From an optimization exercise on the open Yosys and OpenROAD flow, aimed at small area and a short achievable clock period; shortcuts taken in it are not production practice. Function was checked by simulation only, so behaviour that the tests miss may differ from the original. Some runs may be left out. An edit can pass the tests and still lose a function that they never use.

Fig. 1: run 1, zoomed window
Window x 164 to 204, y 90 to 130 um. Cells in gray, sequential cells in the stronger gray; small squares are vias.
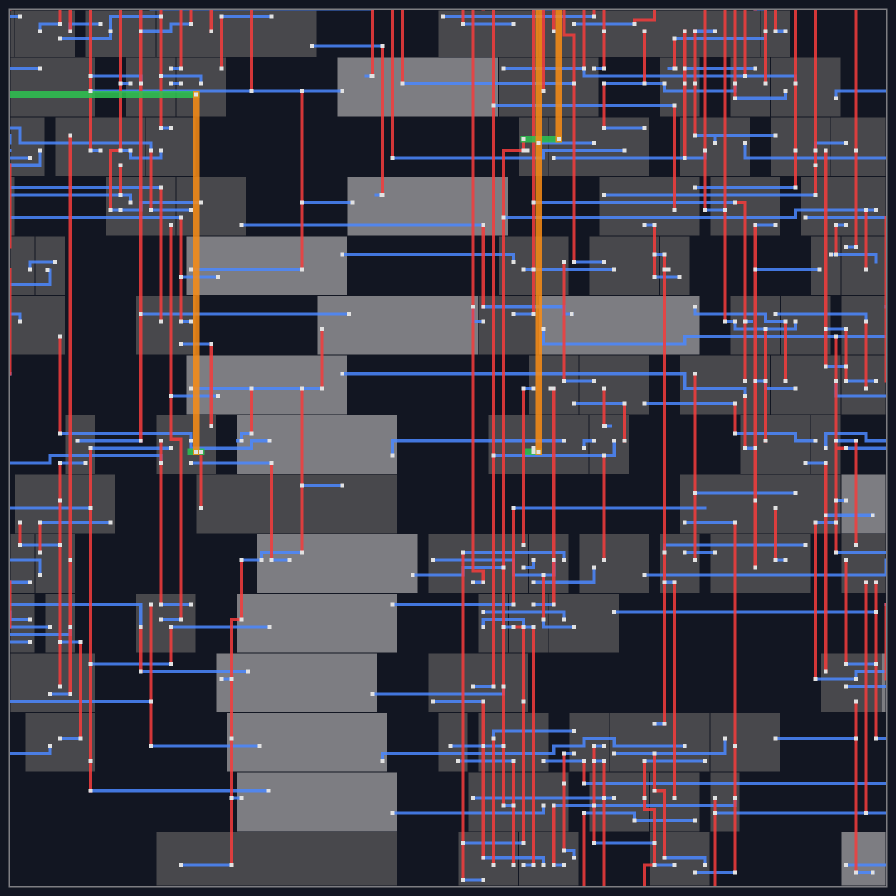
Fig. 2: run 1, cell placement
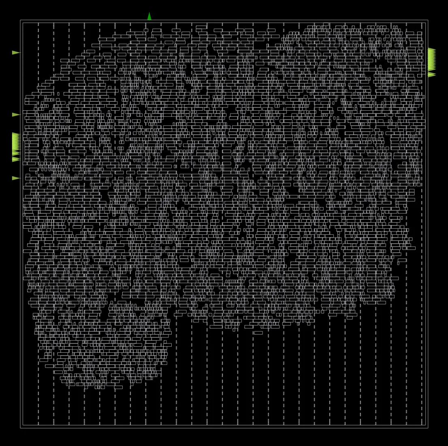
Fig. 3: run 1, routed clock nets over the placement
Scale bar: 100 um.
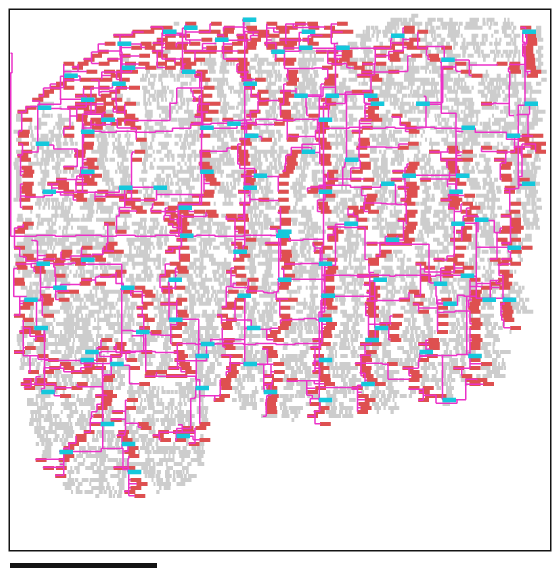
Fig. 4: run 1, pin map
Pins as bars across the die edge, other pins in gray.
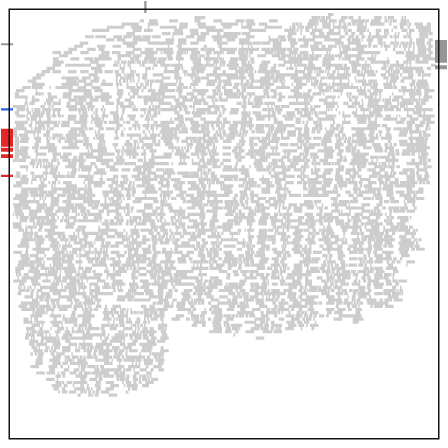
==> flow/design.v, too long to show whole: its modules and the start of the top module <==
// module cordicsqrt: 1174 lines
module cordicsqrt (
    input [15:0] N,
    input clk, in_valid,
    output [15:0] sqrt,
    output out_valid
  );
  // ...
==> flow/run.sh <==
#!/bin/bash
# synth_recipe.tcl (not shown) runs the flow's synth.tcl, then flattens the netlist and writes it again
# the make line also repeats each setting of config.mk as NAME=value (left out here)
make -C /OpenROAD-flow-scripts/flow DESIGN_CONFIG=/design/flow/config.mk WORK_HOME=/design/flow/orfs CLKGATE_MAP_FILE= SYNTH_SCRIPT=/design/flow/synth_recipe.tcl finish
==> flow/config.mk <==
export PLATFORM = sky130hd
export DESIGN_NAME = cordicsqrt
export DESIGN_NICKNAME = cordicsqrt
export VERILOG_FILES = /design/flow/design.v
export SDC_FILE = /design/flow/constraint.sdc
export NUM_CORES = 4
export LEC_CHECK = 0
export CAP_MARGIN = 20
export CORE_MARGIN = 2
export CORE_UTILIZATION = 40
export SLEW_MARGIN = 20
==> flow/constraint.sdc <==
create_clock -name core_clock -period 10.0 [get_ports {clk}]
set_input_delay 2.0000 -clock core_clock [delete_from_list [all_inputs] [get_ports {clk}]]
set_output_delay 2.0000 -clock core_clock [all_outputs]
set_load 0.01 [all_outputs]
==> results.toml, run 1 <==
[logic_synthesis]
synth_edf_count = 0
avgSynthCellArea_um2 = 9.51
yosysSeqAreaShare_pct = 35.6
synth.largest_area_cell = "dfxtp_1"
yosysTopAreaCellShare_pct = 35.6

[global_route]
grt_max_degree = 93
grt_antenna_before_repair = 0
grt-ovfl-total = 0
grtUsageTotal_pct = 15.2
grt_first_pass_wirelength_mm = 174
grt_pass1_vias = 36400

[final_layout]
syn2layout_area_growth_pct = 11.3
final_layout_size_suffix_gt1_share_pct = 5.02
final_cell_mix = "933 x dfxtp_1, 709 x ha_1, 672 x inv_1, 394 x xnor2_1, 389 x nor2_1"

[worst_setup_path]
start_kind = "flip-flop"
path_depth = 13
r2r_slack_ns = 5.69
crit_family = "adder cells"
crit_path_cell_trace = "buf_4, inv_1, buf_4, ha_1, fa_1, fa_1, inv_1, fa_1, inv_1, ha_1, a2111oi_0, o21ai_0, a221o_1"
rr_worst_depth = 13
cp-end-kind = "flip-flop"
arrival_ns = 4.89

[cts]
htreeDepth = 3
cts_tree = "done"
cts_resized = 0
clock_path_buffers = 3

[min_path]
hold_path_depth = 0

[sta]
finalHoldViolCount = 0
setup_viol_count_final = 0
worst_pin_slew_ns = 1.03
setup-tns-final_ns = 0
timing.final.crit_share_pct = 43.1
max_freq_ghz = 0.232

[routing]
drc = 0
drt_iter0_drc = 1643
wirelength_mm = 103
drt-pass1-iter-count = 5

[run_status]
outcome = "finished clean"

[die]
fp.dieH_um = 367

[place]
gp_congestion = 0.870
dpl.hpwl_mm = 81.0

[run]
maxCapViolations = 0
## Picture notes: Fig. 1
orange -> metal 4
red -> metal 2
green -> metal 3
blue -> metal 1
sequential cells in the window = 12
cells with their middle in the window = 92
most frequent = ha_1 (12), dfxtp_1 (12), xor2_1 (11)

## Picture notes: Fig. 2
Layout fillers: 12700
# Taps: 1755
FP Rows: 133
Seq area share: 32.0%

## Picture notes: Fig. 3
magenta -> clock wires  # length 11400 um
cyan -> clock drivers  # count 102
red -> flip-flops  # count 937
routed clock nets = 103
clk latency of the worst-skew pair: 0.70 ns
Clock Skew: 0.0261 ns

## Picture notes: Fig. 4
red -> N  # pins 16, direction input, edge west
blue -> in_valid  # pins 1, direction input, edge west

## run 1: cell families after synthesis
family / count (synthesis) / synth area share [%]
DFF: 937 / 35.6
adders and majority gates: 886 / 23.5
and+or+nand+nor: 1189 / 10.7
muxes: 56 / 1.32
xor gates and xnor gates: 557 / 9.26
AOI/OAI and AO/OA: 1148 / 14.2
buffers and inverters: 766 / 5.47
other: 1 / 0.00711
## run 1: worst reg2reg max path, cell delays in order, from the launching register on
cell and delay, ns:
dfxtp_1 0.31, buf_4 0.38, inv_1 0.26, buf_4 0.33, ha_1 0.35, fa_1 0.49
fa_1 0.49, inv_1 0.05, fa_1 0.47, inv_1 0.04, ha_1 0.19, a2111oi_0 0.36
o21ai_0 0.17, a221o_1 0.31
## run 1: cell usage after synthesis (all sizes together), types with 43 or more instances
library cell    n
a211oi         50
a21o           90
a21oi         359
clkbuf         67
dfxtp         937
fa            176
ha            709
inv           674
nand2         278
nand2b         49
nand3          82
nor2          390
nor2b          69
nor3          124
o21a           43
o21ai         235
o21bai         80
xnor2         394
xor2          163
## run 1: area by class of cell
| class | count | area, um^2 | share of cell area (%) |
|---|---|---|---|
| Multi-Input combinational cell | 3837 | 31100 | 52.9 |
| Sequential cell | 937 | 18800 | 32.0 |
| Clock buffer | 146 | 2980 | 5.08 |
| Inverter | 677 | 2540 | 4.33 |
| Tap cell | 1755 | 2200 | 3.74 |
| Clock inverter | 46 | 659 | 1.12 |
| Timing Repair Buffer | 51 | 468 | 0.798 |
## run 1: routing by layer
metal	global-route usage [%]	routed length, um	vias up
met5	0	0	-
met4	4.22	2600	0
met3	2.41	3680	174
met2	26.6	49100	563
met1	19.3	47600	16700
li1	-	-	19000
## run 1: through the flow
step | setup WS [ns] | instances | utilization (%) | area, um^2 | hold slack, ns
CTS | 5.68 | 7449 | 44.7 | 58700 | 0.298
floorplan | 5.78 | 5540 | - | 52700 | 0.310
global placement | 5.79 | 7257 | 42.0 | 55000 | 0.310
finish | 5.69 | 7449 | 44.7 | 58700 | 0.300
detailed placement | 5.70 | 7257 | 42.0 | 55000 | 0.312
global route | 5.31 | 7449 | 44.7 | 58700 | 0.309
## Run 2: large edit since run 1, in outline
flow/design.v: 1174 -> 1158 lines; modules unchanged: 0
  cordicsqrt: edited, 1174 -> 1158 lines
==> flow/flow/run.sh (new file) <==
#!/bin/bash
set -o pipefail
export SETUP_SLACK_MARGIN=${MARGIN:-6.6}
bash standard.sh > standard.log 2>&1
==> flow/standard.sh (new file) <==
#!/bin/bash
# synth_recipe.tcl (not shown) runs the flow's synth.tcl, then flattens the netlist and writes it again
# the make line also repeats each setting of config.mk as NAME=value (left out here)
make -C /OpenROAD-flow-scripts/flow DESIGN_CONFIG=/design/flow/config.mk WORK_HOME=/design/flow/orfs CLKGATE_MAP_FILE= SYNTH_SCRIPT=/design/flow/synth_recipe.tcl "${@:-finish}"
removed: flow/run.sh
Fig. 5: run 2, met3 routing
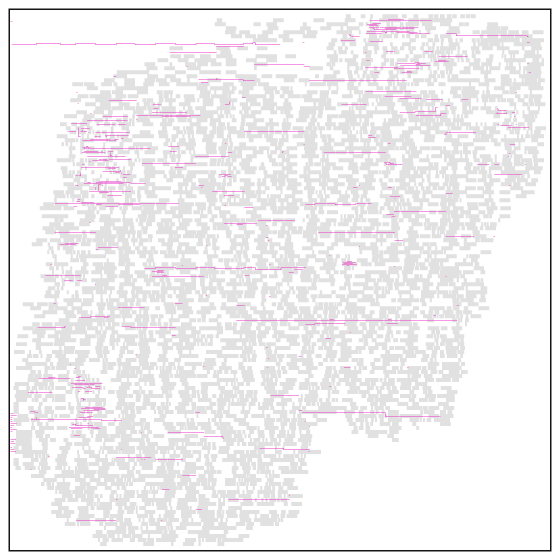
main direction = horizontal
wire length on this layer = 3610 um
share of all routed wire = 3.4%
vias: 36400
met3 global-route usage: 2.13%
WL final: 106 mm

==> run 2 against run 1 <==
Net effect:
- worst setup slack gained 0.97 ns
- hold slack gained 0.021 ns
- synthesized cell count is essentially flat
- utilization grew 0.073 points
- cell area grew 0.29%
- clock skew grew 0.0045 ns
- flip-flop and latch count grew 13
- critical path type is now flip-flop to output pin
- register-to-register slack gained 1.0 ns
- largest cell class unchanged
- sequential share of layout area grew 0.40 points
- final cell count shrank 0.36%
- die area grew 0.23%
==> results.toml, run 2 <==
[logic_synthesis]
synth_most_common_cell = "dfxtp_1"
synth_edf_count = 0
yosysSeqAreaShare_pct = 36.0
avgSynthCellArea_um2 = 9.53
synth.largest_area_cell = "dfxtp_1"
yosysTopAreaCellShare_pct = 36.0

[routing]
drt_iter0_drc = 2288
drt-pass1-iter-count = 6

[sta]
setup_ws_ns = 6.67
timing.final.crit_share_pct = 33.3
max_freq_ghz = 0.300
finalHoldViolCount = 0
setup_viol_count_final = 0
worst_pin_slew_ns = 0.923
setup-tns-final_ns = 0

[worst_setup_path]
crit_family = "flip-flops"
path_depth = 1
crit_path_cell_trace = "clkdlybuf4s15_1"
cp-end-kind = "output pin"
start_kind = "flip-flop"
arrival_ns = 1.33
r2r_slack_ns = 6.73

[cts]
hold_buffers = 0
htreeDepth = 3
cts_tree = "done"
clock_path_buffers = 3

[final_layout]
fill_cells = 12500
final_cell_mix = "932 x dfxtp_1, 683 x ha_1, 596 x inv_1, 340 x nor2_1, 332 x a21oi_1"
register_area_um2 = 19100
syn2layout_area_growth_pct = 11.4
num_antenna_cells = 0
final_layout_size_suffix_gt1_share_pct = 5.68

[die]
die_area_um2 = 135000
rows = 133
fp.dieH_um = 367

[place]
gp_congestion = 0.883
dpl.hpwl_mm = 81.9
dpl_worst_slack_ns = 6.13

[global_route]
grt-ovfl-total = 0
grt_antenna_before_repair = 0
grt_first_pass_wirelength_mm = 178
grt_max_degree = 78
grt_pass1_vias = 36400

[run]
maxCapViolations = 0

[min_path]
hold_path_depth = 0

[run_status]
outcome = "finished clean"
Fig. 6: run 2, cell placement
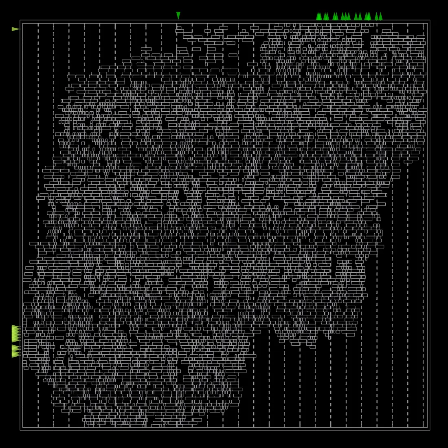
Cell Count, Final, Fillers Out: 7422
fin util: 44.8%
Seq cells: 950
Core ar.: 131000 um^2

[run 2: changes by cell type in the layout (fill, tap and decap cells not counted), moves of 27 or more]
| cell | change |
|---|---|
| inv_1 | -76 |
| a21o_1 | +45 |
| nor2_1 | -49 |
| o21ai_1 | -29 |
| xor2_1 | +131 |
| xnor2_1 | -102 |
| nand2_1 | +27 |
| o21ai_0 | +68 |
[run 2: cell families after synthesis]
family / after synthesis / share of synthesized area, %
compound gates: 1202 / 14.7
simple gates: 1161 / 10.3
flops: 950 / 36.0
fa+ha+maj: 855 / 22.7
buf+inv: 720 / 5.16
xor+xnor: 587 / 9.73
mux: 67 / 1.49
other cells: 1 / 0.00710
[run 2: metrics by stage]
step                      hold WS, ns  cells  instance area (um^2)  utilization [%]
after detailed placement        0.312   7231                 55000             41.9
after global placement          0.311   7231                 55000             41.9
after floorplan                 0.310   5543                 52800                -
after global routing            0.324   7422                 58800             44.8
after CTS                       0.321   7420                 58600             44.7
final                           0.321   7422                 58800             44.8
[run 2: repair_timing]
item | in CTS | in global routing
setup buffers | 0 | 2
pin swaps | 0 | 3
setup endpoints to repair | 33 | 52
cloned | 0 | 0
gates resized for setup | 27 | 58
[run 2: layout make-up]
cell class / count / share of cell area [%]
flip-flops and latches: 950 / 32.4
inverters: 607 / 3.88
well taps: 1755 / 3.73
multi-input cells: 3873 / 53.1
repair buffers: 48 / 0.774
clock buffers: 143 / 5.01
clock inverters: 46 / 1.16
[run 2: worst register-to-register path, stage by stage (launching register included)]
cell and delay, ns:
dfxtp_4 0.48, clkinv_2 0.18, nor2_1 0.22, ha_1 0.26, nor2b_1 0.12, o21ai_0 0.21, a21boi_0 0.16, o21ai_0 0.21
a21boi_0 0.15, o21ai_0 0.23, a21boi_0 0.16, o21ai_1 0.28, a211oi_2 0.14, o311ai_0 0.36
[run 2: routing by layer]
metal	global-route usage, %	wire length [um]	up-vias
li1	-	-	19000
met1	20.4	50500	16600
met2	26.4	49000	555
met3	2.13	3610	188
met4	5.41	2920	0
met5	0	0	-
## Run 3: large edit since run 2, in outline
flow/design.v: 1158 -> 1127 lines; modules unchanged: 0
  cordicsqrt: edited, 1158 -> 1127 lines
==> flow/flow/run.sh (replaced) <==
#!/bin/bash
set -o pipefail
export SETUP_SLACK_MARGIN=${MARGIN:-6.5}
bash standard.sh > standard.log 2>&1
Fig. 7: run 3, cell placement
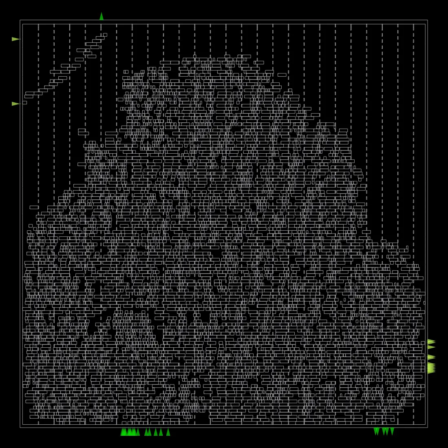
Core ar.: 126000 um^2
FP Rows: 130
fin util: 45.7%
Seq area share: 29.4%
Seq cells: 839

==> run 3 against run 2 <==
Net effect:
- still clean on timing, DRC and antenna
- hold slack lost 0.012 ns
- global-route usage grew 0.29 points
- non-clock buffer count grew 58
- register-to-register slack lost 0.98 ns
- clock skew shrank 0.0034 ns
- sequential share of layout area shrank 3.0 points
- first-iteration DRC count shrank 19%
- cell area shrank 2.4%
- critical path depth grew 17
- clock-buffer cell count shrank 27
==> results.toml, run 3 <==
[run_status]
outcome = "finished clean"

[die]
die_area_um2 = 130000

[run]
maxCapViolations = 0

[place]
postPlaceCellArea_um2 = 52900
dpl.hpwl_mm = 79.4
placed_cells = 7000
dpl_worst_slack_ns = 5.39

[routing]
drt-pass1-iter-count = 6
vias = 36500
wirelength_mm = 103
drt_iter0_drc = 1850

[cts]
cts_tree = "done"
htreeDepth = 3

[final_layout]
fin_cells = 7233
num_antenna_cells = 0

[worst_setup_path]
r2r_slack_ns = 5.75
cp-end-kind = "flip-flop"

[sta]
setup_viol_count_final = 0
setup-tns-final_ns = 0
hold_slack_ns = 0.309
timing.final.crit_share_pct = 42.5
setup_ws_ns = 5.75

[global_route]
use_met3_pct = 2.50
met1_usage_pct = 19.3
grt_first_pass_wirelength_mm = 175
top_usage_layer = "met2"

[logic_synthesis]
synth.largest_area_cell = "dfxtp_1"
yosysSeqAreaShare_pct = 33.1
Fig. 8: run 3, pin map
Pins as bars across the die edge, other pins in gray.
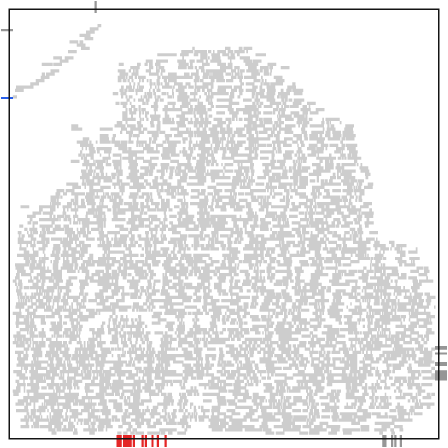
red -> N  # pins 16, direction input, edge south
blue -> in_valid  # pins 1, direction input, edge west
all pins by edge = 21 south, 11 east, 2 west, 1 north
Die W: 360 um
port buffer count: 34
chip height: 360 um

-- run 3: changes by cell type after synthesis, sizes merged, moves of 17 or more --
cell   before  now
nand2     305  280
nor2      341  375
o21a       37   57
xor2      295  273
dfxtp     950  839
a21o      135  107
nor2b      61   82
xnor2     292  309
-- run 3: kinds of logic after synthesis --
logic type | Yosys count | share of synthesized area [%]
AND/OR/NAND/NOR | 1205 | 11.3
adder cells (fa/ha/maj) | 853 | 23.6
buffers and inverters | 694 | 5.22
other | 1 | 0.00740
XOR/XNOR | 582 | 10.1
AO/OA/AOI/OAI | 1173 | 15.5
multiplexers | 55 | 1.25
flip-flops | 839 | 33.1
-- run 3: per-layer routing --
| metal | up-vias | part of all wire (%) |
|---|---|---|
| li1 | 18800 | - |
| met1 | 16900 | 44 |
| met2 | 564 | 50 |
| met3 | 204 | 3.7 |
| met4 | 0 | 2.6 |
| met5 | - | 0 |
-- run 3: final cells by class --
type                    count  area [um^2]
multi-input cells        3869        31700
clock buffers             116         2610
clock inverters            62          896
repair buffers            106         1020
flip-flops and latches    839        16900
well taps                1650         2060
inverters                 591         2260
fillers                 11900        68300
-- run 3: repair_timing --
| item | 4_1_cts | 5_1_grt |
|---|---|---|
| gates resized for setup | 86 | 93 |
| endpoints found under the setup margin | 56 | 59 |
| pin swaps | 40 | 23 |
| buffers inserted | 39 | 13 |
| gates cloned | 3 | 0 |
-- run 3: worst max-delay path: stages, from the launching register on --
cell and delay, ns:
dfxtp_4 0.37, inv_6 0.03, fa_1 0.52, inv_1 0.04, fa_1 0.47, inv_1 0.05, fa_1 0.50, inv_2 0.05
ha_4 0.23, and3_4 0.17, and3_4 0.15, a32oi_2 0.19, a21o_1 0.15, o211ai_1 0.17, o41ai_4 0.34, o21ai_2 0.14
o41ai_2 0.28, o21bai_1 0.12, xnor2_1 0.14
==> run 4, diff against run 3 <==
==> flow/run.sh (new file) <==
#!/bin/bash
# synth_recipe.tcl (not shown) runs the flow's synth.tcl, then flattens the netlist and writes it again
# the make line also repeats each setting of config.mk as NAME=value (left out here)
make -C /OpenROAD-flow-scripts/flow DESIGN_CONFIG=/design/flow/config.mk WORK_HOME=/design/flow/orfs CLKGATE_MAP_FILE= SYNTH_SCRIPT=/design/flow/synth_recipe.tcl finish
removed: flow/flow/run.sh
removed: flow/standard.sh
Fig. 9: run 4, worst path highlighted
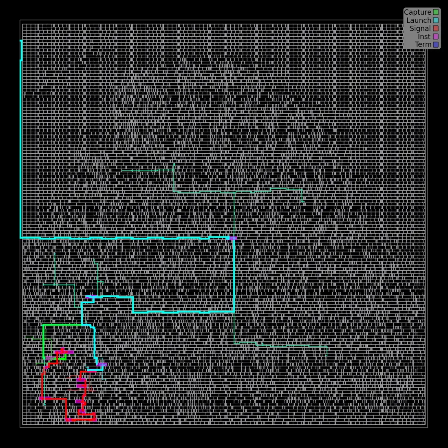
final setup margin: 5.27 ns
Cell Count, Final, Fillers Out: 7178
Min Clock Period, post-route: 4.73 ns

==> run 4 against run 3 <==
Net effect:
- synthesized cell count is the same
- still clean on timing, DRC and antenna
- global-route usage shrank 0.23 points
- via count down 0.92%
- clock skew grew 0.0035 ns
- largest cell class unchanged
- register-to-register slack worse by 0.48 ns
- clock-buffer cell count is 2 higher
- sequential share of layout area rose by 0.41 points
==> results.toml, run 4 <==
[run]
maxCapViolations = 0

[die]
core_um2 = 126000
die_w_um = 360
fp.dieH_um = 360
rows = 130
die_area_um2 = 130000

[logic_synthesis]
syn_area_um2 = 50700
yosysSeqAreaShare_pct = 33.1
yosysTopAreaCellShare_pct = 33.1
synth_area_leaders = "dfxtp_1 33%, ha_1 17%, fa_1 6.7%"
synth_edf_count = 0
synth.largest_area_cell = "dfxtp_1"

[min_path]
hold_path_depth = 0
hold_class = "flip-flop to flip-flop"

[worst_setup_path]
crit_path_cell_trace = "inv_1, fa_1, inv_1, fa_1, inv_1, fa_1, inv_1, ha_1, and3_1, and3_1, a32oi_1, a21o_1, o211ai_1, o41ai_4, o21ai_2, o41ai_2, o21bai_1, xnor2_1"
r2r_slack_ns = 5.27
cp-end-kind = "flip-flop"
crit_path_top_delay_cell = "dfxtp_1"
crit_type = "flip-flop to flip-flop"
critPathMostFrequentCell = "inv_1"
slowest_delay_ns = 0.52

[sta]
setup_viol_count_final = 0
slew_headroom_pct = 34.8
setup-tns-final_ns = 0
timing.final.crit_share_pct = 47.3

[final_layout]
num_antenna_cells = 0
fin_util_pct = 44.8

[global_route]
grt_first_pass_wirelength_mm = 173
grt_antenna_before_repair = 0

[routing]
vias = 36200
wirelength_mm = 101
drt-pass1-iter-count = 8
drt_iter0_drc = 1985

[place]
dpl.hpwl_mm = 79.2
placed_cells = 7002
io_buffers = 34

[cts]
clock_path_buffers = 3
cts-root-buf = "clkbuf_16"
post_cts_buffers = 0
cts_tree = "done"
cts_resized = 0
htreeDepth = 3

[run_status]
outcome = "finished clean"
Fig. 10: run 4, cell placement
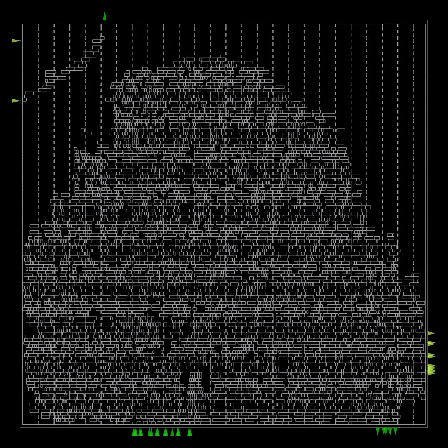
Layout fillers: 12100
# Taps: 1650

## run 4: cell counts after synthesis
Identical to the previous run, type by type.
## run 4: worst max-delay path, delay by kind of cell (launching register included)
kind	cells	cell delay, ns
AO/OA/AOI/OAI	7	1.50
adder cells (fa/ha/maj)	4	1.81
XOR/XNOR	1	0.13
flip-flops	1	0.52
buffers and inverters	4	0.27
AND/OR/NAND/NOR	2	0.39
## run 4: final cells by class
class | instances | area (um^2)
fill | 12100 | 69400
multi-input combinational | 3869 | 31200
sequential | 839 | 16800
clock buffer | 118 | 2580
inverter | 591 | 2220
tap | 1650 | 2060
clock inverter | 57 | 938
timing repair buffer | 54 | 498
## run 4: per-layer routing
metal / wire [um] / track usage, % / vias to the layer above / share of wire [%]
met3: 3240 / 2.26 / 178 / 3.2
met1: 44900 / 19.0 / 16800 / 44
met5: 0 / 0 / - / 0
li1: - / - / 18700 / -
met4: 2510 / 4.54 / 0 / 2.5
met2: 50400 / 28.5 / 511 / 50
## run 4: metrics by stage
stage	hold WS [ns]	area [um^2]	setup slack [ns]
3_5_place_dp	0.312	52800	5.30
3_3_place_gp	0.310	52800	5.30
2_1_floorplan	0.310	50700	5.73
6_report	0.320	56300	5.27
4_1_cts	0.321	56300	5.27
5_1_grt	0.328	56300	4.94
## run 4: cells by family after synthesis
family          share of synthesized area [%]
xor+xnor                                 10.1
mux                                      1.25
compound gates                           15.5
simple gates                             11.3
flops                                    33.1
buf+inv                                  5.22
other cells                           0.00740
fa+ha+maj                                23.6
--- run 5: outline of the changes from run 4 ---
flow/design.v: 1127 -> 1253 lines; modules unchanged: 0
  cordicsqrt: edited, 1127 -> 1253 lines
==> flow/flow/run.sh (new file) <==
#!/bin/bash
set -o pipefail
export SETUP_SLACK_MARGIN=${MARGIN:-6.6}
bash standard.sh > standard.log 2>&1
==> flow/standard.sh (new file) <==
#!/bin/bash
# synth_recipe.tcl (not shown) runs the flow's synth.tcl, then flattens the netlist and writes it again
# the make line also repeats each setting of config.mk as NAME=value (left out here)
make -C /OpenROAD-flow-scripts/flow DESIGN_CONFIG=/design/flow/config.mk WORK_HOME=/design/flow/orfs CLKGATE_MAP_FILE= SYNTH_SCRIPT=/design/flow/synth_recipe.tcl "${@:-finish}"
--- a/flow/config.mk
+++ b/flow/config.mk
@@ -8,4 +8,5 @@
 export CAP_MARGIN = 20
 export CORE_MARGIN = 2
-export CORE_UTILIZATION = 40
+export CORE_UTILIZATION = 60
+export CTS_BUF_LIST = sky130_fd_sc_hd__clkbuf_8
 export SLEW_MARGIN = 20
removed: flow/run.sh
Fig. 11: run 5, cell placement
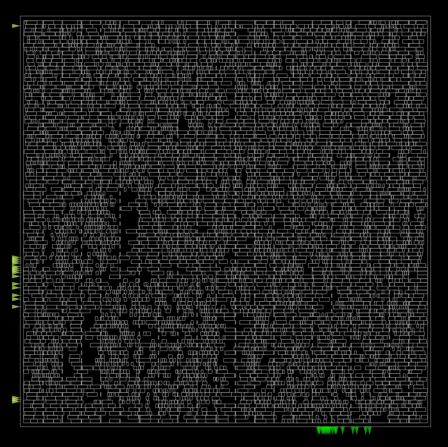
FP Rows: 106
Core ar.: 83600 um^2
Cell Count, Final, Fillers Out: 6808
Seq cells: 855
Layout fillers: 6973

==> run 5 against run 4 <==
Net effect:
- sequential share of layout area up 1.3 points
- worst setup slack improved by 1.4 ns
- flip-flop and latch count is 16 higher
- final cell count down 5.2%
- area after synthesis shrank 0.20%
- still clean
==> results.toml, run 5 <==
[sta]
slew_headroom_pct = 29.5
setup_viol_count_final = 0
setup-tns-final_ns = 0
timing.final.crit_share_pct = 33.2
setup_ws_ns = 6.68

[final_layout]
final_area_um2 = 55200
fin_util_pct = 66.1

[cts]
cts_tree = "done"
cts-root-buf = "clkbuf_8"

[logic_synthesis]
synth.largest_area_cell = "dfxtp_1"
synth_area_leaders = "dfxtp_1 34%, ha_1 15%, fa_1 6.6%"
synth_edf_count = 0
yosysSeqAreaShare_pct = 33.8
syn_area_um2 = 50600
yosysTopAreaCellShare_pct = 33.8

[routing]
vias = 39300
wirelength_mm = 122
drt-pass1-iter-count = 6

[worst_setup_path]
crit_path_top_delay_cell = "dfxtp_1"
slowest_delay_ns = 0.30
cp_num_buf_inv = 1
path_depth = 1
crit_path_cell_trace = "clkdlybuf4s15_1"
crit_type = "flip-flop to output pin"
cp-end-kind = "output pin"

[min_path]
hold_class = "flip-flop to flip-flop"
hold_path_depth = 0

[die]
fp.dieH_um = 294
die_area_um2 = 86600

[place]
dpl.hpwl_mm = 91.2
postPlaceCellArea_um2 = 51900
io_buffers = 34

[global_route]
grt_first_pass_wirelength_mm = 196

[run]
maxCapViolations = 0

[run_status]
outcome = "finished clean"
Fig. 12: run 5, zoomed window
Window x 127 to 167, y 68 to 108 um. Cells in gray, sequential cells in the stronger gray; small squares are vias.
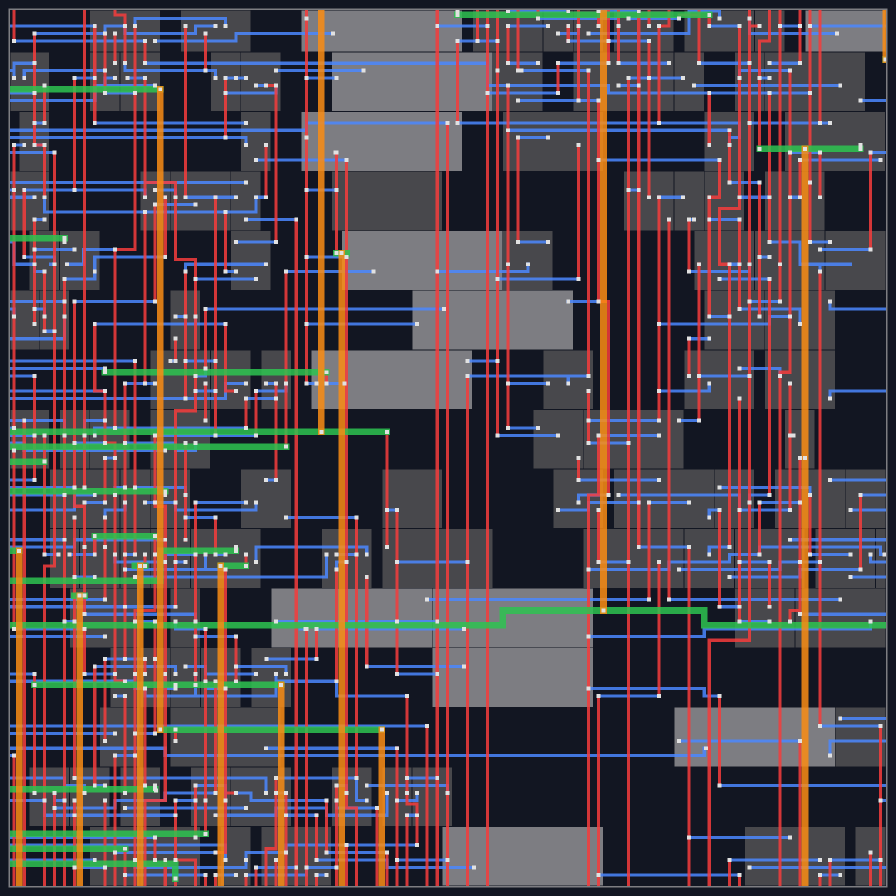
blue -> metal 1
orange -> metal 4
green -> metal 3
red -> metal 2
most frequent = nor2_1 (12), o21ai_0 (12), dfxtp_1 (12)
sequential cells in the window = 12
cells with their middle in the window = 113

-- run 5: cell types whose count changed after synthesis, moves of 29 or more --
cell	previous run	this run
nand2_1	279	356
ha_1	683	617
o21ai_0	240	305
clkbuf_1	75	129
xnor2_1	309	255
a21oi_1	307	347
inv_1	586	546
xor2_1	273	243
a31oi_1	36	65
-- run 5: what timing repair did --
item                                    in CTS  in global routing
cloned                                       2                  0
gates resized for setup                     70                 64
pin swaps                                    0                  4
endpoints found under the setup margin      47                 64
setup buffers                                3                  0
-- run 5: through the flow --
step,hold slack [ns],cells
2_1_floorplan,0.310,5564
3_3_place_gp,0.310,6544
3_5_place_dp,0.312,6544
4_1_cts,0.306,6806
5_1_grt,0.319,6808
6_report,0.300,6808
-- run 5: cell families (layout without fill, tap and decap cells) --
family	Yosys count	after routing	synth area share, %
mux	42	42	0.945
other cells	1	3	0.00741
compound gates	1337	1337	17.1
xor+xnor	498	498	8.62
simple gates	1316	1316	12.1
fa+ha+maj	786	786	21.9
buf+inv	729	891	5.46
flops	855	855	33.8
-- run 5: per-layer routing --
layer	track usage, %	part of all wire (%)	vias to the layer above
met5	0	0	-
met4	12.5	4.4	0
met3	5.35	6.1	377
met2	48.6	48	1292
met1	33.9	42	18200
li1	-	-	19400
-- run 5: final cells by class --
class	count	area, um^2	share of cell area, %
diodes	2	5.00	0.00907
clock buffers	188	2590	4.69
clock inverters	69	502	0.909
inverters	554	2090	3.79
multi-input cells	3980	30800	55.9
flip-flops and latches	855	17200	31.1
well taps	1080	1350	2.45
repair buffers	78	653	1.18
repair inverters	2	15.0	0.0272
==> run 6, diff against run 5 <==
--- a/flow/config.mk
+++ b/flow/config.mk
@@ -8,5 +8,4 @@
 export CAP_MARGIN = 20
 export CORE_MARGIN = 2
-export CORE_UTILIZATION = 60
-export CTS_BUF_LIST = sky130_fd_sc_hd__clkbuf_8
+export CORE_UTILIZATION = 40
 export SLEW_MARGIN = 20
Fig. 13: run 6, pin map
Pins as bars across the die edge, other pins in gray.
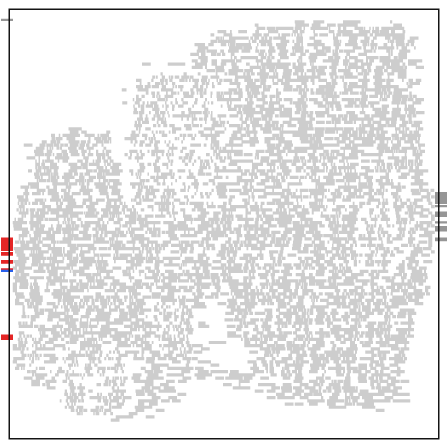
chip height: 360 um
Die W: 360 um

==> run 6 against run 5 <==
Net effect:
- still clean on timing, DRC and antenna
- die area up 49%
- final cell count up 7.3%
- non-clock buffer count up 9
- utilization decreased by 21 points
- via count decreased by 1.8%
- highest routed layer is now met5
==> results.toml, run 6 <==
[run_status]
outcome = "finished clean"

[logic_synthesis]
yosysTopAreaCellShare_pct = 33.8
synth.largest_area_cell = "dfxtp_1"
synth_edf_count = 0
async_flop_share_pct = 0
yosysSeqAreaShare_pct = 33.8
syn_area_um2 = 50600
synth_area_leaders = "dfxtp_1 34%, ha_1 15%, fa_1 6.6%"

[sta]
setup-tns-final_ns = 0
slew_headroom_pct = 30.0
timing.final.crit_share_pct = 33.0
setup_viol_count_final = 0

[routing]
final_antenna_net_count = 0
drt-pass1-iter-count = 6
vias = 38600
wirelength_mm = 124

[run]
maxCapViolations = 0

[place]
io_buffers = 34
dpl.hpwl_mm = 94.0

[min_path]
hold_path_depth = 0
hold_class = "flip-flop to flip-flop"

[final_layout]
register_area_um2 = 17200
num_antenna_cells = 0
multiInputGateArea_um2 = 30900

[global_route]
grt_first_pass_wirelength_mm = 200
grt_antenna_before_repair = 4

[die]
die_area_um2 = 129000

[worst_setup_path]
cp-end-kind = "flip-flop"
crit_type = "flip-flop to flip-flop"
Fig. 14: run 6, cell placement
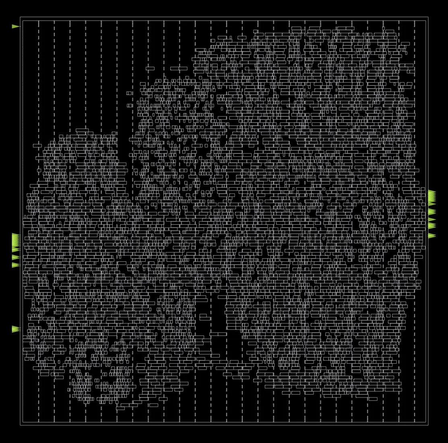
Cell Count, Final, Fillers Out: 7305
Layout fillers: 12200
FP Rows: 130
Core ar.: 126000 um^2

## run 6: cell counts after synthesis
No cell type changed its count.
## run 6: cell families after synthesis
| family | Yosys count | share of synthesized area (%) |
|---|---|---|
| other | 1 | 0.00741 |
| AND/OR/NAND/NOR | 1316 | 12.1 |
| adder cells (fa/ha/maj) | 786 | 21.9 |
| multiplexers | 42 | 0.945 |
| flip-flops | 855 | 33.8 |
| XOR/XNOR | 498 | 8.62 |
| AO/OA/AOI/OAI | 1337 | 17.1 |
| buffers and inverters | 729 | 5.46 |
## run 6: final cells by class
class | instances | area share [%]
sequential | 855 | 30.4
tap | 1650 | 3.66
timing repair inverter | 2 | 0.0266
multi-input combinational | 3980 | 54.7
timing repair buffer | 87 | 1.42
clock buffer | 125 | 4.75
inverter | 554 | 3.72
clock inverter | 52 | 1.29
## run 6: worst max-delay path, cell delays in order (launching register included)
cell and delay (ns):
dfxtp_1 0.35, buf_12 0.21, clkinvlp_4 0.21, nor2_4 0.17, ha_1 0.23, nor2b_1 0.12
o21ai_0 0.18, a21boi_0 0.14, o21ai_1 0.18, a21oi_1 0.12, o21a_1 0.20, o31a_1 0.27
o31a_1 0.27, or4b_1 0.48, nand3_1 0.09
## run 6: metal layers
layer	share of wire (%)	wire length, um	GRT usage, %
met5	0.010	13	0
met4	4.3	5300	8.15
met3	5.2	6500	3.09
met2	48	59100	32.5
met1	43	53100	23.3
## run 6: what timing repair did
| action | 4_1_cts | 5_1_grt |
|---|---|---|
| gates cloned | 2 | 0 |
| setup buffers | 2 | 9 |
| resized for setup | 34 | 58 |
| endpoints found under the setup margin | 54 | 54 |
| pin swaps | 0 | 10 |
## run 6: stage by stage
step | setup WS (ns) | cell area (um^2) | utilization [%] | hold slack [ns] | std cells
after detailed placement | 6.32 | 52600 | 41.9 | 0.312 | 7115
final | 6.70 | 56400 | 44.9 | 0.308 | 7305
after global placement | 6.33 | 52600 | 41.9 | 0.310 | 7115
after floorplan | 6.47 | 50600 | - | 0.310 | 5564
after global routing | 6.45 | 56400 | 44.9 | 0.313 | 7305
after CTS | 6.56 | 56100 | 44.7 | 0.305 | 7296
==> run 7, diff against run 6 <==
==> flow/flow/run.sh (replaced) <==
#!/bin/bash
set -o pipefail
export SETUP_SLACK_MARGIN=${MARGIN:-6.9}
bash standard.sh > standard.log 2>&1
Fig. 15: run 7, pin map
Pins as bars across the die edge, other pins in gray.
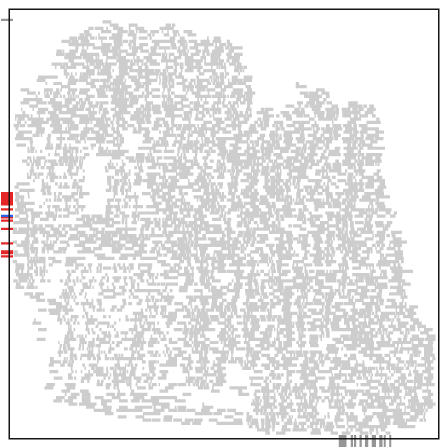
red -> N  # pins 16, direction input, edge west
blue -> in_valid  # pins 1, direction input, edge west

==> run 7 against run 6 <==
Net effect:
- critical path depth fell by 3
- via count about the same
- cell area is 1.5% higher
- synthesized cell count stayed put
- wire length down 1.6%
- still clean
- worst setup slack better by 0.12 ns
- maximum frequency increased by 3.8%
- critical path type unchanged
==> results.toml, run 7 <==
[logic_synthesis]
syn_area_um2 = 50600
yosysWarnings = 1
yosysTopAreaCellShare_pct = 33.8
synth_edf_count = 0
synth_area_leaders = "dfxtp_1 34%, ha_1 15%, fa_1 6.6%"
yosysSeqAreaShare_pct = 33.8
synth.largest_area_cell = "dfxtp_1"
async_flop_share_pct = 0

[cts]
hold_buffers = 0
cts_buffers = 94
clock_path_buffers = 3

[sta]
slew_headroom_pct = 18.3
worst_pin_slew_ns = 1.23
setup-tns-final_ns = 0
timing.final.crit_share_pct = 31.8
finalHoldViolCount = 0
max_freq_ghz = 0.314
setup_viol_count_final = 0
skew_ns = 0.0421

[die]
die_area_um2 = 129000
rows = 130
die_w_um = 360
fp.dieH_um = 360
start_util_pct = 40.3
core_um2 = 126000

[final_layout]
fill_cells = 12000
register_area_um2 = 17200
multiInputGateArea_um2 = 31400
num_antenna_cells = 0
syn2layout_area_growth_pct = 13.1
fin_util_pct = 45.6
largest_reg_flops = 30

[worst_setup_path]
crit_path_cell_trace = "ha_4, a21o_1, a2111oi_4, a21o_4, a311o_1, a31oi_4, or4_4, a21oi_4, a31oi_4, o21ai_2, o22ai_2"
rr_worst_depth = 11
slowest_delay_ns = 0.47
crit_family = "compound AO/OA/AOI/OAI gates"
path_max_fanout = 4
critPathMostFrequentCell = "a31oi_4"
path_depth = 11
crit_path_top_delay_cell = "or4_4"
cp_num_buf_inv = 0
cp-end-kind = "flip-flop"
crit_type = "flip-flop to flip-flop"

[routing]
drt-pass1-iter-count = 8
vias = 38500
final_antenna_net_count = 0
wirelength_mm = 122

[place]
io_buffers = 34
dpl.hpwl_mm = 90.7

[min_path]
hold_class = "flip-flop to flip-flop"
hold_path_depth = 0

[global_route]
grtUsageTotal_pct = 18.3
grt_max_degree = 84
grt_first_pass_wirelength_mm = 196
grt-ovfl-total = 0
grt_antenna_before_repair = 0

[run]
maxCapViolations = 0

[run_status]
outcome = "finished clean"
Fig. 16: run 7, zoomed window
Window x 160 to 200, y 88 to 128 um. Cells in gray, sequential cells in the stronger gray; small squares are vias.
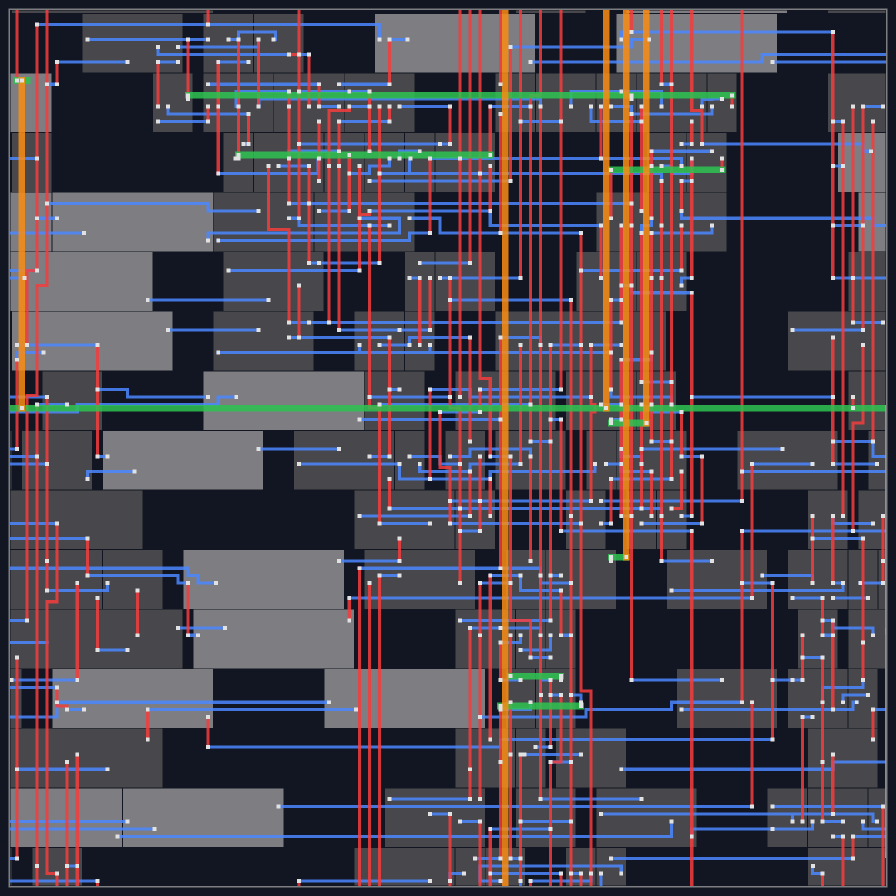
red -> metal 2
blue -> metal 1
orange -> metal 4
green -> metal 3
most frequent = ha_1 (16), dfxtp_1 (13), nor2_1 (11)
sequential cells in the window = 13
cells with their middle in the window = 107

==> run 7: cell counts after synthesis <==
Identical to the previous run, type by type.
==> run 7: area by class of cell <==
type / count / share of cell area [%]
clock buffer: 132 / 4.72
clock inverter: 42 / 0.894
inverter: 554 / 3.67
multi-input combinational: 3980 / 54.9
sequential: 855 / 30.1
tap: 1650 / 3.61
timing repair buffer: 145 / 2.16
==> run 7: through the flow <==
| stage | hold WS (ns) | std cells | area, um^2 | setup slack (ns) |
|---|---|---|---|---|
| floorplan | 0.309 | 5564 | 50600 | 6.72 |
| global placement | 0.310 | 7109 | 52600 | 6.32 |
| detailed placement | 0.312 | 7109 | 52600 | 6.29 |
| CTS | 0.312 | 7319 | 56300 | 6.75 |
| global route | 0.324 | 7358 | 57200 | 6.69 |
| finish | 0.302 | 7358 | 57200 | 6.82 |
==> run 7: layer usage <==
metal / vias up / share of wire (%) / GRT usage, %
li1: 19400 / - / -
met1: 17700 / 45 / 23.9
met2: 1090 / 46 / 30.0
met3: 326 / 5.5 / 3.30
met4: 0 / 3.9 / 7.20
met5: - / 0 / 0
==> run 7: kinds of logic (layout without fill, tap and decap cells) <==
kind of cell             after synthesis  after routing  synth area share [%]
XOR/XNOR                             498            498                  8.62
adder cells (fa/ha/maj)              786            786                  21.9
AO/OA/AOI/OAI                       1337           1337                  17.1
other                                  1              1               0.00741
multiplexers                          42             42                 0.945
buffers and inverters                729            873                  5.46
AND/OR/NAND/NOR                     1316           1316                  12.1
flip-flops                           855            855                  33.8
==> run 7: repair_timing <==
| action | in CTS | in global routing |
|---|---|---|
| setup buffers | 36 | 39 |
| pin swaps | 18 | 85 |
| endpoints found under the setup margin | 103 | 110 |
| resized for setup | 146 | 163 |
==> run 8, diff against run 7 <==
==> flow/flow/run.sh (replaced) <==
#!/bin/bash
set -o pipefail
export SETUP_SLACK_MARGIN=${MARGIN:-6.9}
export CTS_ARGS="-sink_clustering_enable -repair_clock_nets -sink_clustering_size ${CSIZE:-30} -sink_clustering_max_diameter ${CDIAM:-120} -dont_use_dummy_load -buf_list {sky130_fd_sc_hd__clkbuf_16}"
bash standard.sh > standard.log 2>&1
--- a/flow/config.mk
+++ b/flow/config.mk
@@ -6,6 +6,7 @@
 export NUM_CORES = 4
 export LEC_CHECK = 0
+export ABC_AREA = 1
 export CAP_MARGIN = 20
 export CORE_MARGIN = 2
-export CORE_UTILIZATION = 40
+export CORE_UTILIZATION = 60
 export SLEW_MARGIN = 20
Fig. 17: run 8, routed clock nets over the placement
Scale bar: 100 um.
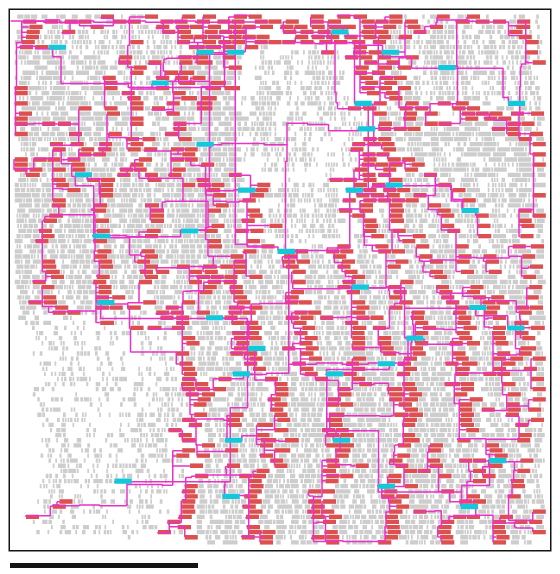
red -> flip-flops  # count 855
magenta -> clock wires  # length 8450 um
cyan -> clock drivers  # count 36
routed clock nets = 37
clk latency of the worst-skew pair: 0.60 ns

==> run 8 against run 7 <==
Net effect:
- still clean
- hold slack worse by 0.0047 ns
- via count fell by 3.1%
- final cell count is 6.2% lower
- highest routed layer is now met5
==> results.toml, run 8 <==
[global_route]
grt_max_degree = 58
grt_first_pass_wirelength_mm = 187
grt-ovfl-total = 0

[worst_setup_path]
path_depth = 31
critPathMostFrequentCell = "nand2_2"
rr_worst_depth = 31
cp_num_buf_inv = 1
cp-end-kind = "flip-flop"
slowest_delay_ns = 0.34
crit_type = "flip-flop to flip-flop"
crit_family = "simple AND/OR/NAND/NOR gates"

[die]
die_area_um2 = 82800
fp.dieH_um = 288
core_um2 = 80200

[place]
postPlaceCellArea_um2 = 50000
dpl_worst_slack_ns = 6.08
io_buffers = 34

[routing]
final_antenna_net_count = 0
drt-pass1-iter-count = 6

[sta]
worst_pin_slew_ns = 0.839
skew_ns = 0.0823
hold_slack_ns = 0.297
slew_headroom_pct = 44.0

[logic_synthesis]
yosysWarnings = 1
synth.largest_area_cell = "dfxtp_1"

[cts]
hold_buffers = 0
clock_path_buffers = 3

[run]
maxCapViolations = 0

[run_status]
outcome = "finished clean"

[final_layout]
final_area_um2 = 54900
Fig. 18: run 8, cell placement
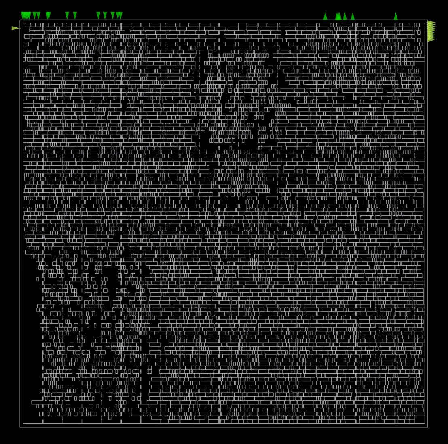
FP Rows: 104
fin util: 68.5%
Cell Count, Final, Fillers Out: 6900

-- run 8: cell types whose count changed after synthesis, moves of 39 or more --
cell / before / now
xnor2_1: 255 / 101
inv_1: 546 / 858
a31oi_1: 65 / 22
clkbuf_1: 129 / 71
nand2_1: 356 / 594
nand2b_1: 39 / 0
nor3_1: 140 / 32
nor2b_1: 67 / 0
nand3_1: 110 / 194
xor2_1: 243 / 436
a21o_1: 117 / 27
a21oi_1: 347 / 466
-- run 8: layout make-up --
class,count,area (um^2)
repair buffers,350,2900
flip-flops and latches,855,17300
repair inverters,1,7.51
well taps,1060,1330
clock buffers,36,901
inverters,878,3350
fillers,6411,25300
multi-input cells,3720,29200
-- run 8: routing by layer --
metal	up-vias	routed length, um	track usage, %
met4	2	5040	10.3
met2	1076	56100	46.8
met1	17300	52800	36.8
met5	-	13	0
li1	18600	-	-
met3	327	6440	3.84
-- run 8: cells by family after synthesis --
kind of cell	synth area share [%]
other	0.00776
AND/OR/NAND/NOR	11.3
adder cells (fa/ha/maj)	22.9
flip-flops	35.4
buffers and inverters	7.51
XOR/XNOR	9.74
multiplexers	0.238
AO/OA/AOI/OAI	12.8
-- run 8: worst reg2reg max path: cells and delay by family (launching register included) --
family,cells,cell delay (ns)
compound gates,10,1.33
fa+ha+maj,1,0.25
buf+inv,1,0.04
flops,1,0.34
simple gates,19,1.73
-- run 8: stage by stage --
step / utilization [%] / std cells
floorplan: - / 5538
detailed placement: 62.3 / 6568
finish: 68.5 / 6900
CTS: 65.5 / 6758
global placement: 62.3 / 6568
global route: 68.5 / 6900
-- run 8: what timing repair did --
action | CTS | global route
pin swaps | 98 | 239
endpoints found under the setup margin | 128 | 114
gates cloned | 2 | 0
setup buffers | 152 | 142
gates resized for setup | 249 | 381
==> run 9, diff against run 8 <==
==> flow/flow/run.sh (replaced) <==
#!/bin/bash
set -o pipefail
export SETUP_SLACK_MARGIN=${MARGIN:-7.1}
export CTS_ARGS="-sink_clustering_enable -repair_clock_nets -sink_clustering_size ${CSIZE:-30} -sink_clustering_max_diameter ${CDIAM:-120} -dont_use_dummy_load -buf_list {sky130_fd_sc_hd__clkbuf_16}"
bash standard.sh > standard.log 2>&1
Fig. 19: run 9, pin map
Pins as bars across the die edge, other pins in gray.
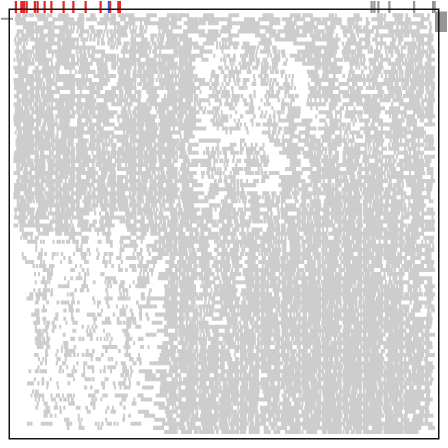
red -> N  # pins 16, direction input, edge north
blue -> in_valid  # pins 1, direction input, edge north
chip height: 288 um
Die W: 288 um

==> run 9 against run 8 <==
Net effect:
- sequential share of layout area decreased by 1.4 points
- highest routed layer unchanged
- utilization is 3.2 points higher
- clock-buffer cell count did not move
- hold slack better by 0.0037 ns
- maximum frequency up 4.5%
==> results.toml, run 9 <==
[logic_synthesis]
async_flop_share_pct = 0
synth-main-ff-cell = "dfxtp_1"
syn_inst = 5538
synth_most_common_cell = "inv_1"
synth.largest_area_cell = "dfxtp_1"
yosysWarnings = 1

[worst_setup_path]
slowest_delay_ns = 0.35
crit_type = "flip-flop to flip-flop"
cp-end-kind = "flip-flop"
rr_worst_depth = 29
critPathMostFrequentCell = "buf_4"

[cts]
clk_latency_ns = 0.62
hold_buffers = 0
clock_path_buffers = 3
cts-root-buf = "clkbuf_16"
clock_sinks = 855

[routing]
final_antenna_net_count = 0
drt-pass1-iter-count = 6

[sta]
skew_ns = 0.0940
worst_pin_slew_ns = 0.900
max_freq_ghz = 0.275
timing.final.crit_share_pct = 36.4
setup_viol_count_final = 0
slew_headroom_pct = 39.3

[final_layout]
final_layout_size_suffix_gt1_share_pct = 20.4
fill_cells = 5656
fin_nets = 6819
largest_reg_flops = 30

[global_route]
grt_max_degree = 53
grt_first_pass_wirelength_mm = 195
grt-ovfl-total = 0

[run_status]
outcome = "finished clean"

[run]
maxCapViolations = 0

[die]
die_area_um2 = 82800
core_um2 = 80200
rows = 104

[place]
dpl_worst_slack_ns = 6.23
io_buffers = 34
Fig. 20: run 9, worst path highlighted
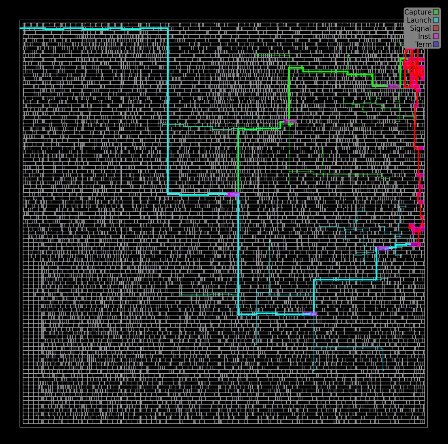
Cell Count, Final, Fillers Out: 7076
final setup margin: 6.36 ns
Fin Setup TNS: 0 ns
fin util: 71.7%

[run 9: cell counts after synthesis]
No cell type changed its count.
[run 9: area by class of cell]
| type | instances | area (um^2) | share of cell area (%) |
|---|---|---|---|
| Clock buffer | 36 | 901 | 1.57 |
| Multi-Input combinational cell | 3720 | 30100 | 52.4 |
| Sequential cell | 855 | 17300 | 30.1 |
| Timing Repair inverter | 1 | 7.51 | 0.0131 |
| Antenna cell | 1 | 2.50 | 0.00435 |
| Tap cell | 1060 | 1330 | 2.31 |
| Inverter | 878 | 3360 | 5.85 |
| Timing Repair Buffer | 525 | 4470 | 7.77 |
[run 9: kinds of logic after synthesis]
group,Yosys count,synth area share (%)
AND/OR/NAND/NOR,1318,11.3
AO/OA/AOI/OAI,1069,12.8
multiplexers,11,0.238
buffers and inverters,963,7.51
XOR/XNOR,537,9.74
flip-flops,855,35.4
adder cells (fa/ha/maj),784,22.9
other,1,0.00776
[run 9: what timing repair did]
action,CTS,global route
setup buffers,316,155
pin swaps,204,382
gates cloned,1,0
endpoints found under the setup margin,194,172
resized for setup,357,505
[run 9: routing by layer]
metal,vias up,GRT usage (%),wire [um]
li1,18900,-,-
met3,456,3.49,7140
met4,2,12.1,7160
met5,-,0,13
met2,1408,49.5,65400
met1,18600,38.3,57100
[run 9: metrics by stage]
| stage | area (um^2) | cells | hold slack, ns |
|---|---|---|---|
| 6_report | 57500 | 7076 | 0.301 |
| 5_1_grt | 57500 | 7075 | 0.314 |
| 4_1_cts | 54300 | 6920 | 0.307 |
| 3_5_place_dp | 50100 | 6567 | 0.312 |
| 3_3_place_gp | 50100 | 6567 | 0.309 |
| 2_1_floorplan | 48800 | 5538 | 0.309 |
[run 9: critical path: cells and delay by family (launching register included)]
| family | cells | cell delay [ns] |
|---|---|---|
| compound gates | 10 | 1.09 |
| buf+inv | 8 | 1.00 |
| simple gates | 10 | 0.81 |
| flops | 1 | 0.35 |
| fa+ha+maj | 1 | 0.26 |
==> run 10, diff against run 9 <==
==> flow/flow/run.sh (replaced) <==
#!/bin/bash
set -o pipefail
export SETUP_SLACK_MARGIN=${MARGIN:-6.6}
export CTS_ARGS="-sink_clustering_enable -repair_clock_nets -sink_clustering_size ${CSIZE:-20} -sink_clustering_max_diameter ${CDIAM:-80} -dont_use_dummy_load -buf_list {sky130_fd_sc_hd__clkbuf_16}"
bash standard.sh > standard.log 2>&1
--- a/flow/config.mk
+++ b/flow/config.mk
@@ -6,5 +6,4 @@
 export NUM_CORES = 4
 export LEC_CHECK = 0
-export ABC_AREA = 1
 export CAP_MARGIN = 20
 export CORE_MARGIN = 2
Fig. 21: run 10, met3 routing
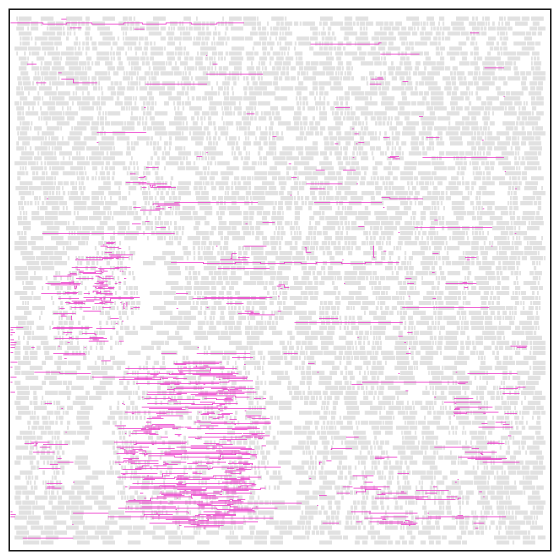
share of all routed wire = 5.7%
longest straight run = 88.3 um
main direction = horizontal
nets with wire on the layer = 368
wire length on this layer = 6790 um
WL final: 120 mm
vias: 38500
met3 global-route usage: 3.69%

==> run 10 against run 9 <==
Net effect:
- still clean on timing, DRC and antenna
- critical path depth decreased by 15
- synthesized cell count increased by 0.47%
- final cell count decreased by 6.6%
- wire length decreased by 12%
- global-route usage decreased by 2.0 points
- cell area decreased by 6.8%
- worst setup slack improved by 0.32 ns
- hold slack about the same
- die area increased by 4.6%
- sequential share of layout area increased by 2.0 points
- first-iteration DRC count decreased by 3.4%
- critical path type unchanged
- largest cell class unchanged
==> results.toml, run 10 <==
[final_layout]
final_layout_size_suffix_gt1_share_pct = 4.14
fin_util_pct = 64.1
fin_nets = 6330
largest_reg_flops = 30
multiInputGateArea_um2 = 30900
final_area_um2 = 53600
register_area_um2 = 17200

[run]
maxCapViolations = 0

[sta]
slew_headroom_pct = 29.7
hold_slack_ns = 0.300
max_freq_ghz = 0.301
setup_ws_ns = 6.68
setup-tns-final_ns = 0
worst_pin_slew_ns = 1.05
setup_viol_count_final = 0

[global_route]
grt-ovfl-total = 0
grt_max_degree = 81
grt_first_pass_wirelength_mm = 193

[routing]
final_antenna_net_count = 0
wl_met2_mm = 57.8
wl_met3_mm = 6.79
routed.top_layer = "met4"

[place]
postPlaceCellArea_um2 = 51900
io_buffers = 34

[logic_synthesis]
synth.largest_area_cell = "dfxtp_1"
syn_inst = 5564
synth_top_family_by_area = "adder cells"
synth_most_common_cell = "dfxtp_1"
synth_mux_area_share_pct = 0.945
synth-simple-area-share_pct = 12.1
synthXorXnorAreaFrac_pct = 8.62

[die]
die_area_um2 = 86600
core_um2 = 83600
rows = 106

[cts]
cts-root-buf = "clkbuf_16"
clock_sinks = 855
hold_buffers = 0
clk_latency_ns = 0.63
clock_path_buffers = 3

[worst_setup_path]
crit_type = "flip-flop to flip-flop"
rr_worst_depth = 14
cp-end-kind = "flip-flop"

[run_status]
outcome = "finished clean"
Fig. 22: run 10, pin map
Pins as bars across the die edge, other pins in gray.
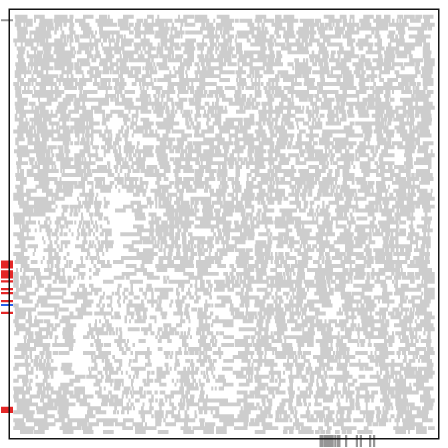
Die W: 294 um
chip height: 294 um

## run 10: final cells by class
cell class / instances / share of cell area, %
repair buffers: 81 / 1.37
flip-flops and latches: 855 / 32.0
inverters: 554 / 3.91
clock buffers: 54 / 2.52
well taps: 1080 / 2.52
multi-input cells: 3980 / 57.6
repair inverters: 2 / 0.0280
## run 10: logic make-up (layout without fill, tap and decap cells)
| group | Yosys count | after routing |
|---|---|---|
| AOI/OAI and AO/OA | 1337 | 1337 |
| and+or+nand+nor | 1316 | 1316 |
| DFF | 855 | 855 |
| adders and majority gates | 786 | 786 |
| buffers and inverters | 729 | 691 |
| xor gates and xnor gates | 498 | 498 |
| muxes | 42 | 42 |
| other | 1 | 1 |
## run 10: routing by layer
metal  global-route usage (%)  vias up
met5                        0        -
met4                     9.99        0
met3                     3.69      298
met2                     48.3     1167
met1                     33.9    17900
li1                         -    19100
## run 10: critical path, cell delays in order (launching register included)
cell        delay, ns
dfxtp_1          0.38
buf_12           0.21
clkinvlp_4       0.22
nor2_2           0.18
ha_1             0.25
nor2b_1          0.13
o21ai_0          0.19
a21boi_0         0.14
o21ai_0          0.21
a21boi_0         0.16
o21ai_1          0.21
o21ai_0          0.14
and2_1           0.21
o31a_1           0.26
o311ai_0         0.33
## run 10: per-stage QoR
stage	instances
floorplan	5564
global placement	6544
CTS	6601
global route	6606
detailed placement	6544
finish	6606
## run 10: timing repair
action,in CTS,in global routing
setup buffers,1,4
gates cloned,2,1
resized for setup,30,62
setup endpoints to repair,49,59
pin swaps,0,5
==> run 11, diff against run 10 <==
==> flow/flow/run.sh (replaced) <==
#!/bin/bash
set -o pipefail
export SETUP_SLACK_MARGIN=${MARGIN:-6.9}
export CTS_ARGS="-sink_clustering_enable -repair_clock_nets -sink_clustering_size ${CSIZE:-20} -sink_clustering_max_diameter ${CDIAM:-80} -dont_use_dummy_load -buf_list {sky130_fd_sc_hd__clkbuf_16}"
bash standard.sh > standard.log 2>&1
--- a/flow/config.mk
+++ b/flow/config.mk
@@ -6,4 +6,5 @@
 export NUM_CORES = 4
 export LEC_CHECK = 0
+export ABC_AREA = 1
 export CAP_MARGIN = 20
 export CORE_MARGIN = 2
Fig. 23: run 11, zoomed window
Window x 124 to 164, y 66 to 106 um. Cells in gray, sequential cells in the stronger gray; small squares are vias.
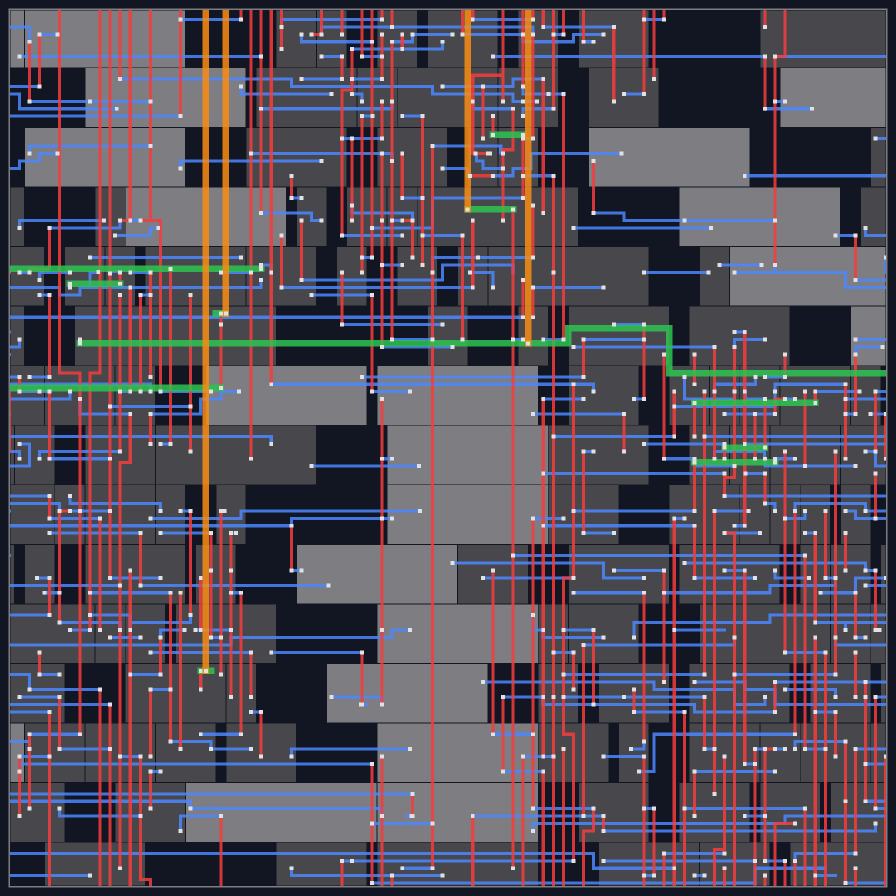
blue -> metal 1
green -> metal 3
red -> metal 2
orange -> metal 4
sequential cells in the window = 18
cells with their middle in the window = 128
most frequent = xor2_1 (23), dfxtp_1 (17), ha_1 (15)

==> run 11 against run 10 <==
Net effect:
- wire length increased by 0.79%
- worst setup slack got worse by 0.47 ns
- critical endpoint is now res_q20[0]
- register-to-register slack got worse by 0.47 ns
- highest routed layer is now met5
==> results.toml, run 11 <==
[run_status]
outcome = "finished clean"

[sta]
setup-tns-final_ns = 0
setup_ws_ns = 6.21
max_freq_ghz = 0.264
slew_headroom_pct = 41.9

[routing]
vias = 37400
wirelength_mm = 121
routed.top_layer = "met5"
final_antenna_net_count = 0

[die]
fp.dieH_um = 288
die_w_um = 288
die_area_um2 = 82800

[place]
io_buffers = 34

[logic_synthesis]
synth_top_family_by_area = "adder cells"
syn_inst = 5538
synth_most_common_cell = "inv_1"
synthXorXnorAreaFrac_pct = 9.74
synth-simple-area-share_pct = 11.3

[worst_setup_path]
critPathMostFrequentCell = "nand2_2"
crit_path_top_delay_cell = "dfxtp_2"
cp-end-kind = "flip-flop"
rr_worst_depth = 31
crit_type = "flip-flop to flip-flop"

[final_layout]
fin_nets = 6658
fin_util_pct = 69.1
largest_reg_flops = 30

[run]
maxCapViolations = 0

[cts]
clk_latency_ns = 0.63
cts-root-buf = "clkbuf_16"
clock_path_buffers = 3

[global_route]
grt-ovfl-total = 0
grt_first_pass_wirelength_mm = 187
Fig. 24: run 11, cell placement
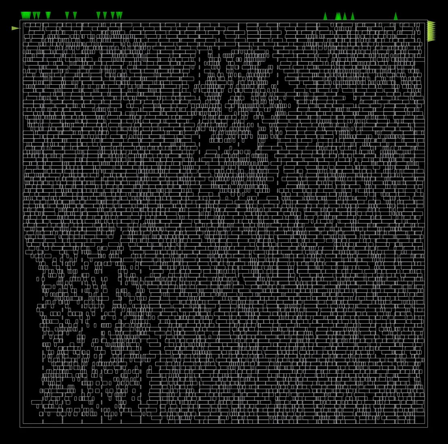
Cell Count, Final, Fillers Out: 6914
Core ar.: 80200 um^2
Layout fillers: 6369
# Taps: 1060

[run 11: cell types whose count changed in the layout (fill, tap and decap cells not counted), sizes merged, moves of 32 or more]
| cell | previous run | this run |
|---|---|---|
| nand2b | 39 | 0 |
| nor2b | 67 | 0 |
| nand2 | 356 | 596 |
| xnor2 | 255 | 101 |
| inv | 544 | 862 |
| and3 | 33 | 1 |
| a31oi | 65 | 22 |
| a21o | 119 | 27 |
| nand3 | 111 | 194 |
| buf | 46 | 330 |
| nor3 | 140 | 32 |
| a21oi | 347 | 476 |
| xor2 | 243 | 436 |
[run 11: worst max-delay path, delay by kind of cell (launching register included)]
family | cells | cell delay, ns
flip-flops | 1 | 0.33
AO/OA/AOI/OAI | 10 | 1.26
buffers and inverters | 1 | 0.04
AND/OR/NAND/NOR | 19 | 1.72
adder cells (fa/ha/maj) | 1 | 0.25
[run 11: layer usage]
metal / track usage (%) / vias to the layer above
met2: 46.9 / 1058
met5: 0 / -
li1: - / 18600
met3: 3.72 / 320
met4: 10.2 / 2
met1: 36.9 / 17400
[run 11: cell type report]
cell class	instances	area, um^2
well taps	1060	1330
clock buffers	52	1300
inverters	878	3350
flip-flops and latches	855	17300
repair inverters	1	7.51
fillers	6369	24800
repair buffers	348	2930
multi-input cells	3720	29200
[run 11: cell families (layout without fill, tap and decap cells)]
kind of cell | after synthesis | count (layout)
muxes | 11 | 11
other | 1 | 1
xor gates and xnor gates | 537 | 537
adders and majority gates | 784 | 784
AOI/OAI and AO/OA | 1069 | 1069
and+or+nand+nor | 1318 | 1318
buffers and inverters | 963 | 1279
DFF | 855 | 855
[run 11: repair_timing]
item,in CTS,in global routing
gates cloned,2,0
pin swaps,96,264
hold buffers,0,0
gates resized for setup,241,427
endpoints found under the setup margin,131,121
buffers inserted,143,149
[run 11: metrics by stage]
step / cells / hold slack, ns
3_5_place_dp: 6568 / 0.312
2_1_floorplan: 5538 / 0.310
5_1_grt: 6914 / 0.302
4_1_cts: 6765 / 0.295
6_report: 6914 / 0.291
3_3_place_gp: 6568 / 0.310
==> run 12, diff against run 11 <==
--- a/flow/config.mk
+++ b/flow/config.mk
@@ -6,5 +6,4 @@
 export NUM_CORES = 4
 export LEC_CHECK = 0
-export ABC_AREA = 1
 export CAP_MARGIN = 20
 export CORE_MARGIN = 2
Fig. 25: run 12, cell placement
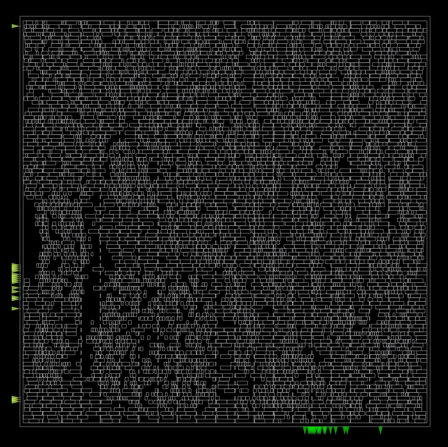
fin util: 65.2%
Core ar.: 83600 um^2
# Taps: 1080
Layout fillers: 6929

==> run 12 against run 11 <==
Net effect:
- synthesized cell count up 0.47%
- utilization shrank 3.9 points
- wire length decreased by 0.41%
- still clean on timing, DRC and antenna
==> results.toml, run 12 <==
[final_layout]
final_layout_size_suffix_gt1_share_pct = 7.42
largest_reg_flops = 30
fin_nets = 6381

[worst_setup_path]
cp_num_buf_inv = 2
start_kind = "flip-flop"
cp-end-kind = "flip-flop"
crit_family = "compound AO/OA/AOI/OAI gates"
crit_type = "flip-flop to flip-flop"
crit_path_top_delay_cell = "ha_1"
rr_worst_depth = 8
path_depth = 8

[logic_synthesis]
yosysTopAreaCellShare_pct = 33.8
synth_most_common_cell = "dfxtp_1"
ys_ff_latch = 855
synth_cell_types = 87
synth-main-ff-cell = "dfxtp_1"
yosysSeqAreaShare_pct = 33.8
syn-num-nets = 6366
syn_inst = 5564

[place]
io_buffers = 34
gp_congestion = 0.991
dpl.hpwl_mm = 90.3

[sta]
slew_headroom_pct = 34.2
setup-tns-final_ns = 0
hold_slack_ns = 0.290
max_freq_ghz = 0.321
setup_viol_count_final = 0

[routing]
vias = 38900
wl_per_cell_um = 18.1
final_antenna_net_count = 0
wirelength_mm = 120
drc = 0

[cts]
clock_path_buffers = 3
hold_buffers = 0
clk_latency_ns = 0.63
cts-root-buf = "clkbuf_16"
cts_tree = "done"

[die]
die_w_um = 294
die_area_um2 = 86600
fp.dieH_um = 294

[run_status]
outcome = "finished clean"

[global_route]
grt-ovfl-total = 0
grt_first_pass_wirelength_mm = 192
grtUsageTotal_pct = 27.2

[run]
maxCapViolations = 0
Fig. 26: run 12, worst path highlighted
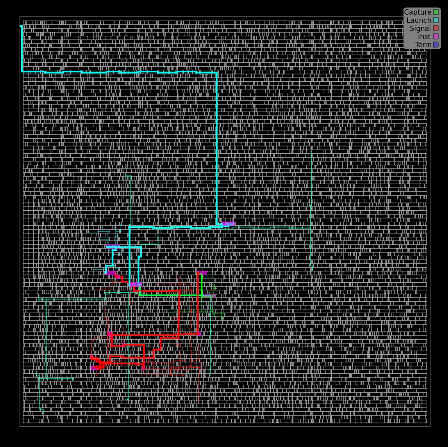
Min Clock Period, post-route: 3.12 ns
final setup margin: 6.88 ns

==> run 12: cell types whose count changed after synthesis, moves of 84 or more <==
cell,delta
nand3_1,-84
nor3_1,+108
inv_1,-312
a21oi_1,-119
xor2_1,-193
a21o_1,+90
xnor2_1,+154
nand2_1,-238
==> run 12: area by class of cell <==
class,count,area [um^2],area share [%]
Inverter,554,2110,3.86
Timing Repair inverter,2,15.0,0.0276
Sequential cell,855,17200,31.6
Multi-Input combinational cell,3980,31400,57.6
Tap cell,1080,1350,2.48
Clock buffer,53,1330,2.43
Timing Repair Buffer,133,1090,1.99
==> run 12: cells by family after synthesis <==
family | count (synthesis) | share of synthesized area, %
compound gates | 1337 | 17.1
simple gates | 1316 | 12.1
flops | 855 | 33.8
fa+ha+maj | 786 | 21.9
buf+inv | 729 | 5.46
xor+xnor | 498 | 8.62
mux | 42 | 0.945
other cells | 1 | 0.00741
==> run 12: per-stage QoR <==
step                      cells  util (%)  instance area (um^2)
after floorplan            5564         -                 50600
after global placement     6540      62.1                 51900
after detailed placement   6540      62.1                 51900
after CTS                  6621      64.1                 53600
after global routing       6657      65.2                 54500
final                      6657      65.2                 54500
==> run 12: repair_timing <==
item / CTS / global route
resized for setup: 133 / 168
endpoints found under the setup margin: 102 / 88
pin swaps: 17 / 73
cloned: 2 / 0
buffers inserted: 26 / 36
==> run 12: worst reg2reg max path, cell delays in order, from the launching register on <==
cell and delay [ns]:
dfxtp_1 0.30, buf_4 0.23, inv_1 0.44, ha_1 0.73
nor2_2 0.23, nor2_1 0.23, a21oi_1 0.09, a221oi_1 0.62
a21o_1 0.18
==> run 12: routing by layer <==
| layer | part of all wire, % | GRT usage (%) | vias to the layer above |
|---|---|---|---|
| li1 | - | - | 19200 |
| met5 | 0 | 0 | - |
| met1 | 42 | 34.1 | 18100 |
| met3 | 5.9 | 3.59 | 323 |
| met4 | 4.3 | 11.0 | 0 |
| met2 | 48 | 47.2 | 1268 |
==> run 13, diff against run 12 <==
==> flow/flow/run.sh (replaced) <==
#!/bin/bash
set -o pipefail
export SETUP_SLACK_MARGIN=${MARGIN:-7.1}
export CTS_ARGS="-sink_clustering_enable -repair_clock_nets -sink_clustering_size ${CSIZE:-20} -sink_clustering_max_diameter ${CDIAM:-80} -dont_use_dummy_load -buf_list {sky130_fd_sc_hd__clkbuf_16}"
bash standard.sh > standard.log 2>&1
Fig. 27: run 13, routed clock nets over the placement
Scale bar: 100 um.
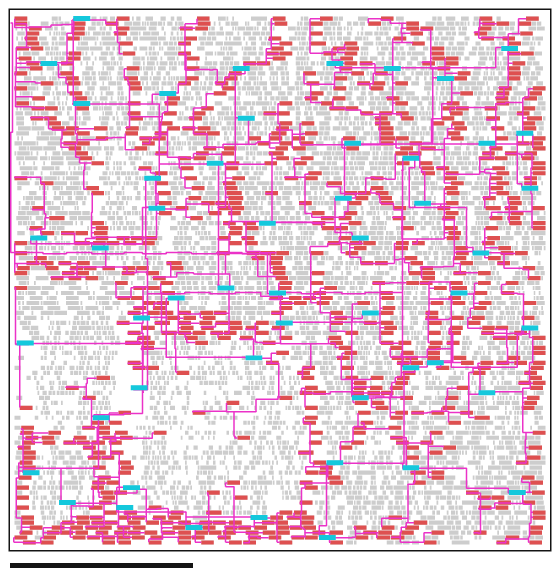
clk latency of the worst-skew pair: 0.64 ns
Clock Skew: 0.0450 ns

==> run 13 against run 12 <==
Net effect:
- critical path depth decreased by 7
- via count increased by 1.9%
- utilization increased by 2.2 points
- first-iteration DRC count increased by 19%
- area after synthesis unchanged
- hold slack improved by 0.028 ns
- largest cell class unchanged
- highest routed layer unchanged
==> results.toml, run 13 <==
[die]
fp.dieH_um = 294
core_um2 = 83600
die_w_um = 294
die_area_um2 = 86600

[final_layout]
fin_nets = 6506
final_layout_size_suffix_gt1_share_pct = 12.2
largest_reg_flops = 30

[routing]
vias = 39600
wirelength_mm = 124
drc = 0

[global_route]
grtUsageTotal_pct = 28.1
groute.layer.met2.usage_pct = 49.8
met1_usage_pct = 34.1
grt-ovfl-total = 0

[cts]
hold_buffers = 0
clock_path_buffers = 3

[place]
placed_cells = 6537

[logic_synthesis]
yosysTopAreaCellShare_pct = 33.8
syn-num-nets = 6366
synth_most_common_cell = "dfxtp_1"
synth_cell_types = 87

[worst_setup_path]
cp-end-kind = "output pin"
crit_path_top_delay_cell = "dfxtp_1"
crit_family = "flip-flops"
rr_worst_depth = 14

[run_status]
outcome = "finished clean"

[sta]
setup-tns-final_ns = 0
Fig. 28: run 13, worst path highlighted
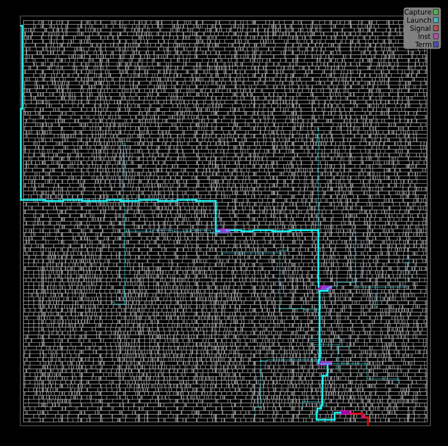
Min Clock Period, post-route: 3.08 ns
fin util: 67.4%
final setup margin: 6.92 ns

run 13: metrics by stage:
stage               area [um^2]  hold slack [ns]
floorplan                 50800            0.309
global placement          52000            0.310
detailed placement        52000            0.312
CTS                       54700            0.318
global route              56300            0.324
finish                    56300            0.317
run 13: timing repair:
| item | CTS | global route |
|---|---|---|
| pin swaps | 87 | 159 |
| buffers inserted | 107 | 85 |
| endpoints found under the setup margin | 207 | 177 |
| gates cloned | 2 | 0 |
| resized for setup | 235 | 261 |
run 13: kinds of logic after synthesis:
| group | Yosys count | share of synthesized area, % |
|---|---|---|
| other | 1 | 0.00741 |
| buffers and inverters | 729 | 5.46 |
| multiplexers | 42 | 0.945 |
| XOR/XNOR | 498 | 8.62 |
| flip-flops | 855 | 33.8 |
| adder cells (fa/ha/maj) | 786 | 21.9 |
| AND/OR/NAND/NOR | 1316 | 12.1 |
| AO/OA/AOI/OAI | 1337 | 17.1 |
run 13: layout make-up:
cell class              count  area, um^2
fillers                  6785       27200
repair buffers            260        2220
repair inverters            2        15.0
multi-input cells        3980       32100
flip-flops and latches    855       17300
well taps                1080        1350
inverters                 554        2130
clock buffers              51        1280
run 13: per-layer routing:
layer | vias up | share of wire (%)
li1 | 19500 | -
met1 | 18600 | 41
met2 | 1220 | 49
met3 | 351 | 5.3
met4 | 0 | 4.3
met5 | - | 0
==> run 14, diff against run 13 <==
==> flow/flow/run.sh (replaced) <==
#!/bin/bash
set -o pipefail
export SETUP_SLACK_MARGIN=${MARGIN:-6.9}
export CTS_ARGS="-sink_clustering_enable -repair_clock_nets -sink_clustering_size ${CSIZE:-20} -sink_clustering_max_diameter ${CDIAM:-80} -dont_use_dummy_load -buf_list {sky130_fd_sc_hd__clkbuf_16}"
bash standard.sh > standard.log 2>&1
--- a/flow/config.mk
+++ b/flow/config.mk
@@ -8,4 +8,5 @@
 export CAP_MARGIN = 20
 export CORE_MARGIN = 2
-export CORE_UTILIZATION = 60
+export CORE_UTILIZATION = 70
+export PLACE_DENSITY = 0.75
 export SLEW_MARGIN = 20
Fig. 29: run 14, cell placement
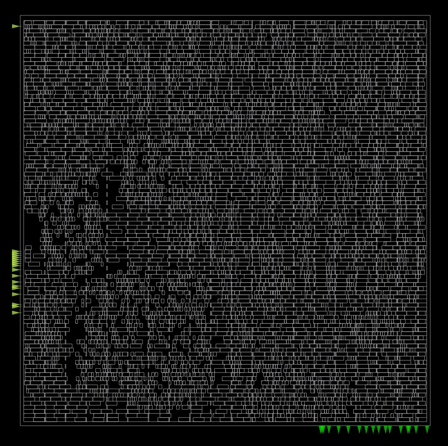
Layout fillers: 4970
Core ar.: 71500 um^2
FP Rows: 98
Cell Count, Final, Fillers Out: 6530

==> run 14 against run 13 <==
Net effect:
- still clean
- clock-buffer cell count fell by 1
- first-iteration DRC count grew 9.8%
- flip-flop and latch count stayed put
- via count up 0.52%
- cell area decreased by 3.6%
- non-clock buffer count down 122
- sequential share of layout area rose by 1.1 points
- clock skew shrank 0.020 ns
- largest cell class unchanged
==> results.toml, run 14 <==
[run_status]
outcome = "finished clean"

[logic_synthesis]
synth_compound_area_share_pct = 17.1
synth_top_family_by_area = "adder cells"
synth_mux_area_share_pct = 0.945
synthXorXnorAreaFrac_pct = 8.62
yosysSeqAreaShare_pct = 33.8
yosysTopAreaCellShare_pct = 33.8
synth-simple-area-share_pct = 12.1
synthAdderAreaFrac_pct = 21.9
synth_most_common_cell = "dfxtp_1"

[global_route]
grt-ovfl-total = 0
grtUsageTotal_pct = 32.4

[cts]
cts_buffers = 50
clock_path_buffers = 3
htreeDepth = 2
hold_buffers = 0
clk_latency_ns = 0.62

[routing]
wl_met2_mm = 60.8
wirelength_mm = 125
routed.top_layer = "met4"
wl_met1_mm = 49.7
wl_met3_mm = 8.12
drc = 0

[worst_setup_path]
rr_worst_depth = 11
cp-end-kind = "flip-flop"

[final_layout]
final_layout_size_suffix_gt1_share_pct = 7.46
largest_reg_flops = 30
fin_nets = 6384

[sta]
setup-tns-final_ns = 0
slew_headroom_pct = 38.5
skew_ns = 0.0252

[die]
die_area_um2 = 74400
fp.dieH_um = 273
Fig. 30: run 14, worst path highlighted
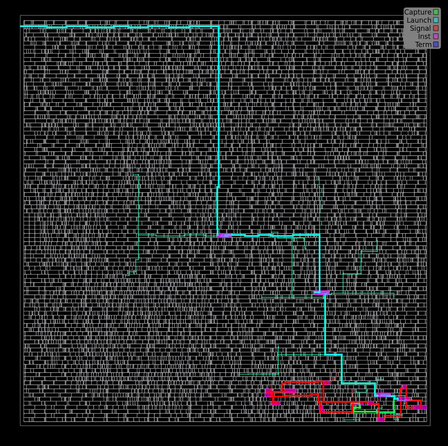
fin util: 76.0%
Min Clock Period, post-route: 3.17 ns

run 14: changes by cell type in the layout (fill, tap and decap cells not counted), sizes merged:
cell / change
buf: -123
inv: +2
clkinvlp: -1
run 14: cells by family (layout without fill, tap and decap cells):
kind of cell / count (synthesis) / after routing
compound gates: 1337 / 1337
xor+xnor: 498 / 498
fa+ha+maj: 786 / 786
buf+inv: 729 / 745
flops: 855 / 855
mux: 42 / 42
other cells: 1 / 1
simple gates: 1316 / 1316
run 14: metrics by stage:
step           hold slack [ns]  instance area [um^2]  setup slack [ns]  utilization (%)  instances
4_1_cts                  0.314                 53400              6.88             74.6       6487
3_5_place_dp             0.312                 51700              6.31             72.3       6406
5_1_grt                  0.318                 54300              6.72             76.0       6530
2_1_floorplan            0.309                 50600              6.72                -       5564
3_3_place_gp             0.310                 51700              6.45             72.3       6406
6_report                 0.317                 54300              6.83             76.0       6530
run 14: cell type report:
| class | instances | area [um^2] |
|---|---|---|
| clock buffer | 50 | 1250 |
| inverter | 554 | 2100 |
| fill | 4970 | 17200 |
| timing repair buffer | 138 | 1140 |
| timing repair inverter | 3 | 20.0 |
| multi-input combinational | 3980 | 31400 |
| tap | 950 | 1190 |
| sequential | 855 | 17200 |
run 14: metal layers:
metal  track usage, %  vias up
met1             38.7    18700
li1                 -    19200
met5                0        -
met2             57.1     1476
met3             5.37      391
met4             14.6        0
run 14: what timing repair did:
| item | CTS | global route |
|---|---|---|
| hold endpoints to repair | 0 | 0 |
| gates resized for setup | 137 | 161 |
| setup buffers | 28 | 43 |
| cloned | 3 | 0 |
| setup endpoints to repair | 116 | 114 |
| pin swaps | 17 | 69 |
run 14: critical path, stage by stage (launching register included):
cell and delay [ns]:
dfxtp_2 0.34, ha_4 0.23, a21o_1 0.20, a211oi_2 0.32
o211a_1 0.29, a311o_1 0.32, a31oi_4 0.13, or4_4 0.52
a21oi_4 0.19, a31oi_2 0.10, o211ai_1 0.23, a31oi_1 0.13
## Run 15: large edit since run 14, in outline
flow/design.v: 1253 -> 1290 lines; modules unchanged: 0
  cordicsqrt: edited, 1253 -> 1290 lines
==> flow/flow/run.sh (replaced) <==
#!/bin/bash
set -o pipefail
export SETUP_SLACK_MARGIN=${MARGIN:-7.1}
export CTS_ARGS="-sink_clustering_enable -repair_clock_nets -sink_clustering_size ${CSIZE:-20} -sink_clustering_max_diameter ${CDIAM:-80} -dont_use_dummy_load -buf_list {sky130_fd_sc_hd__clkbuf_16}"
bash standard.sh > standard.log 2>&1
--- a/flow/config.mk
+++ b/flow/config.mk
@@ -8,5 +8,4 @@
 export CAP_MARGIN = 20
 export CORE_MARGIN = 2
-export CORE_UTILIZATION = 70
-export PLACE_DENSITY = 0.75
+export CORE_UTILIZATION = 60
 export SLEW_MARGIN = 20
Fig. 31: run 15, routed clock nets over the placement
Scale bar: 100 um.
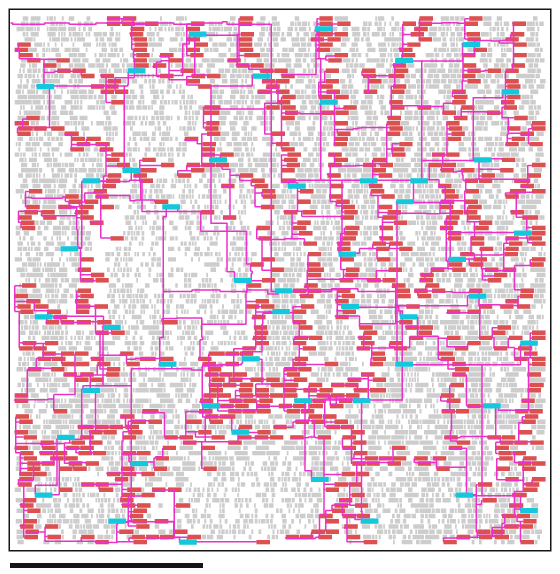
magenta -> clock wires  # length 8620 um
red -> flip-flops  # count 769
cyan -> clock drivers  # count 49
flops lie = widely spread
routed clock nets = 50
clk latency of the worst-skew pair: 0.62 ns
Clock Skew: 0.0450 ns

==> run 15 against run 14 <==
Net effect:
- final cell count shrank 5.9%
- die area grew 5.7%
- first-iteration DRC count shrank 16%
- critical path depth grew 1
- synthesized cell count shrank 9.1%
- non-clock buffer count grew 85
- sequential share of layout area shrank 1.3 points
- largest cell class unchanged
- critical endpoint is now res_q20[3]
- maximum frequency grew 1.0%
- global-route usage shrank 5.4 points
==> results.toml, run 15 <==
[place]
placed_cells = 5932
gp_congestion = 0.999

[die]
core_um2 = 75800
start_util_pct = 60.5
die_area_um2 = 78700
fp.dieH_um = 280
pin_count = 35

[cts]
clkTransAtPathRegs_ns = 0.08
cts_buffers = 49
cts_tree = "done"
clock_sinks = 769
clock_path_buffers = 3
hold_buffers = 0
cts-root-buf = "clkbuf_16"
htreeDepth = 2

[final_layout]
fin_nets = 5917
largest_reg_flops = 30
fin_util_pct = 67.2
syn2layout_area_growth_pct = 11.1
final_cell_mix = "715 x dfxtp_1, 553 x ha_1, 508 x inv_1, 345 x nor2_1, 325 x nand2_1"
final_layout_size_suffix_gt1_share_pct = 11.6

[worst_setup_path]
crit_path_top_delay_cell = "a211o_1"
crit_family = "compound AO/OA/AOI/OAI gates"
crit_path_cell_trace = "ha_4, a21o_1, a211oi_4, a2bb2oi_4, a311oi_4, buf_4, o211a_4, nor3_4, xnor2_2, a211o_1, o211ai_1, a31oi_1"
rr_worst_depth = 12
r2r_slack_ns = 6.86
slowest_delay_ns = 0.40
cp_num_buf_inv = 1
required_ns = 10.48
crit_type = "flip-flop to flip-flop"
cp-end-kind = "flip-flop"
path_depth = 12

[sta]
finalCriticalPeriod_ns = 3.14
slew_headroom_pct = 27.8
slew_viol_final = 0
worst_pin_slew_ns = 1.08
setup_viol_count_final = 0
timing.final.crit_share_pct = 31.4
setup-tns-final_ns = 0
hold_slack_ns = 0.311

[routing]
final_antenna_net_count = 0
wirelength_mm = 108
wl_per_cell_um = 17.5
drc = 0
vias = 35500

[min_path]
hold_path_depth = 0
hold_class = "flip-flop to flip-flop"

[logic_synthesis]
synthTopCellsByCount = "769 x dfxtp_1, 575 x ha_1, 533 x inv_1"
yosysTopAreaCellShare_pct = 33.6
synth_most_common_cell = "dfxtp_1"
syn-num-nets = 5805
yosysSeqAreaShare_pct = 33.6
yosysWarnings = 1
avgSynthCellArea_um2 = 9.07

[global_route]
grt_pass1_vias = 34400
grt-ovfl-total = 0
grtUsageTotal_pct = 27.0

[run_status]
outcome = "finished clean"
Fig. 32: run 15, cell placement
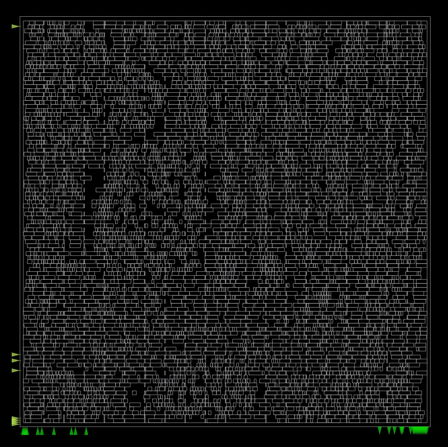
Cell Count, Final, Fillers Out: 6147
FP Rows: 101

run 15: cell count changes in the layout (fill, tap and decap cells not counted), sizes merged, moves of 26 or more:
cell and delta:
nand2 -28, ha -42, xor2 -68, a21oi -33, buf +86, nor2 -45
o21ai -26, xnor2 -31, nor3 -31, dfxtp -86
run 15: worst register-to-register path, stage by stage (launching register included):
cell and delay, ns:
dfxtp_2 0.34, ha_4 0.24, a21o_1 0.20, a211oi_4 0.30
a2bb2oi_4 0.24, a311oi_4 0.14, buf_4 0.17, o211a_4 0.24
nor3_4 0.19, xnor2_2 0.10, a211o_1 0.40, o211ai_1 0.30
a31oi_1 0.14
run 15: what timing repair did:
item                                    4_1_cts  5_1_grt
endpoints found under the hold margin         0        0
buffers inserted                             99       64
pin swaps                                    92      122
gates cloned                                  0        1
endpoints found under the setup margin      138      146
gates resized for setup                     208      240
run 15: routing by layer:
metal,part of all wire (%),track usage (%),vias to the layer above
met5,0,0,-
met4,3.2,8.87,0
met3,5.7,3.48,233
met2,47,45.2,1051
li1,-,-,17600
met1,44,36.0,16600
run 15: final cells by class:
cell class                 instances  area, um^2
tap                              978        1220
fill                            6285       24900
antenna                            2        5.00
inverter                         536        2070
timing repair buffer             223        1870
clock buffer                      49        1230
sequential                       769       15500
multi-input combinational       3590       29100
run 15: cell families after synthesis:
family                   Yosys count  synth area share [%]
XOR/XNOR                         399                  7.62
buffers and inverters            699                  5.74
AO/OA/AOI/OAI                   1224                  17.3
adder cells (fa/ha/maj)          731                  22.5
AND/OR/NAND/NOR                 1191                  12.2
other                              1               0.00818
flip-flops                       769                  33.6
multiplexers                      43                  1.07
run 15: per-stage QoR:
| step | worst slack, ns | area (um^2) |
|---|---|---|
| floorplan | 6.72 | 46000 |
| global placement | 6.47 | 47100 |
| detailed placement | 6.42 | 47100 |
| CTS | 6.90 | 49600 |
| global route | 6.79 | 51000 |
| finish | 6.86 | 51000 |
==> run 16, diff against run 15 <==
==> flow/flow/run.sh (replaced) <==
#!/bin/bash
set -o pipefail
export SETUP_SLACK_MARGIN=${MARGIN:-6.7}
export CTS_ARGS="-sink_clustering_enable -repair_clock_nets -sink_clustering_size ${CSIZE:-20} -sink_clustering_max_diameter ${CDIAM:-80} -dont_use_dummy_load -buf_list {sky130_fd_sc_hd__clkbuf_16}"
bash standard.sh > standard.log 2>&1
Fig. 33: run 16, cell placement
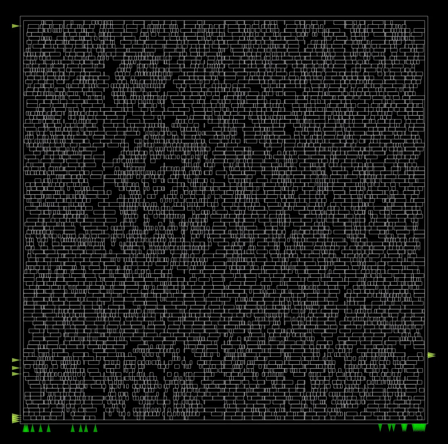
Seq area share: 31.6%
# Taps: 978
Seq cells: 769

==> run 16 against run 15 <==
Net effect:
- critical path depth fell by 3
- worst setup slack lost 0.083 ns
- final cell count decreased by 2.3%
- hold slack worse by 0.016 ns
==> results.toml, run 16 <==
[cts]
cts_tree = "done"
clkTransAtPathRegs_ns = 0.08
clock_path_buffers = 3
cts_buffers = 49
clock_sinks = 769
htreeDepth = 2
cts-root-buf = "clkbuf_16"

[logic_synthesis]
avgSynthCellArea_um2 = 9.07
syn-num-nets = 5805
yosysWarnings = 1
yosysTopAreaCellShare_pct = 33.6
yosysSeqAreaShare_pct = 33.6
synth_most_common_cell = "dfxtp_1"

[min_path]
hold_class = "flip-flop to flip-flop"
hold_path_depth = 0

[sta]
setup-tns-final_ns = 0
slew_headroom_pct = 24.4
finalCriticalPeriod_ns = 3.22
timing.final.crit_share_pct = 32.2

[final_layout]
final_layout_size_suffix_gt1_share_pct = 4.65
syn2layout_area_growth_pct = 6.41
largest_reg_flops = 30
fill_cells = 6500
multiInputGateArea_um2 = 28100
fin_util_pct = 64.4
fin_nets = 5778
final_cell_mix = "752 x dfxtp_1, 573 x ha_1, 530 x inv_1, 353 x nor2_1, 328 x nand2_1"
num_antenna_cells = 0

[die]
fp.dieH_um = 280
pin_count = 35
die_area_um2 = 78700
start_util_pct = 60.5

[run_status]
outcome = "finished clean"

[worst_setup_path]
crit_type = "flip-flop to flip-flop"
rr_worst_depth = 9
cp-end-kind = "flip-flop"
required_ns = 10.39

[place]
postPlaceCellArea_um2 = 47100
placed_cells = 5936

[routing]
final_antenna_net_count = 0
drc = 0
Fig. 34: run 16, pin map
Pins as bars across the die edge, other pins in gray.
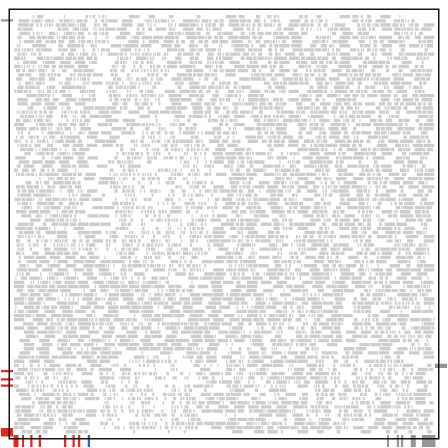
blue -> in_valid  # pins 1, direction input, edge south
red -> N  # pins 16, direction input, edge 9 south, 7 west
all pins by edge = 25 south, 8 west, 2 east

[run 16: changes by cell type in the layout (fill, tap and decap cells not counted), moves of 23 or more]
cell     previous run  this run
a21oi_1           261       299
a21oi_2            49        14
buf_4             163        43
buf_6              28         3
dfxtp_1           715       752
dfxtp_2            36        10
o21ai_0           239       277
o21ai_1            30         7
[run 16: worst max-delay path, cell delays in order, from the launching register on]
cell     delay, ns
dfxtp_1       0.30
buf_4         0.21
inv_1         0.57
ha_2          0.56
nor2_1        0.67
nor3_1        0.13
a31oi_1       0.17
nor2_1        0.06
a31oi_1       0.19
a21oi_1       0.13
[run 16: metrics by stage]
step	hold WS [ns]	worst slack, ns
global placement	0.310	6.45
floorplan	0.310	6.63
detailed placement	0.312	6.32
global route	0.313	6.60
finish	0.295	6.78
CTS	0.294	6.67
[run 16: cells by family after synthesis]
logic type | Yosys count | synth area share (%)
fa+ha+maj | 731 | 22.5
xor+xnor | 399 | 7.62
simple gates | 1191 | 12.2
flops | 769 | 33.6
compound gates | 1224 | 17.3
mux | 43 | 1.07
buf+inv | 699 | 5.74
other cells | 1 | 0.00818
[run 16: repair_timing]
action | CTS | global route
setup buffers | 4 | 15
gates resized for setup | 34 | 74
setup endpoints to repair | 55 | 70
cloned | 0 | 2
endpoints found under the hold margin | 0 | 0
pin swaps | 2 | 25
[run 16: layout make-up]
class,count,area share [%]
Multi-Input combinational cell,3589,57.6
Tap cell,978,2.51
Clock buffer,49,2.51
Inverter,536,4.15
Timing Repair Buffer,85,1.60
Sequential cell,769,31.6
[run 16: layer usage]
layer | up-vias | wire length (um) | GRT usage [%]
met2 | 1058 | 48100 | 43.5
met3 | 206 | 5970 | 3.28
li1 | 17300 | - | -
met5 | - | 0 | 0
met1 | 15900 | 47400 | 35.9
met4 | 0 | 2830 | 7.75
==> run 17, diff against run 16 <==
==> flow/flow/run.sh (replaced) <==
#!/bin/bash
set -o pipefail
export SETUP_SLACK_MARGIN=${MARGIN:-6.9}
export CTS_ARGS="-sink_clustering_enable -repair_clock_nets -sink_clustering_size ${CSIZE:-20} -sink_clustering_max_diameter ${CDIAM:-80} -dont_use_dummy_load -buf_list {sky130_fd_sc_hd__clkbuf_16}"
bash standard.sh > standard.log 2>&1
--- a/flow/config.mk
+++ b/flow/config.mk
@@ -6,4 +6,5 @@
 export NUM_CORES = 4
 export LEC_CHECK = 0
+export ABC_AREA = 1
 export CAP_MARGIN = 20
 export CORE_MARGIN = 2
Fig. 35: run 17, routed clock nets over the placement
Scale bar: 100 um.
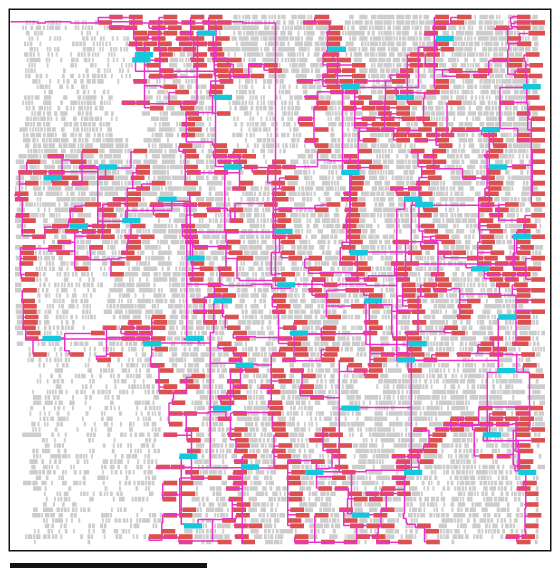
clk latency of the worst-skew pair: 0.60 ns
Clock Skew: 0.0762 ns

==> run 17 against run 16 <==
Net effect:
- still clean on timing, DRC and antenna
- wire length rose by 6.2%
- clock-buffer cell count fell by 2
- via count fell by 1.3%
- first-iteration DRC count fell by 16%
- clock skew rose by 0.011 ns
- utilization rose by 4.1 points
- critical path depth rose by 17
- area after synthesis fell by 4.5%
- highest routed layer unchanged
==> results.toml, run 17 <==
[run_status]
outcome = "finished clean"

[routing]
wl_met2_mm = 53.6
wl_met3_mm = 5.77
drc = 0
drt_iter0_drc = 2250
routed.top_layer = "met4"
final_antenna_net_count = 0
wl_met1_mm = 46.5

[worst_setup_path]
path_depth = 26
slowest_delay_ns = 0.34
cp_num_buf_inv = 3
crit_path_top_delay_cell = "dfxtp_2"
required_ns = 10.44
crit_type = "flip-flop to flip-flop"
rr_worst_depth = 26
crit_family = "compound AO/OA/AOI/OAI gates"
cp-end-kind = "flip-flop"

[logic_synthesis]
yosysSeqAreaShare_pct = 35.1
synth_most_common_cell = "inv_1"
avgSynthCellArea_um2 = 8.63
syn-num-nets = 5826
yosysTopAreaCellShare_pct = 35.1
synth_cell_types = 62
yosysWarnings = 1

[sta]
finalCriticalPeriod_ns = 3.47
max_freq_ghz = 0.288
timing.final.crit_share_pct = 34.7
finalHoldViolCount = 0
slew_headroom_pct = 20.0
slew_viol_final = 0
hold_slack_ns = 0.326
setup-tns-final_ns = 0

[place]
placed_cells = 6015
postPlaceCellArea_um2 = 45300

[final_layout]
final_cell_mix = "779 x inv_1, 715 x dfxtp_1, 553 x ha_1, 503 x nand2_1, 410 x nor2_1"
final_layout_size_suffix_gt1_share_pct = 13.1
num_antenna_cells = 0
fin_nets = 6078
fill_cells = 5840
syn2layout_area_growth_pct = 13.5
largest_reg_flops = 30

[die]
pin_count = 35
rows = 99
start_util_pct = 60.4
die_area_um2 = 75200
fp.dieH_um = 274

[cts]
cts-root-buf = "clkbuf_16"
clkTransAtPathRegs_ns = 0.08
cts_tree = "done"
htreeDepth = 2
clock_sinks = 769
cts_buffers = 47
clock_path_buffers = 3

[min_path]
hold_class = "flip-flop to flip-flop"
hold_path_depth = 0
Fig. 36: run 17, zoomed window
Window x 117 to 157, y 62 to 102 um. Cells in gray, sequential cells in the stronger gray; small squares are vias.
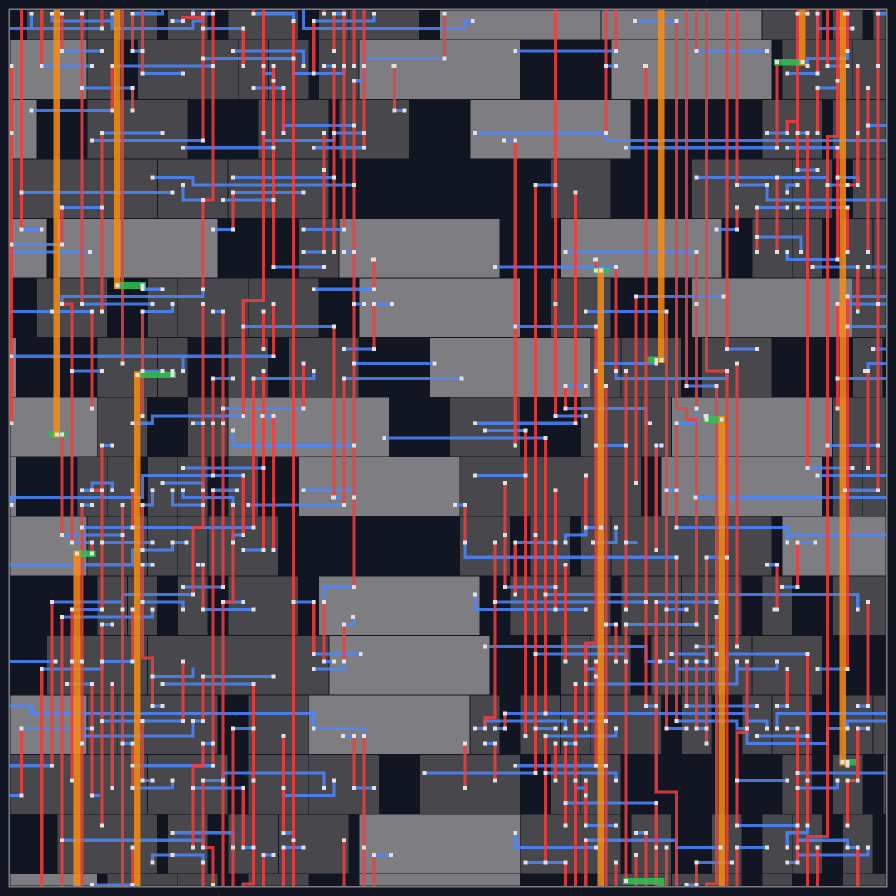

## run 17: cell types whose count changed after synthesis, moves of 72 or more
cell and change:
a21o_1 -72, xnor2_1 -143, xor2_1 +192, nand2_1 +201, a21oi_1 +94, clkbuf_1 -74, inv_1 +283, nand3_1 +87
nor2_1 +75
## run 17: per-stage QoR
stage	setup slack, ns	utilization, %
after floorplan	6.76	-
after global placement	6.19	62.3
after detailed placement	6.13	62.3
after CTS	6.57	66.3
after global routing	6.20	68.5
final	6.53	68.5
## run 17: kinds of logic after synthesis
kind of cell / Yosys count / synth area share, %
AOI/OAI and AO/OA: 979 / 12.9
xor gates and xnor gates: 448 / 8.96
adders and majority gates: 730 / 23.5
buffers and inverters: 915 / 7.86
DFF: 769 / 35.1
muxes: 3 / 0.0685
other: 1 / 0.00856
and+or+nand+nor: 1233 / 11.5
## run 17: cell type report
type / instances / area, um^2 / share of cell area, %
repair inverters: 1 / 7.51 / 0.0151
clock buffers: 47 / 1180 / 2.36
well taps: 959 / 1200 / 2.41
multi-input cells: 3394 / 26400 / 53.1
inverters: 841 / 3220 / 6.48
flip-flops and latches: 769 / 15500 / 31.2
repair buffers: 276 / 2210 / 4.44
## run 17: routing by layer
layer	track usage [%]	vias up
li1	-	17000
met1	36.1	15700
met2	49.6	1084
met3	3.30	320
met4	11.5	0
met5	0	-
## run 17: repair_timing
item                                    in CTS  in global routing
endpoints found under the setup margin     128                 82
cloned                                       1                  0
pin swaps                                   83                202
gates resized for setup                    275                255
setup buffers                              129                 95
==> run 18, diff against run 17 <==
--- a/flow/config.mk
+++ b/flow/config.mk
@@ -6,5 +6,4 @@
 export NUM_CORES = 4
 export LEC_CHECK = 0
-export ABC_AREA = 1
 export CAP_MARGIN = 20
 export CORE_MARGIN = 2
Fig. 37: run 18, routed clock nets over the placement
Scale bar: 100 um.
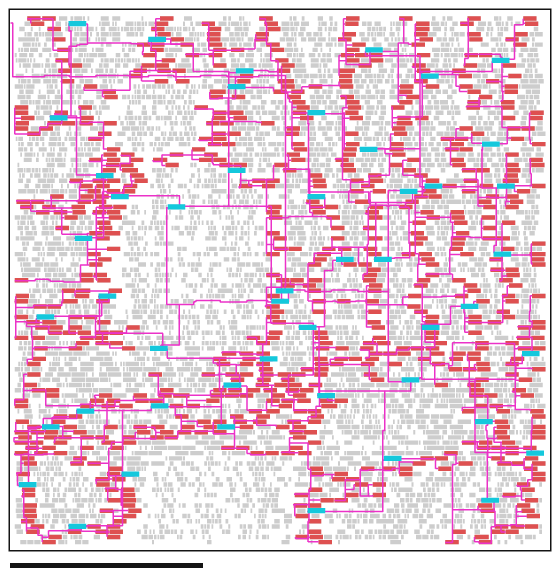
magenta -> clock wires  # length 8260 um
red -> flip-flops  # count 769
cyan -> clock drivers  # count 48
routed clock nets = 49

==> run 18 against run 17 <==
Net effect:
- worst setup slack gained 0.38 ns
- clock-buffer cell count grew 1
- non-clock buffer count shrank 163
- hold slack lost 0.039 ns
- die area grew 4.6%
- register-to-register slack gained 0.38 ns
- wire length shrank 5.8%
- first-iteration DRC count grew 17%
- critical endpoint is now ry10_q15[13]
- critical path type unchanged
- highest routed layer is now met5
- critical path depth shrank 12
- via count grew 1.4%
- global-route usage shrank 2.1 points
==> results.toml, run 18 <==
[global_route]
groute.layer.met2.usage_pct = 43.3
top_usage_layer = "met2"
met1_usage_pct = 35.8
use_met3_pct = 4.04

[logic_synthesis]
synthXorXnorAreaFrac_pct = 7.62
synth_cell_types = 87
avgSynthCellArea_um2 = 9.07
syn-num-nets = 5805
synth_top_family_by_area = "adder cells"
yosysWarnings = 1
synth_compound_area_share_pct = 17.3
synth_mux_area_share_pct = 1.07
yosysSeqAreaShare_pct = 33.6
synth-simple-area-share_pct = 12.2
yosysTopAreaCellShare_pct = 33.6
synthAdderAreaFrac_pct = 22.5

[cts]
cts_buffers = 48
hold_buffers = 0
clock_path_buffers = 3
cts-root-buf = "clkbuf_16"
clock_sinks = 769
htreeDepth = 2
clkTransAtPathRegs_ns = 0.08
clk_latency_ns = 0.63

[final_layout]
num_antenna_cells = 0
largest_reg_flops = 30
syn2layout_area_growth_pct = 7.55
fin_nets = 5806
final_cell_mix = "734 x dfxtp_1, 565 x ha_1, 528 x inv_1, 352 x nor2_1, 327 x nand2_1"
final_layout_size_suffix_gt1_share_pct = 7.02

[routing]
drc = 0
final_antenna_net_count = 0
wl_per_cell_um = 17.3

[worst_setup_path]
crit_type = "flip-flop to flip-flop"
required_ns = 10.51
cp-end-kind = "flip-flop"
rr_worst_depth = 14
arrival_ns = 3.60

[sta]
skew_ns = 0.0636
setup-tns-final_ns = 0
timing.final.crit_share_pct = 30.9
slew_viol_final = 0
finalCriticalPeriod_ns = 3.09
finalHoldViolCount = 0
slew_headroom_pct = 38.7
max_freq_ghz = 0.324

[min_path]
hold_path_depth = 0

[run_status]
outcome = "finished clean"

[die]
pin_count = 35
die_area_um2 = 78700
rows = 101
Fig. 38: run 18, pin map
Pins as bars across the die edge, other pins in gray.
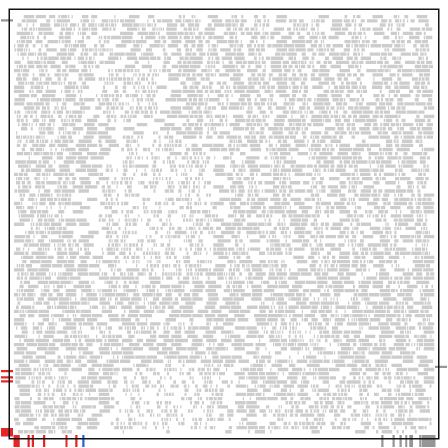
Die W: 280 um
chip height: 280 um

[run 18: cell types whose count changed after synthesis, moves of 74 or more]
cell	previous run	this run
inv_1	816	533
nand2_1	529	328
xor2_1	367	175
xnor2_1	81	224
a21oi_1	408	314
nand3_1	176	89
nor2_1	432	357
clkbuf_1	59	133
[run 18: metrics by stage]
stage                     util (%)  hold slack, ns  worst slack [ns]  cell area [um^2]  instances
final                         65.0           0.287              6.91             49300       6034
after floorplan                  -           0.309              6.72             45900       5057
after detailed placement      62.1           0.312              6.36             47100       5934
after global placement        62.1           0.310              6.46             47100       5934
after global routing          65.0           0.288              6.76             49300       6034
after CTS                     64.1           0.286              6.83             48600       6006
[run 18: logic make-up (layout without fill, tap and decap cells)]
kind of cell	count (synthesis)	in the layout
mux	43	43
fa+ha+maj	731	731
other cells	1	1
buf+inv	699	697
simple gates	1191	1191
flops	769	769
xor+xnor	399	399
compound gates	1224	1225
[run 18: worst max-delay path, cell delays in order (launching register included)]
cell     delay, ns
dfxtp_4       0.38
nor2b_4       0.16
ha_4          0.20
a21o_1        0.20
fa_2          0.35
a21o_1        0.17
a21oi_2       0.13
nor2_1        0.07
o21a_1        0.18
o21a_1        0.18
o21a_1        0.19
o21a_1        0.18
o31a_1        0.27
o31ai_2       0.22
xnor2_1       0.11
[run 18: layout make-up]
cell class,count,area [um^2]
well taps,978,1220
fillers,6407,26500
flip-flops and latches,769,15500
clock buffers,48,1200
repair buffers,113,937
inverters,536,2030
multi-input cells,3590,28500
[run 18: per-layer routing]
metal  vias to the layer above  share of wire [%]
met1                     15900                 45
met3                       252                6.2
met4                         4                3.1
met5                         -              0.020
met2                      1014                 46
li1                      17400                  -
[run 18: what timing repair did]
action                     CTS  global route
gates cloned                 0             1
buffers inserted            24            27
pin swaps                   16            57
setup endpoints to repair  117            77
resized for setup          117           134
==> run 19, diff against run 18 <==
--- a/flow/config.mk
+++ b/flow/config.mk
@@ -6,6 +6,6 @@
 export NUM_CORES = 4
 export LEC_CHECK = 0
-export CAP_MARGIN = 20
+export CAP_MARGIN = 10
 export CORE_MARGIN = 2
 export CORE_UTILIZATION = 60
-export SLEW_MARGIN = 20
+export SLEW_MARGIN = 10
Fig. 39: run 19, cell placement
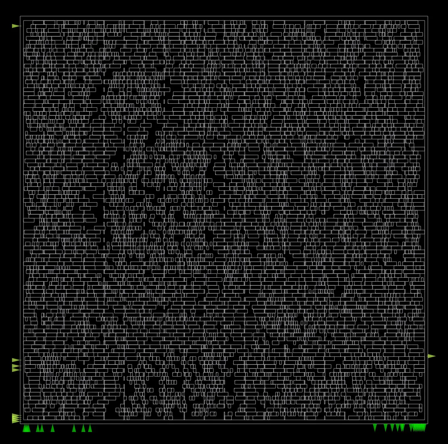
Core ar.: 75800 um^2
fin util: 65.0%
Seq area share: 31.4%
Cell Count, Final, Fillers Out: 6034
Layout fillers: 6407

==> run 19 against run 18 <==
Net effect:
- still clean on timing, DRC and antenna
- die area did not move
- utilization did not move
- worst setup slack did not move
- flip-flop and latch count did not move
==> results.toml, run 19 <==
[logic_synthesis]
syn-num-nets = 5805
synth_cell_types = 87
yosysWarnings = 1
avgSynthCellArea_um2 = 9.07

[cts]
hold_buffers = 0
cts_buffers = 48
clkTransAtPathRegs_ns = 0.08
clock_path_buffers = 3
htreeDepth = 2
cts-root-buf = "clkbuf_16"
clock_sinks = 769

[routing]
drc = 0
final_antenna_net_count = 0
wl_per_cell_um = 17.3

[worst_setup_path]
crit_type = "flip-flop to flip-flop"
rr_worst_depth = 14
required_ns = 10.51

[sta]
setup_ws_ns = 6.91
timing.final.crit_share_pct = 30.9
slew_viol_final = 0
finalHoldViolCount = 0
skew_ns = 0.0636
finalCriticalPeriod_ns = 3.09
setup-tns-final_ns = 0
max_freq_ghz = 0.324

[final_layout]
syn2layout_area_growth_pct = 7.55
num_antenna_cells = 0

[die]
rows = 101

[min_path]
hold_path_depth = 0

[place]
dpl_worst_slack_ns = 6.36

[run_status]
outcome = "finished clean"
Fig. 40: run 19, met3 routing
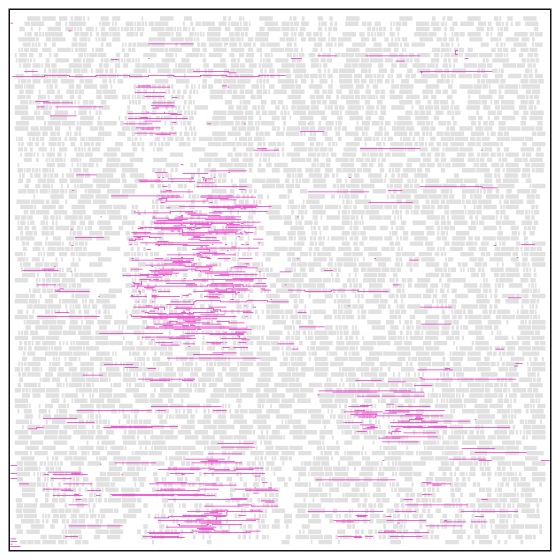
vias: 34500
met3 global-route usage: 4.04%
WL final: 104 mm

[run 19: cell counts after synthesis]
No cell type changed its count.
[run 19: routing by layer]
metal / vias to the layer above / global-route usage [%] / share of wire (%)
met2: 1014 / 43.3 / 46
li1: 17400 / - / -
met5: - / 0 / 0.020
met4: 4 / 8.87 / 3.1
met1: 15900 / 35.8 / 45
met3: 252 / 4.04 / 6.2
[run 19: cell type report]
| cell class | instances | area, um^2 | area share (%) |
|---|---|---|---|
| Clock buffer | 48 | 1200 | 2.44 |
| Inverter | 536 | 2030 | 4.11 |
| Tap cell | 978 | 1220 | 2.48 |
| Timing Repair Buffer | 113 | 937 | 1.90 |
| Multi-Input combinational cell | 3590 | 28500 | 57.7 |
| Sequential cell | 769 | 15500 | 31.4 |
[run 19: through the flow]
stage,utilization (%),cells,area (um^2)
2_1_floorplan,-,5057,45900
3_3_place_gp,62.1,5934,47100
3_5_place_dp,62.1,5934,47100
4_1_cts,64.1,6006,48600
5_1_grt,65.0,6034,49300
6_report,65.0,6034,49300
[run 19: logic make-up (layout without fill, tap and decap cells)]
| logic type | count (synthesis) | count (layout) | synth area share [%] |
|---|---|---|---|
| compound gates | 1224 | 1225 | 17.3 |
| xor+xnor | 399 | 399 | 7.62 |
| fa+ha+maj | 731 | 731 | 22.5 |
| buf+inv | 699 | 697 | 5.74 |
| flops | 769 | 769 | 33.6 |
| mux | 43 | 43 | 1.07 |
| other cells | 1 | 1 | 0.00818 |
| simple gates | 1191 | 1191 | 12.2 |
[run 19: what timing repair did]
action / in CTS / in global routing
setup endpoints to repair: 117 / 77
gates resized for setup: 117 / 134
setup buffers: 24 / 27
pin swaps: 16 / 57
gates cloned: 0 / 1
[run 19: worst max-delay path, stage by stage, from the launching register on]
cell,delay (ns)
dfxtp_4,0.38
nor2b_4,0.16
ha_4,0.20
a21o_1,0.20
fa_2,0.35
a21o_1,0.17
a21oi_2,0.13
nor2_1,0.07
o21a_1,0.18
o21a_1,0.18
o21a_1,0.19
o21a_1,0.18
o31a_1,0.27
o31ai_2,0.22
xnor2_1,0.11
==> run 20, diff against run 19 <==
==> flow/flow/run.sh (replaced) <==
#!/bin/bash
set -o pipefail
export SETUP_SLACK_MARGIN=${MARGIN:-7.1}
export CTS_ARGS="-sink_clustering_enable -repair_clock_nets -sink_clustering_size ${CSIZE:-30} -sink_clustering_max_diameter ${CDIAM:-100} -dont_use_dummy_load -buf_list {sky130_fd_sc_hd__clkbuf_16}"
bash standard.sh > standard.log 2>&1
--- a/flow/config.mk
+++ b/flow/config.mk
@@ -6,6 +6,6 @@
 export NUM_CORES = 4
 export LEC_CHECK = 0
-export CAP_MARGIN = 10
+export CAP_MARGIN = 20
 export CORE_MARGIN = 2
 export CORE_UTILIZATION = 60
-export SLEW_MARGIN = 10
+export SLEW_MARGIN = 20
Fig. 41: run 20, pin map
Pins as bars across the die edge, other pins in gray.
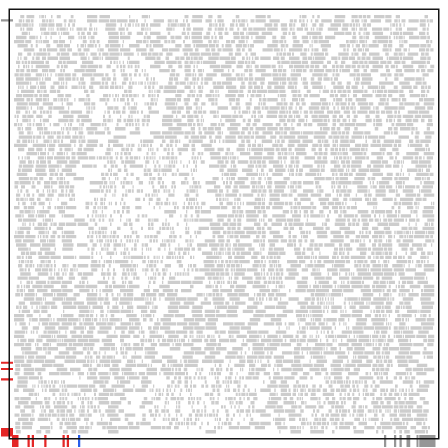
red -> N  # pins 16, direction input, edge 9 south, 7 west
blue -> in_valid  # pins 1, direction input, edge south

==> run 20 against run 19 <==
Net effect:
- still clean
- non-clock buffer count grew 129
- final cell count grew 2.0%
- maximum frequency grew 0.43%
- hold slack gained 0.0074 ns
- synthesized cell count is the same
- critical path type unchanged
- largest cell class unchanged
==> results.toml, run 20 <==
[cts]
hold_buffers = 0
cts_buffers = 36
clkTransAtPathRegs_ns = 0.11
cts_tree = "done"
htreeDepth = 2
cts-root-buf = "clkbuf_16"
clock_sinks = 769
clock_path_buffers = 3

[logic_synthesis]
yosysWarnings = 1
synth_cell_types = 87
avgSynthCellArea_um2 = 9.07
syn-num-nets = 5805
syn_inst = 5057
synth_most_common_cell = "dfxtp_1"

[routing]
wirelength_mm = 107
drt-pass1-iter-count = 6
wl_per_cell_um = 17.4
vias = 35500
final_antenna_net_count = 0

[final_layout]
syn2layout_area_growth_pct = 10.9
fill_cells = 6299
fin_util_pct = 67.1

[min_path]
hold_path_depth = 0

[die]
core_um2 = 75800
rows = 101

[sta]
slew_viol_final = 0
max_freq_ghz = 0.325
setup-tns-final_ns = 0
finalHoldViolCount = 0
finalCriticalPeriod_ns = 3.08
timing.final.crit_share_pct = 30.8

[worst_setup_path]
rr_worst_depth = 14
crit_type = "flip-flop to flip-flop"

[global_route]
top_usage_layer = "met2"
groute.layer.met2.usage_pct = 45.0
met1_usage_pct = 36.1

[run_status]
outcome = "finished clean"
Fig. 42: run 20, routed clock nets over the placement
Scale bar: 100 um.
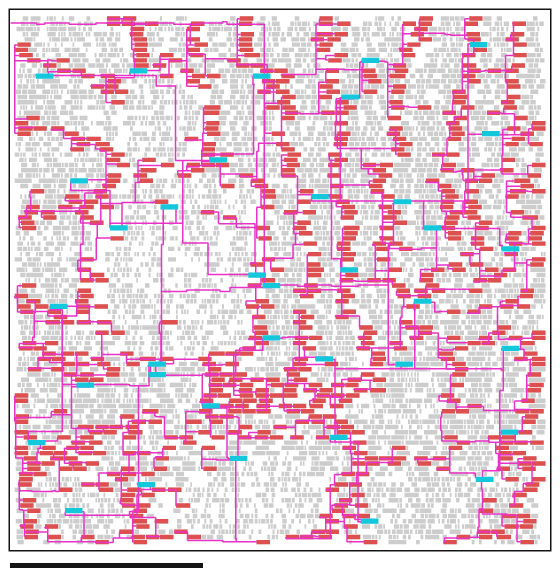
magenta -> clock wires  # length 8210 um
cyan -> clock drivers  # count 36
red -> flip-flops  # count 769
routed clock nets = 37
flops lie = widely spread
Clock Skew: 0.0543 ns
clk latency of the worst-skew pair: 0.61 ns

## run 20: changes by cell type in the layout (fill, tap and decap cells not counted), sizes merged
cell	previous run	this run
inv	531	526
buf	96	225
diode	0	1
clkbuf	48	36
clkinvlp	2	6
clkinv	3	4
## run 20: through the flow
| stage | instance area [um^2] | std cells | setup WS, ns | hold slack (ns) |
|---|---|---|---|---|
| finish | 50800 | 6152 | 6.92 | 0.294 |
| CTS | 49400 | 6069 | 6.94 | 0.295 |
| floorplan | 46000 | 5057 | 6.72 | 0.309 |
| detailed placement | 47100 | 5932 | 6.42 | 0.312 |
| global placement | 47100 | 5932 | 6.47 | 0.310 |
| global route | 50800 | 6151 | 6.77 | 0.294 |
## run 20: area by class of cell
type	instances	area (um^2)	area share [%]
inverters	536	2070	4.07
repair buffers	242	2030	3.99
well taps	978	1220	2.41
flip-flops and latches	769	15500	30.5
multi-input cells	3590	29100	57.2
clock buffers	36	901	1.77
diodes	1	2.50	0.00492
## run 20: cell families (layout without fill, tap and decap cells)
group | after synthesis | count (layout) | synth area share (%)
DFF | 769 | 769 | 33.6
and+or+nand+nor | 1191 | 1191 | 12.2
adders and majority gates | 731 | 731 | 22.5
xor gates and xnor gates | 399 | 399 | 7.62
buffers and inverters | 699 | 814 | 5.74
muxes | 43 | 43 | 1.07
AOI/OAI and AO/OA | 1224 | 1225 | 17.3
other | 1 | 2 | 0.00818
## run 20: worst max-delay path, cell delays in order (launching register included)
cell and delay (ns):
dfxtp_4 0.38, nor2b_4 0.15, ha_4 0.20, a21o_1 0.20
fa_2 0.34, a21o_1 0.18, a21oi_2 0.14, nor2_1 0.07
o21a_1 0.18, o21a_1 0.18, o21a_1 0.19, o21a_1 0.18
o31a_1 0.27, o31ai_2 0.20, xnor2_1 0.14
## run 20: timing repair
action                                  CTS  global route
resized for setup                       226           235
endpoints found under the setup margin  141           150
gates cloned                              0             1
pin swaps                                99           131
buffers inserted                        101            81
## run 20: routing by layer
metal	vias up	wire length (um)	part of all wire, %
li1	17600	-	-
met1	16600	47800	45
met2	1030	50100	47
met3	221	5960	5.6
met4	0	3320	3.1
met5	-	0	0

[separate check: timing with driven ports]
The results above use ideal ports. As a check the final layouts listed here were re-extracted and re-timed, cells and wires unchanged.
Step 1 sets driving cells, clkbuf_16 on the clock port and buf_2 on the other inputs (assumed; they add their load-dependent delay and slew).
Step 2 adds t to the input delays and takes it off the output delays; t is the mean of the earliest and latest rising clock arrival at the registers after step 1. Input paths then give back, and output paths get back, about the clock's delay inside the block.
a / b / c = ideal ports / drivers / drivers and shift; a / b = the first two.
run | shift t [ns] | setup slack, ns | worst hold slack (ns) | slew at the worst register clock pin (ns) | cell pins on the clock port's net
run 1 | 0.751 | 5.695 / 5.695 / 5.695 | 0.300 / 0.300 / 0.300 | 0.06 / 0.06 | 1
run 2 | 0.769 | 6.666 / 6.592 / 6.731 | 0.321 / 0.321 / 0.321 | 0.07 / 0.07 | 1
run 3 | 0.758 | 5.754 / 5.754 / 5.754 | 0.309 / 0.309 / 0.309 | 0.07 / 0.07 | 1
run 4 | 0.733 | 5.271 / 5.271 / 5.271 | 0.320 / 0.320 / 0.320 | 0.07 / 0.07 | 1
run 5 | 0.873 | 6.675 / 6.613 / 6.685 | 0.300 / 0.300 / 0.300 | 0.08 / 0.08 | 1
run 6 | 0.758 | 6.699 / 6.636 / 6.699 | 0.308 / 0.308 / 0.308 | 0.07 / 0.07 | 1
run 7 | 0.774 | 6.820 / 6.744 / 6.820 | 0.302 / 0.302 / 0.302 | 0.07 / 0.07 | 1
run 8 | 0.631 | 6.195 / 6.195 / 6.195 | 0.297 / 0.297 / 0.297 | 0.12 / 0.12 | 1
run 9 | 0.639 | 6.361 / 6.361 / 6.361 | 0.301 / 0.301 / 0.301 | 0.12 / 0.12 | 1
run 10 | 0.686 | 6.676 / 6.671 / 6.676 | 0.300 / 0.300 / 0.300 | 0.08 / 0.08 | 1
run 11 | 0.662 | 6.207 / 6.208 / 6.208 | 0.291 / 0.291 / 0.291 | 0.09 / 0.09 | 1
run 12 | 0.677 | 6.883 / 6.876 / 6.883 | 0.290 / 0.290 / 0.290 | 0.09 / 0.09 | 1
run 13 | 0.691 | 6.924 / 6.855 / 6.937 | 0.317 / 0.317 / 0.317 | 0.09 / 0.09 | 1
run 14 | 0.678 | 6.830 / 6.830 / 6.830 | 0.317 / 0.317 / 0.317 | 0.09 / 0.09 | 1
run 15 | 0.669 | 6.862 / 6.862 / 6.862 | 0.311 / 0.311 / 0.311 | 0.08 / 0.08 | 1
run 16 | 0.649 | 6.779 / 6.755 / 6.779 | 0.295 / 0.295 / 0.295 | 0.09 / 0.09 | 1
run 17 | 0.637 | 6.530 / 6.530 / 6.530 | 0.326 / 0.326 / 0.326 | 0.09 / 0.09 | 1
run 18 | 0.669 | 6.909 / 6.861 / 6.909 | 0.287 / 0.287 / 0.287 | 0.08 / 0.08 | 1
run 19 | 0.669 | 6.909 / 6.861 / 6.909 | 0.287 / 0.287 / 0.287 | 0.08 / 0.08 | 1
run 20 | 0.653 | 6.923 / 6.903 / 6.923 | 0.294 / 0.294 / 0.294 | 0.11 / 0.11 | 1
After both steps every run listed still meets setup and hold.
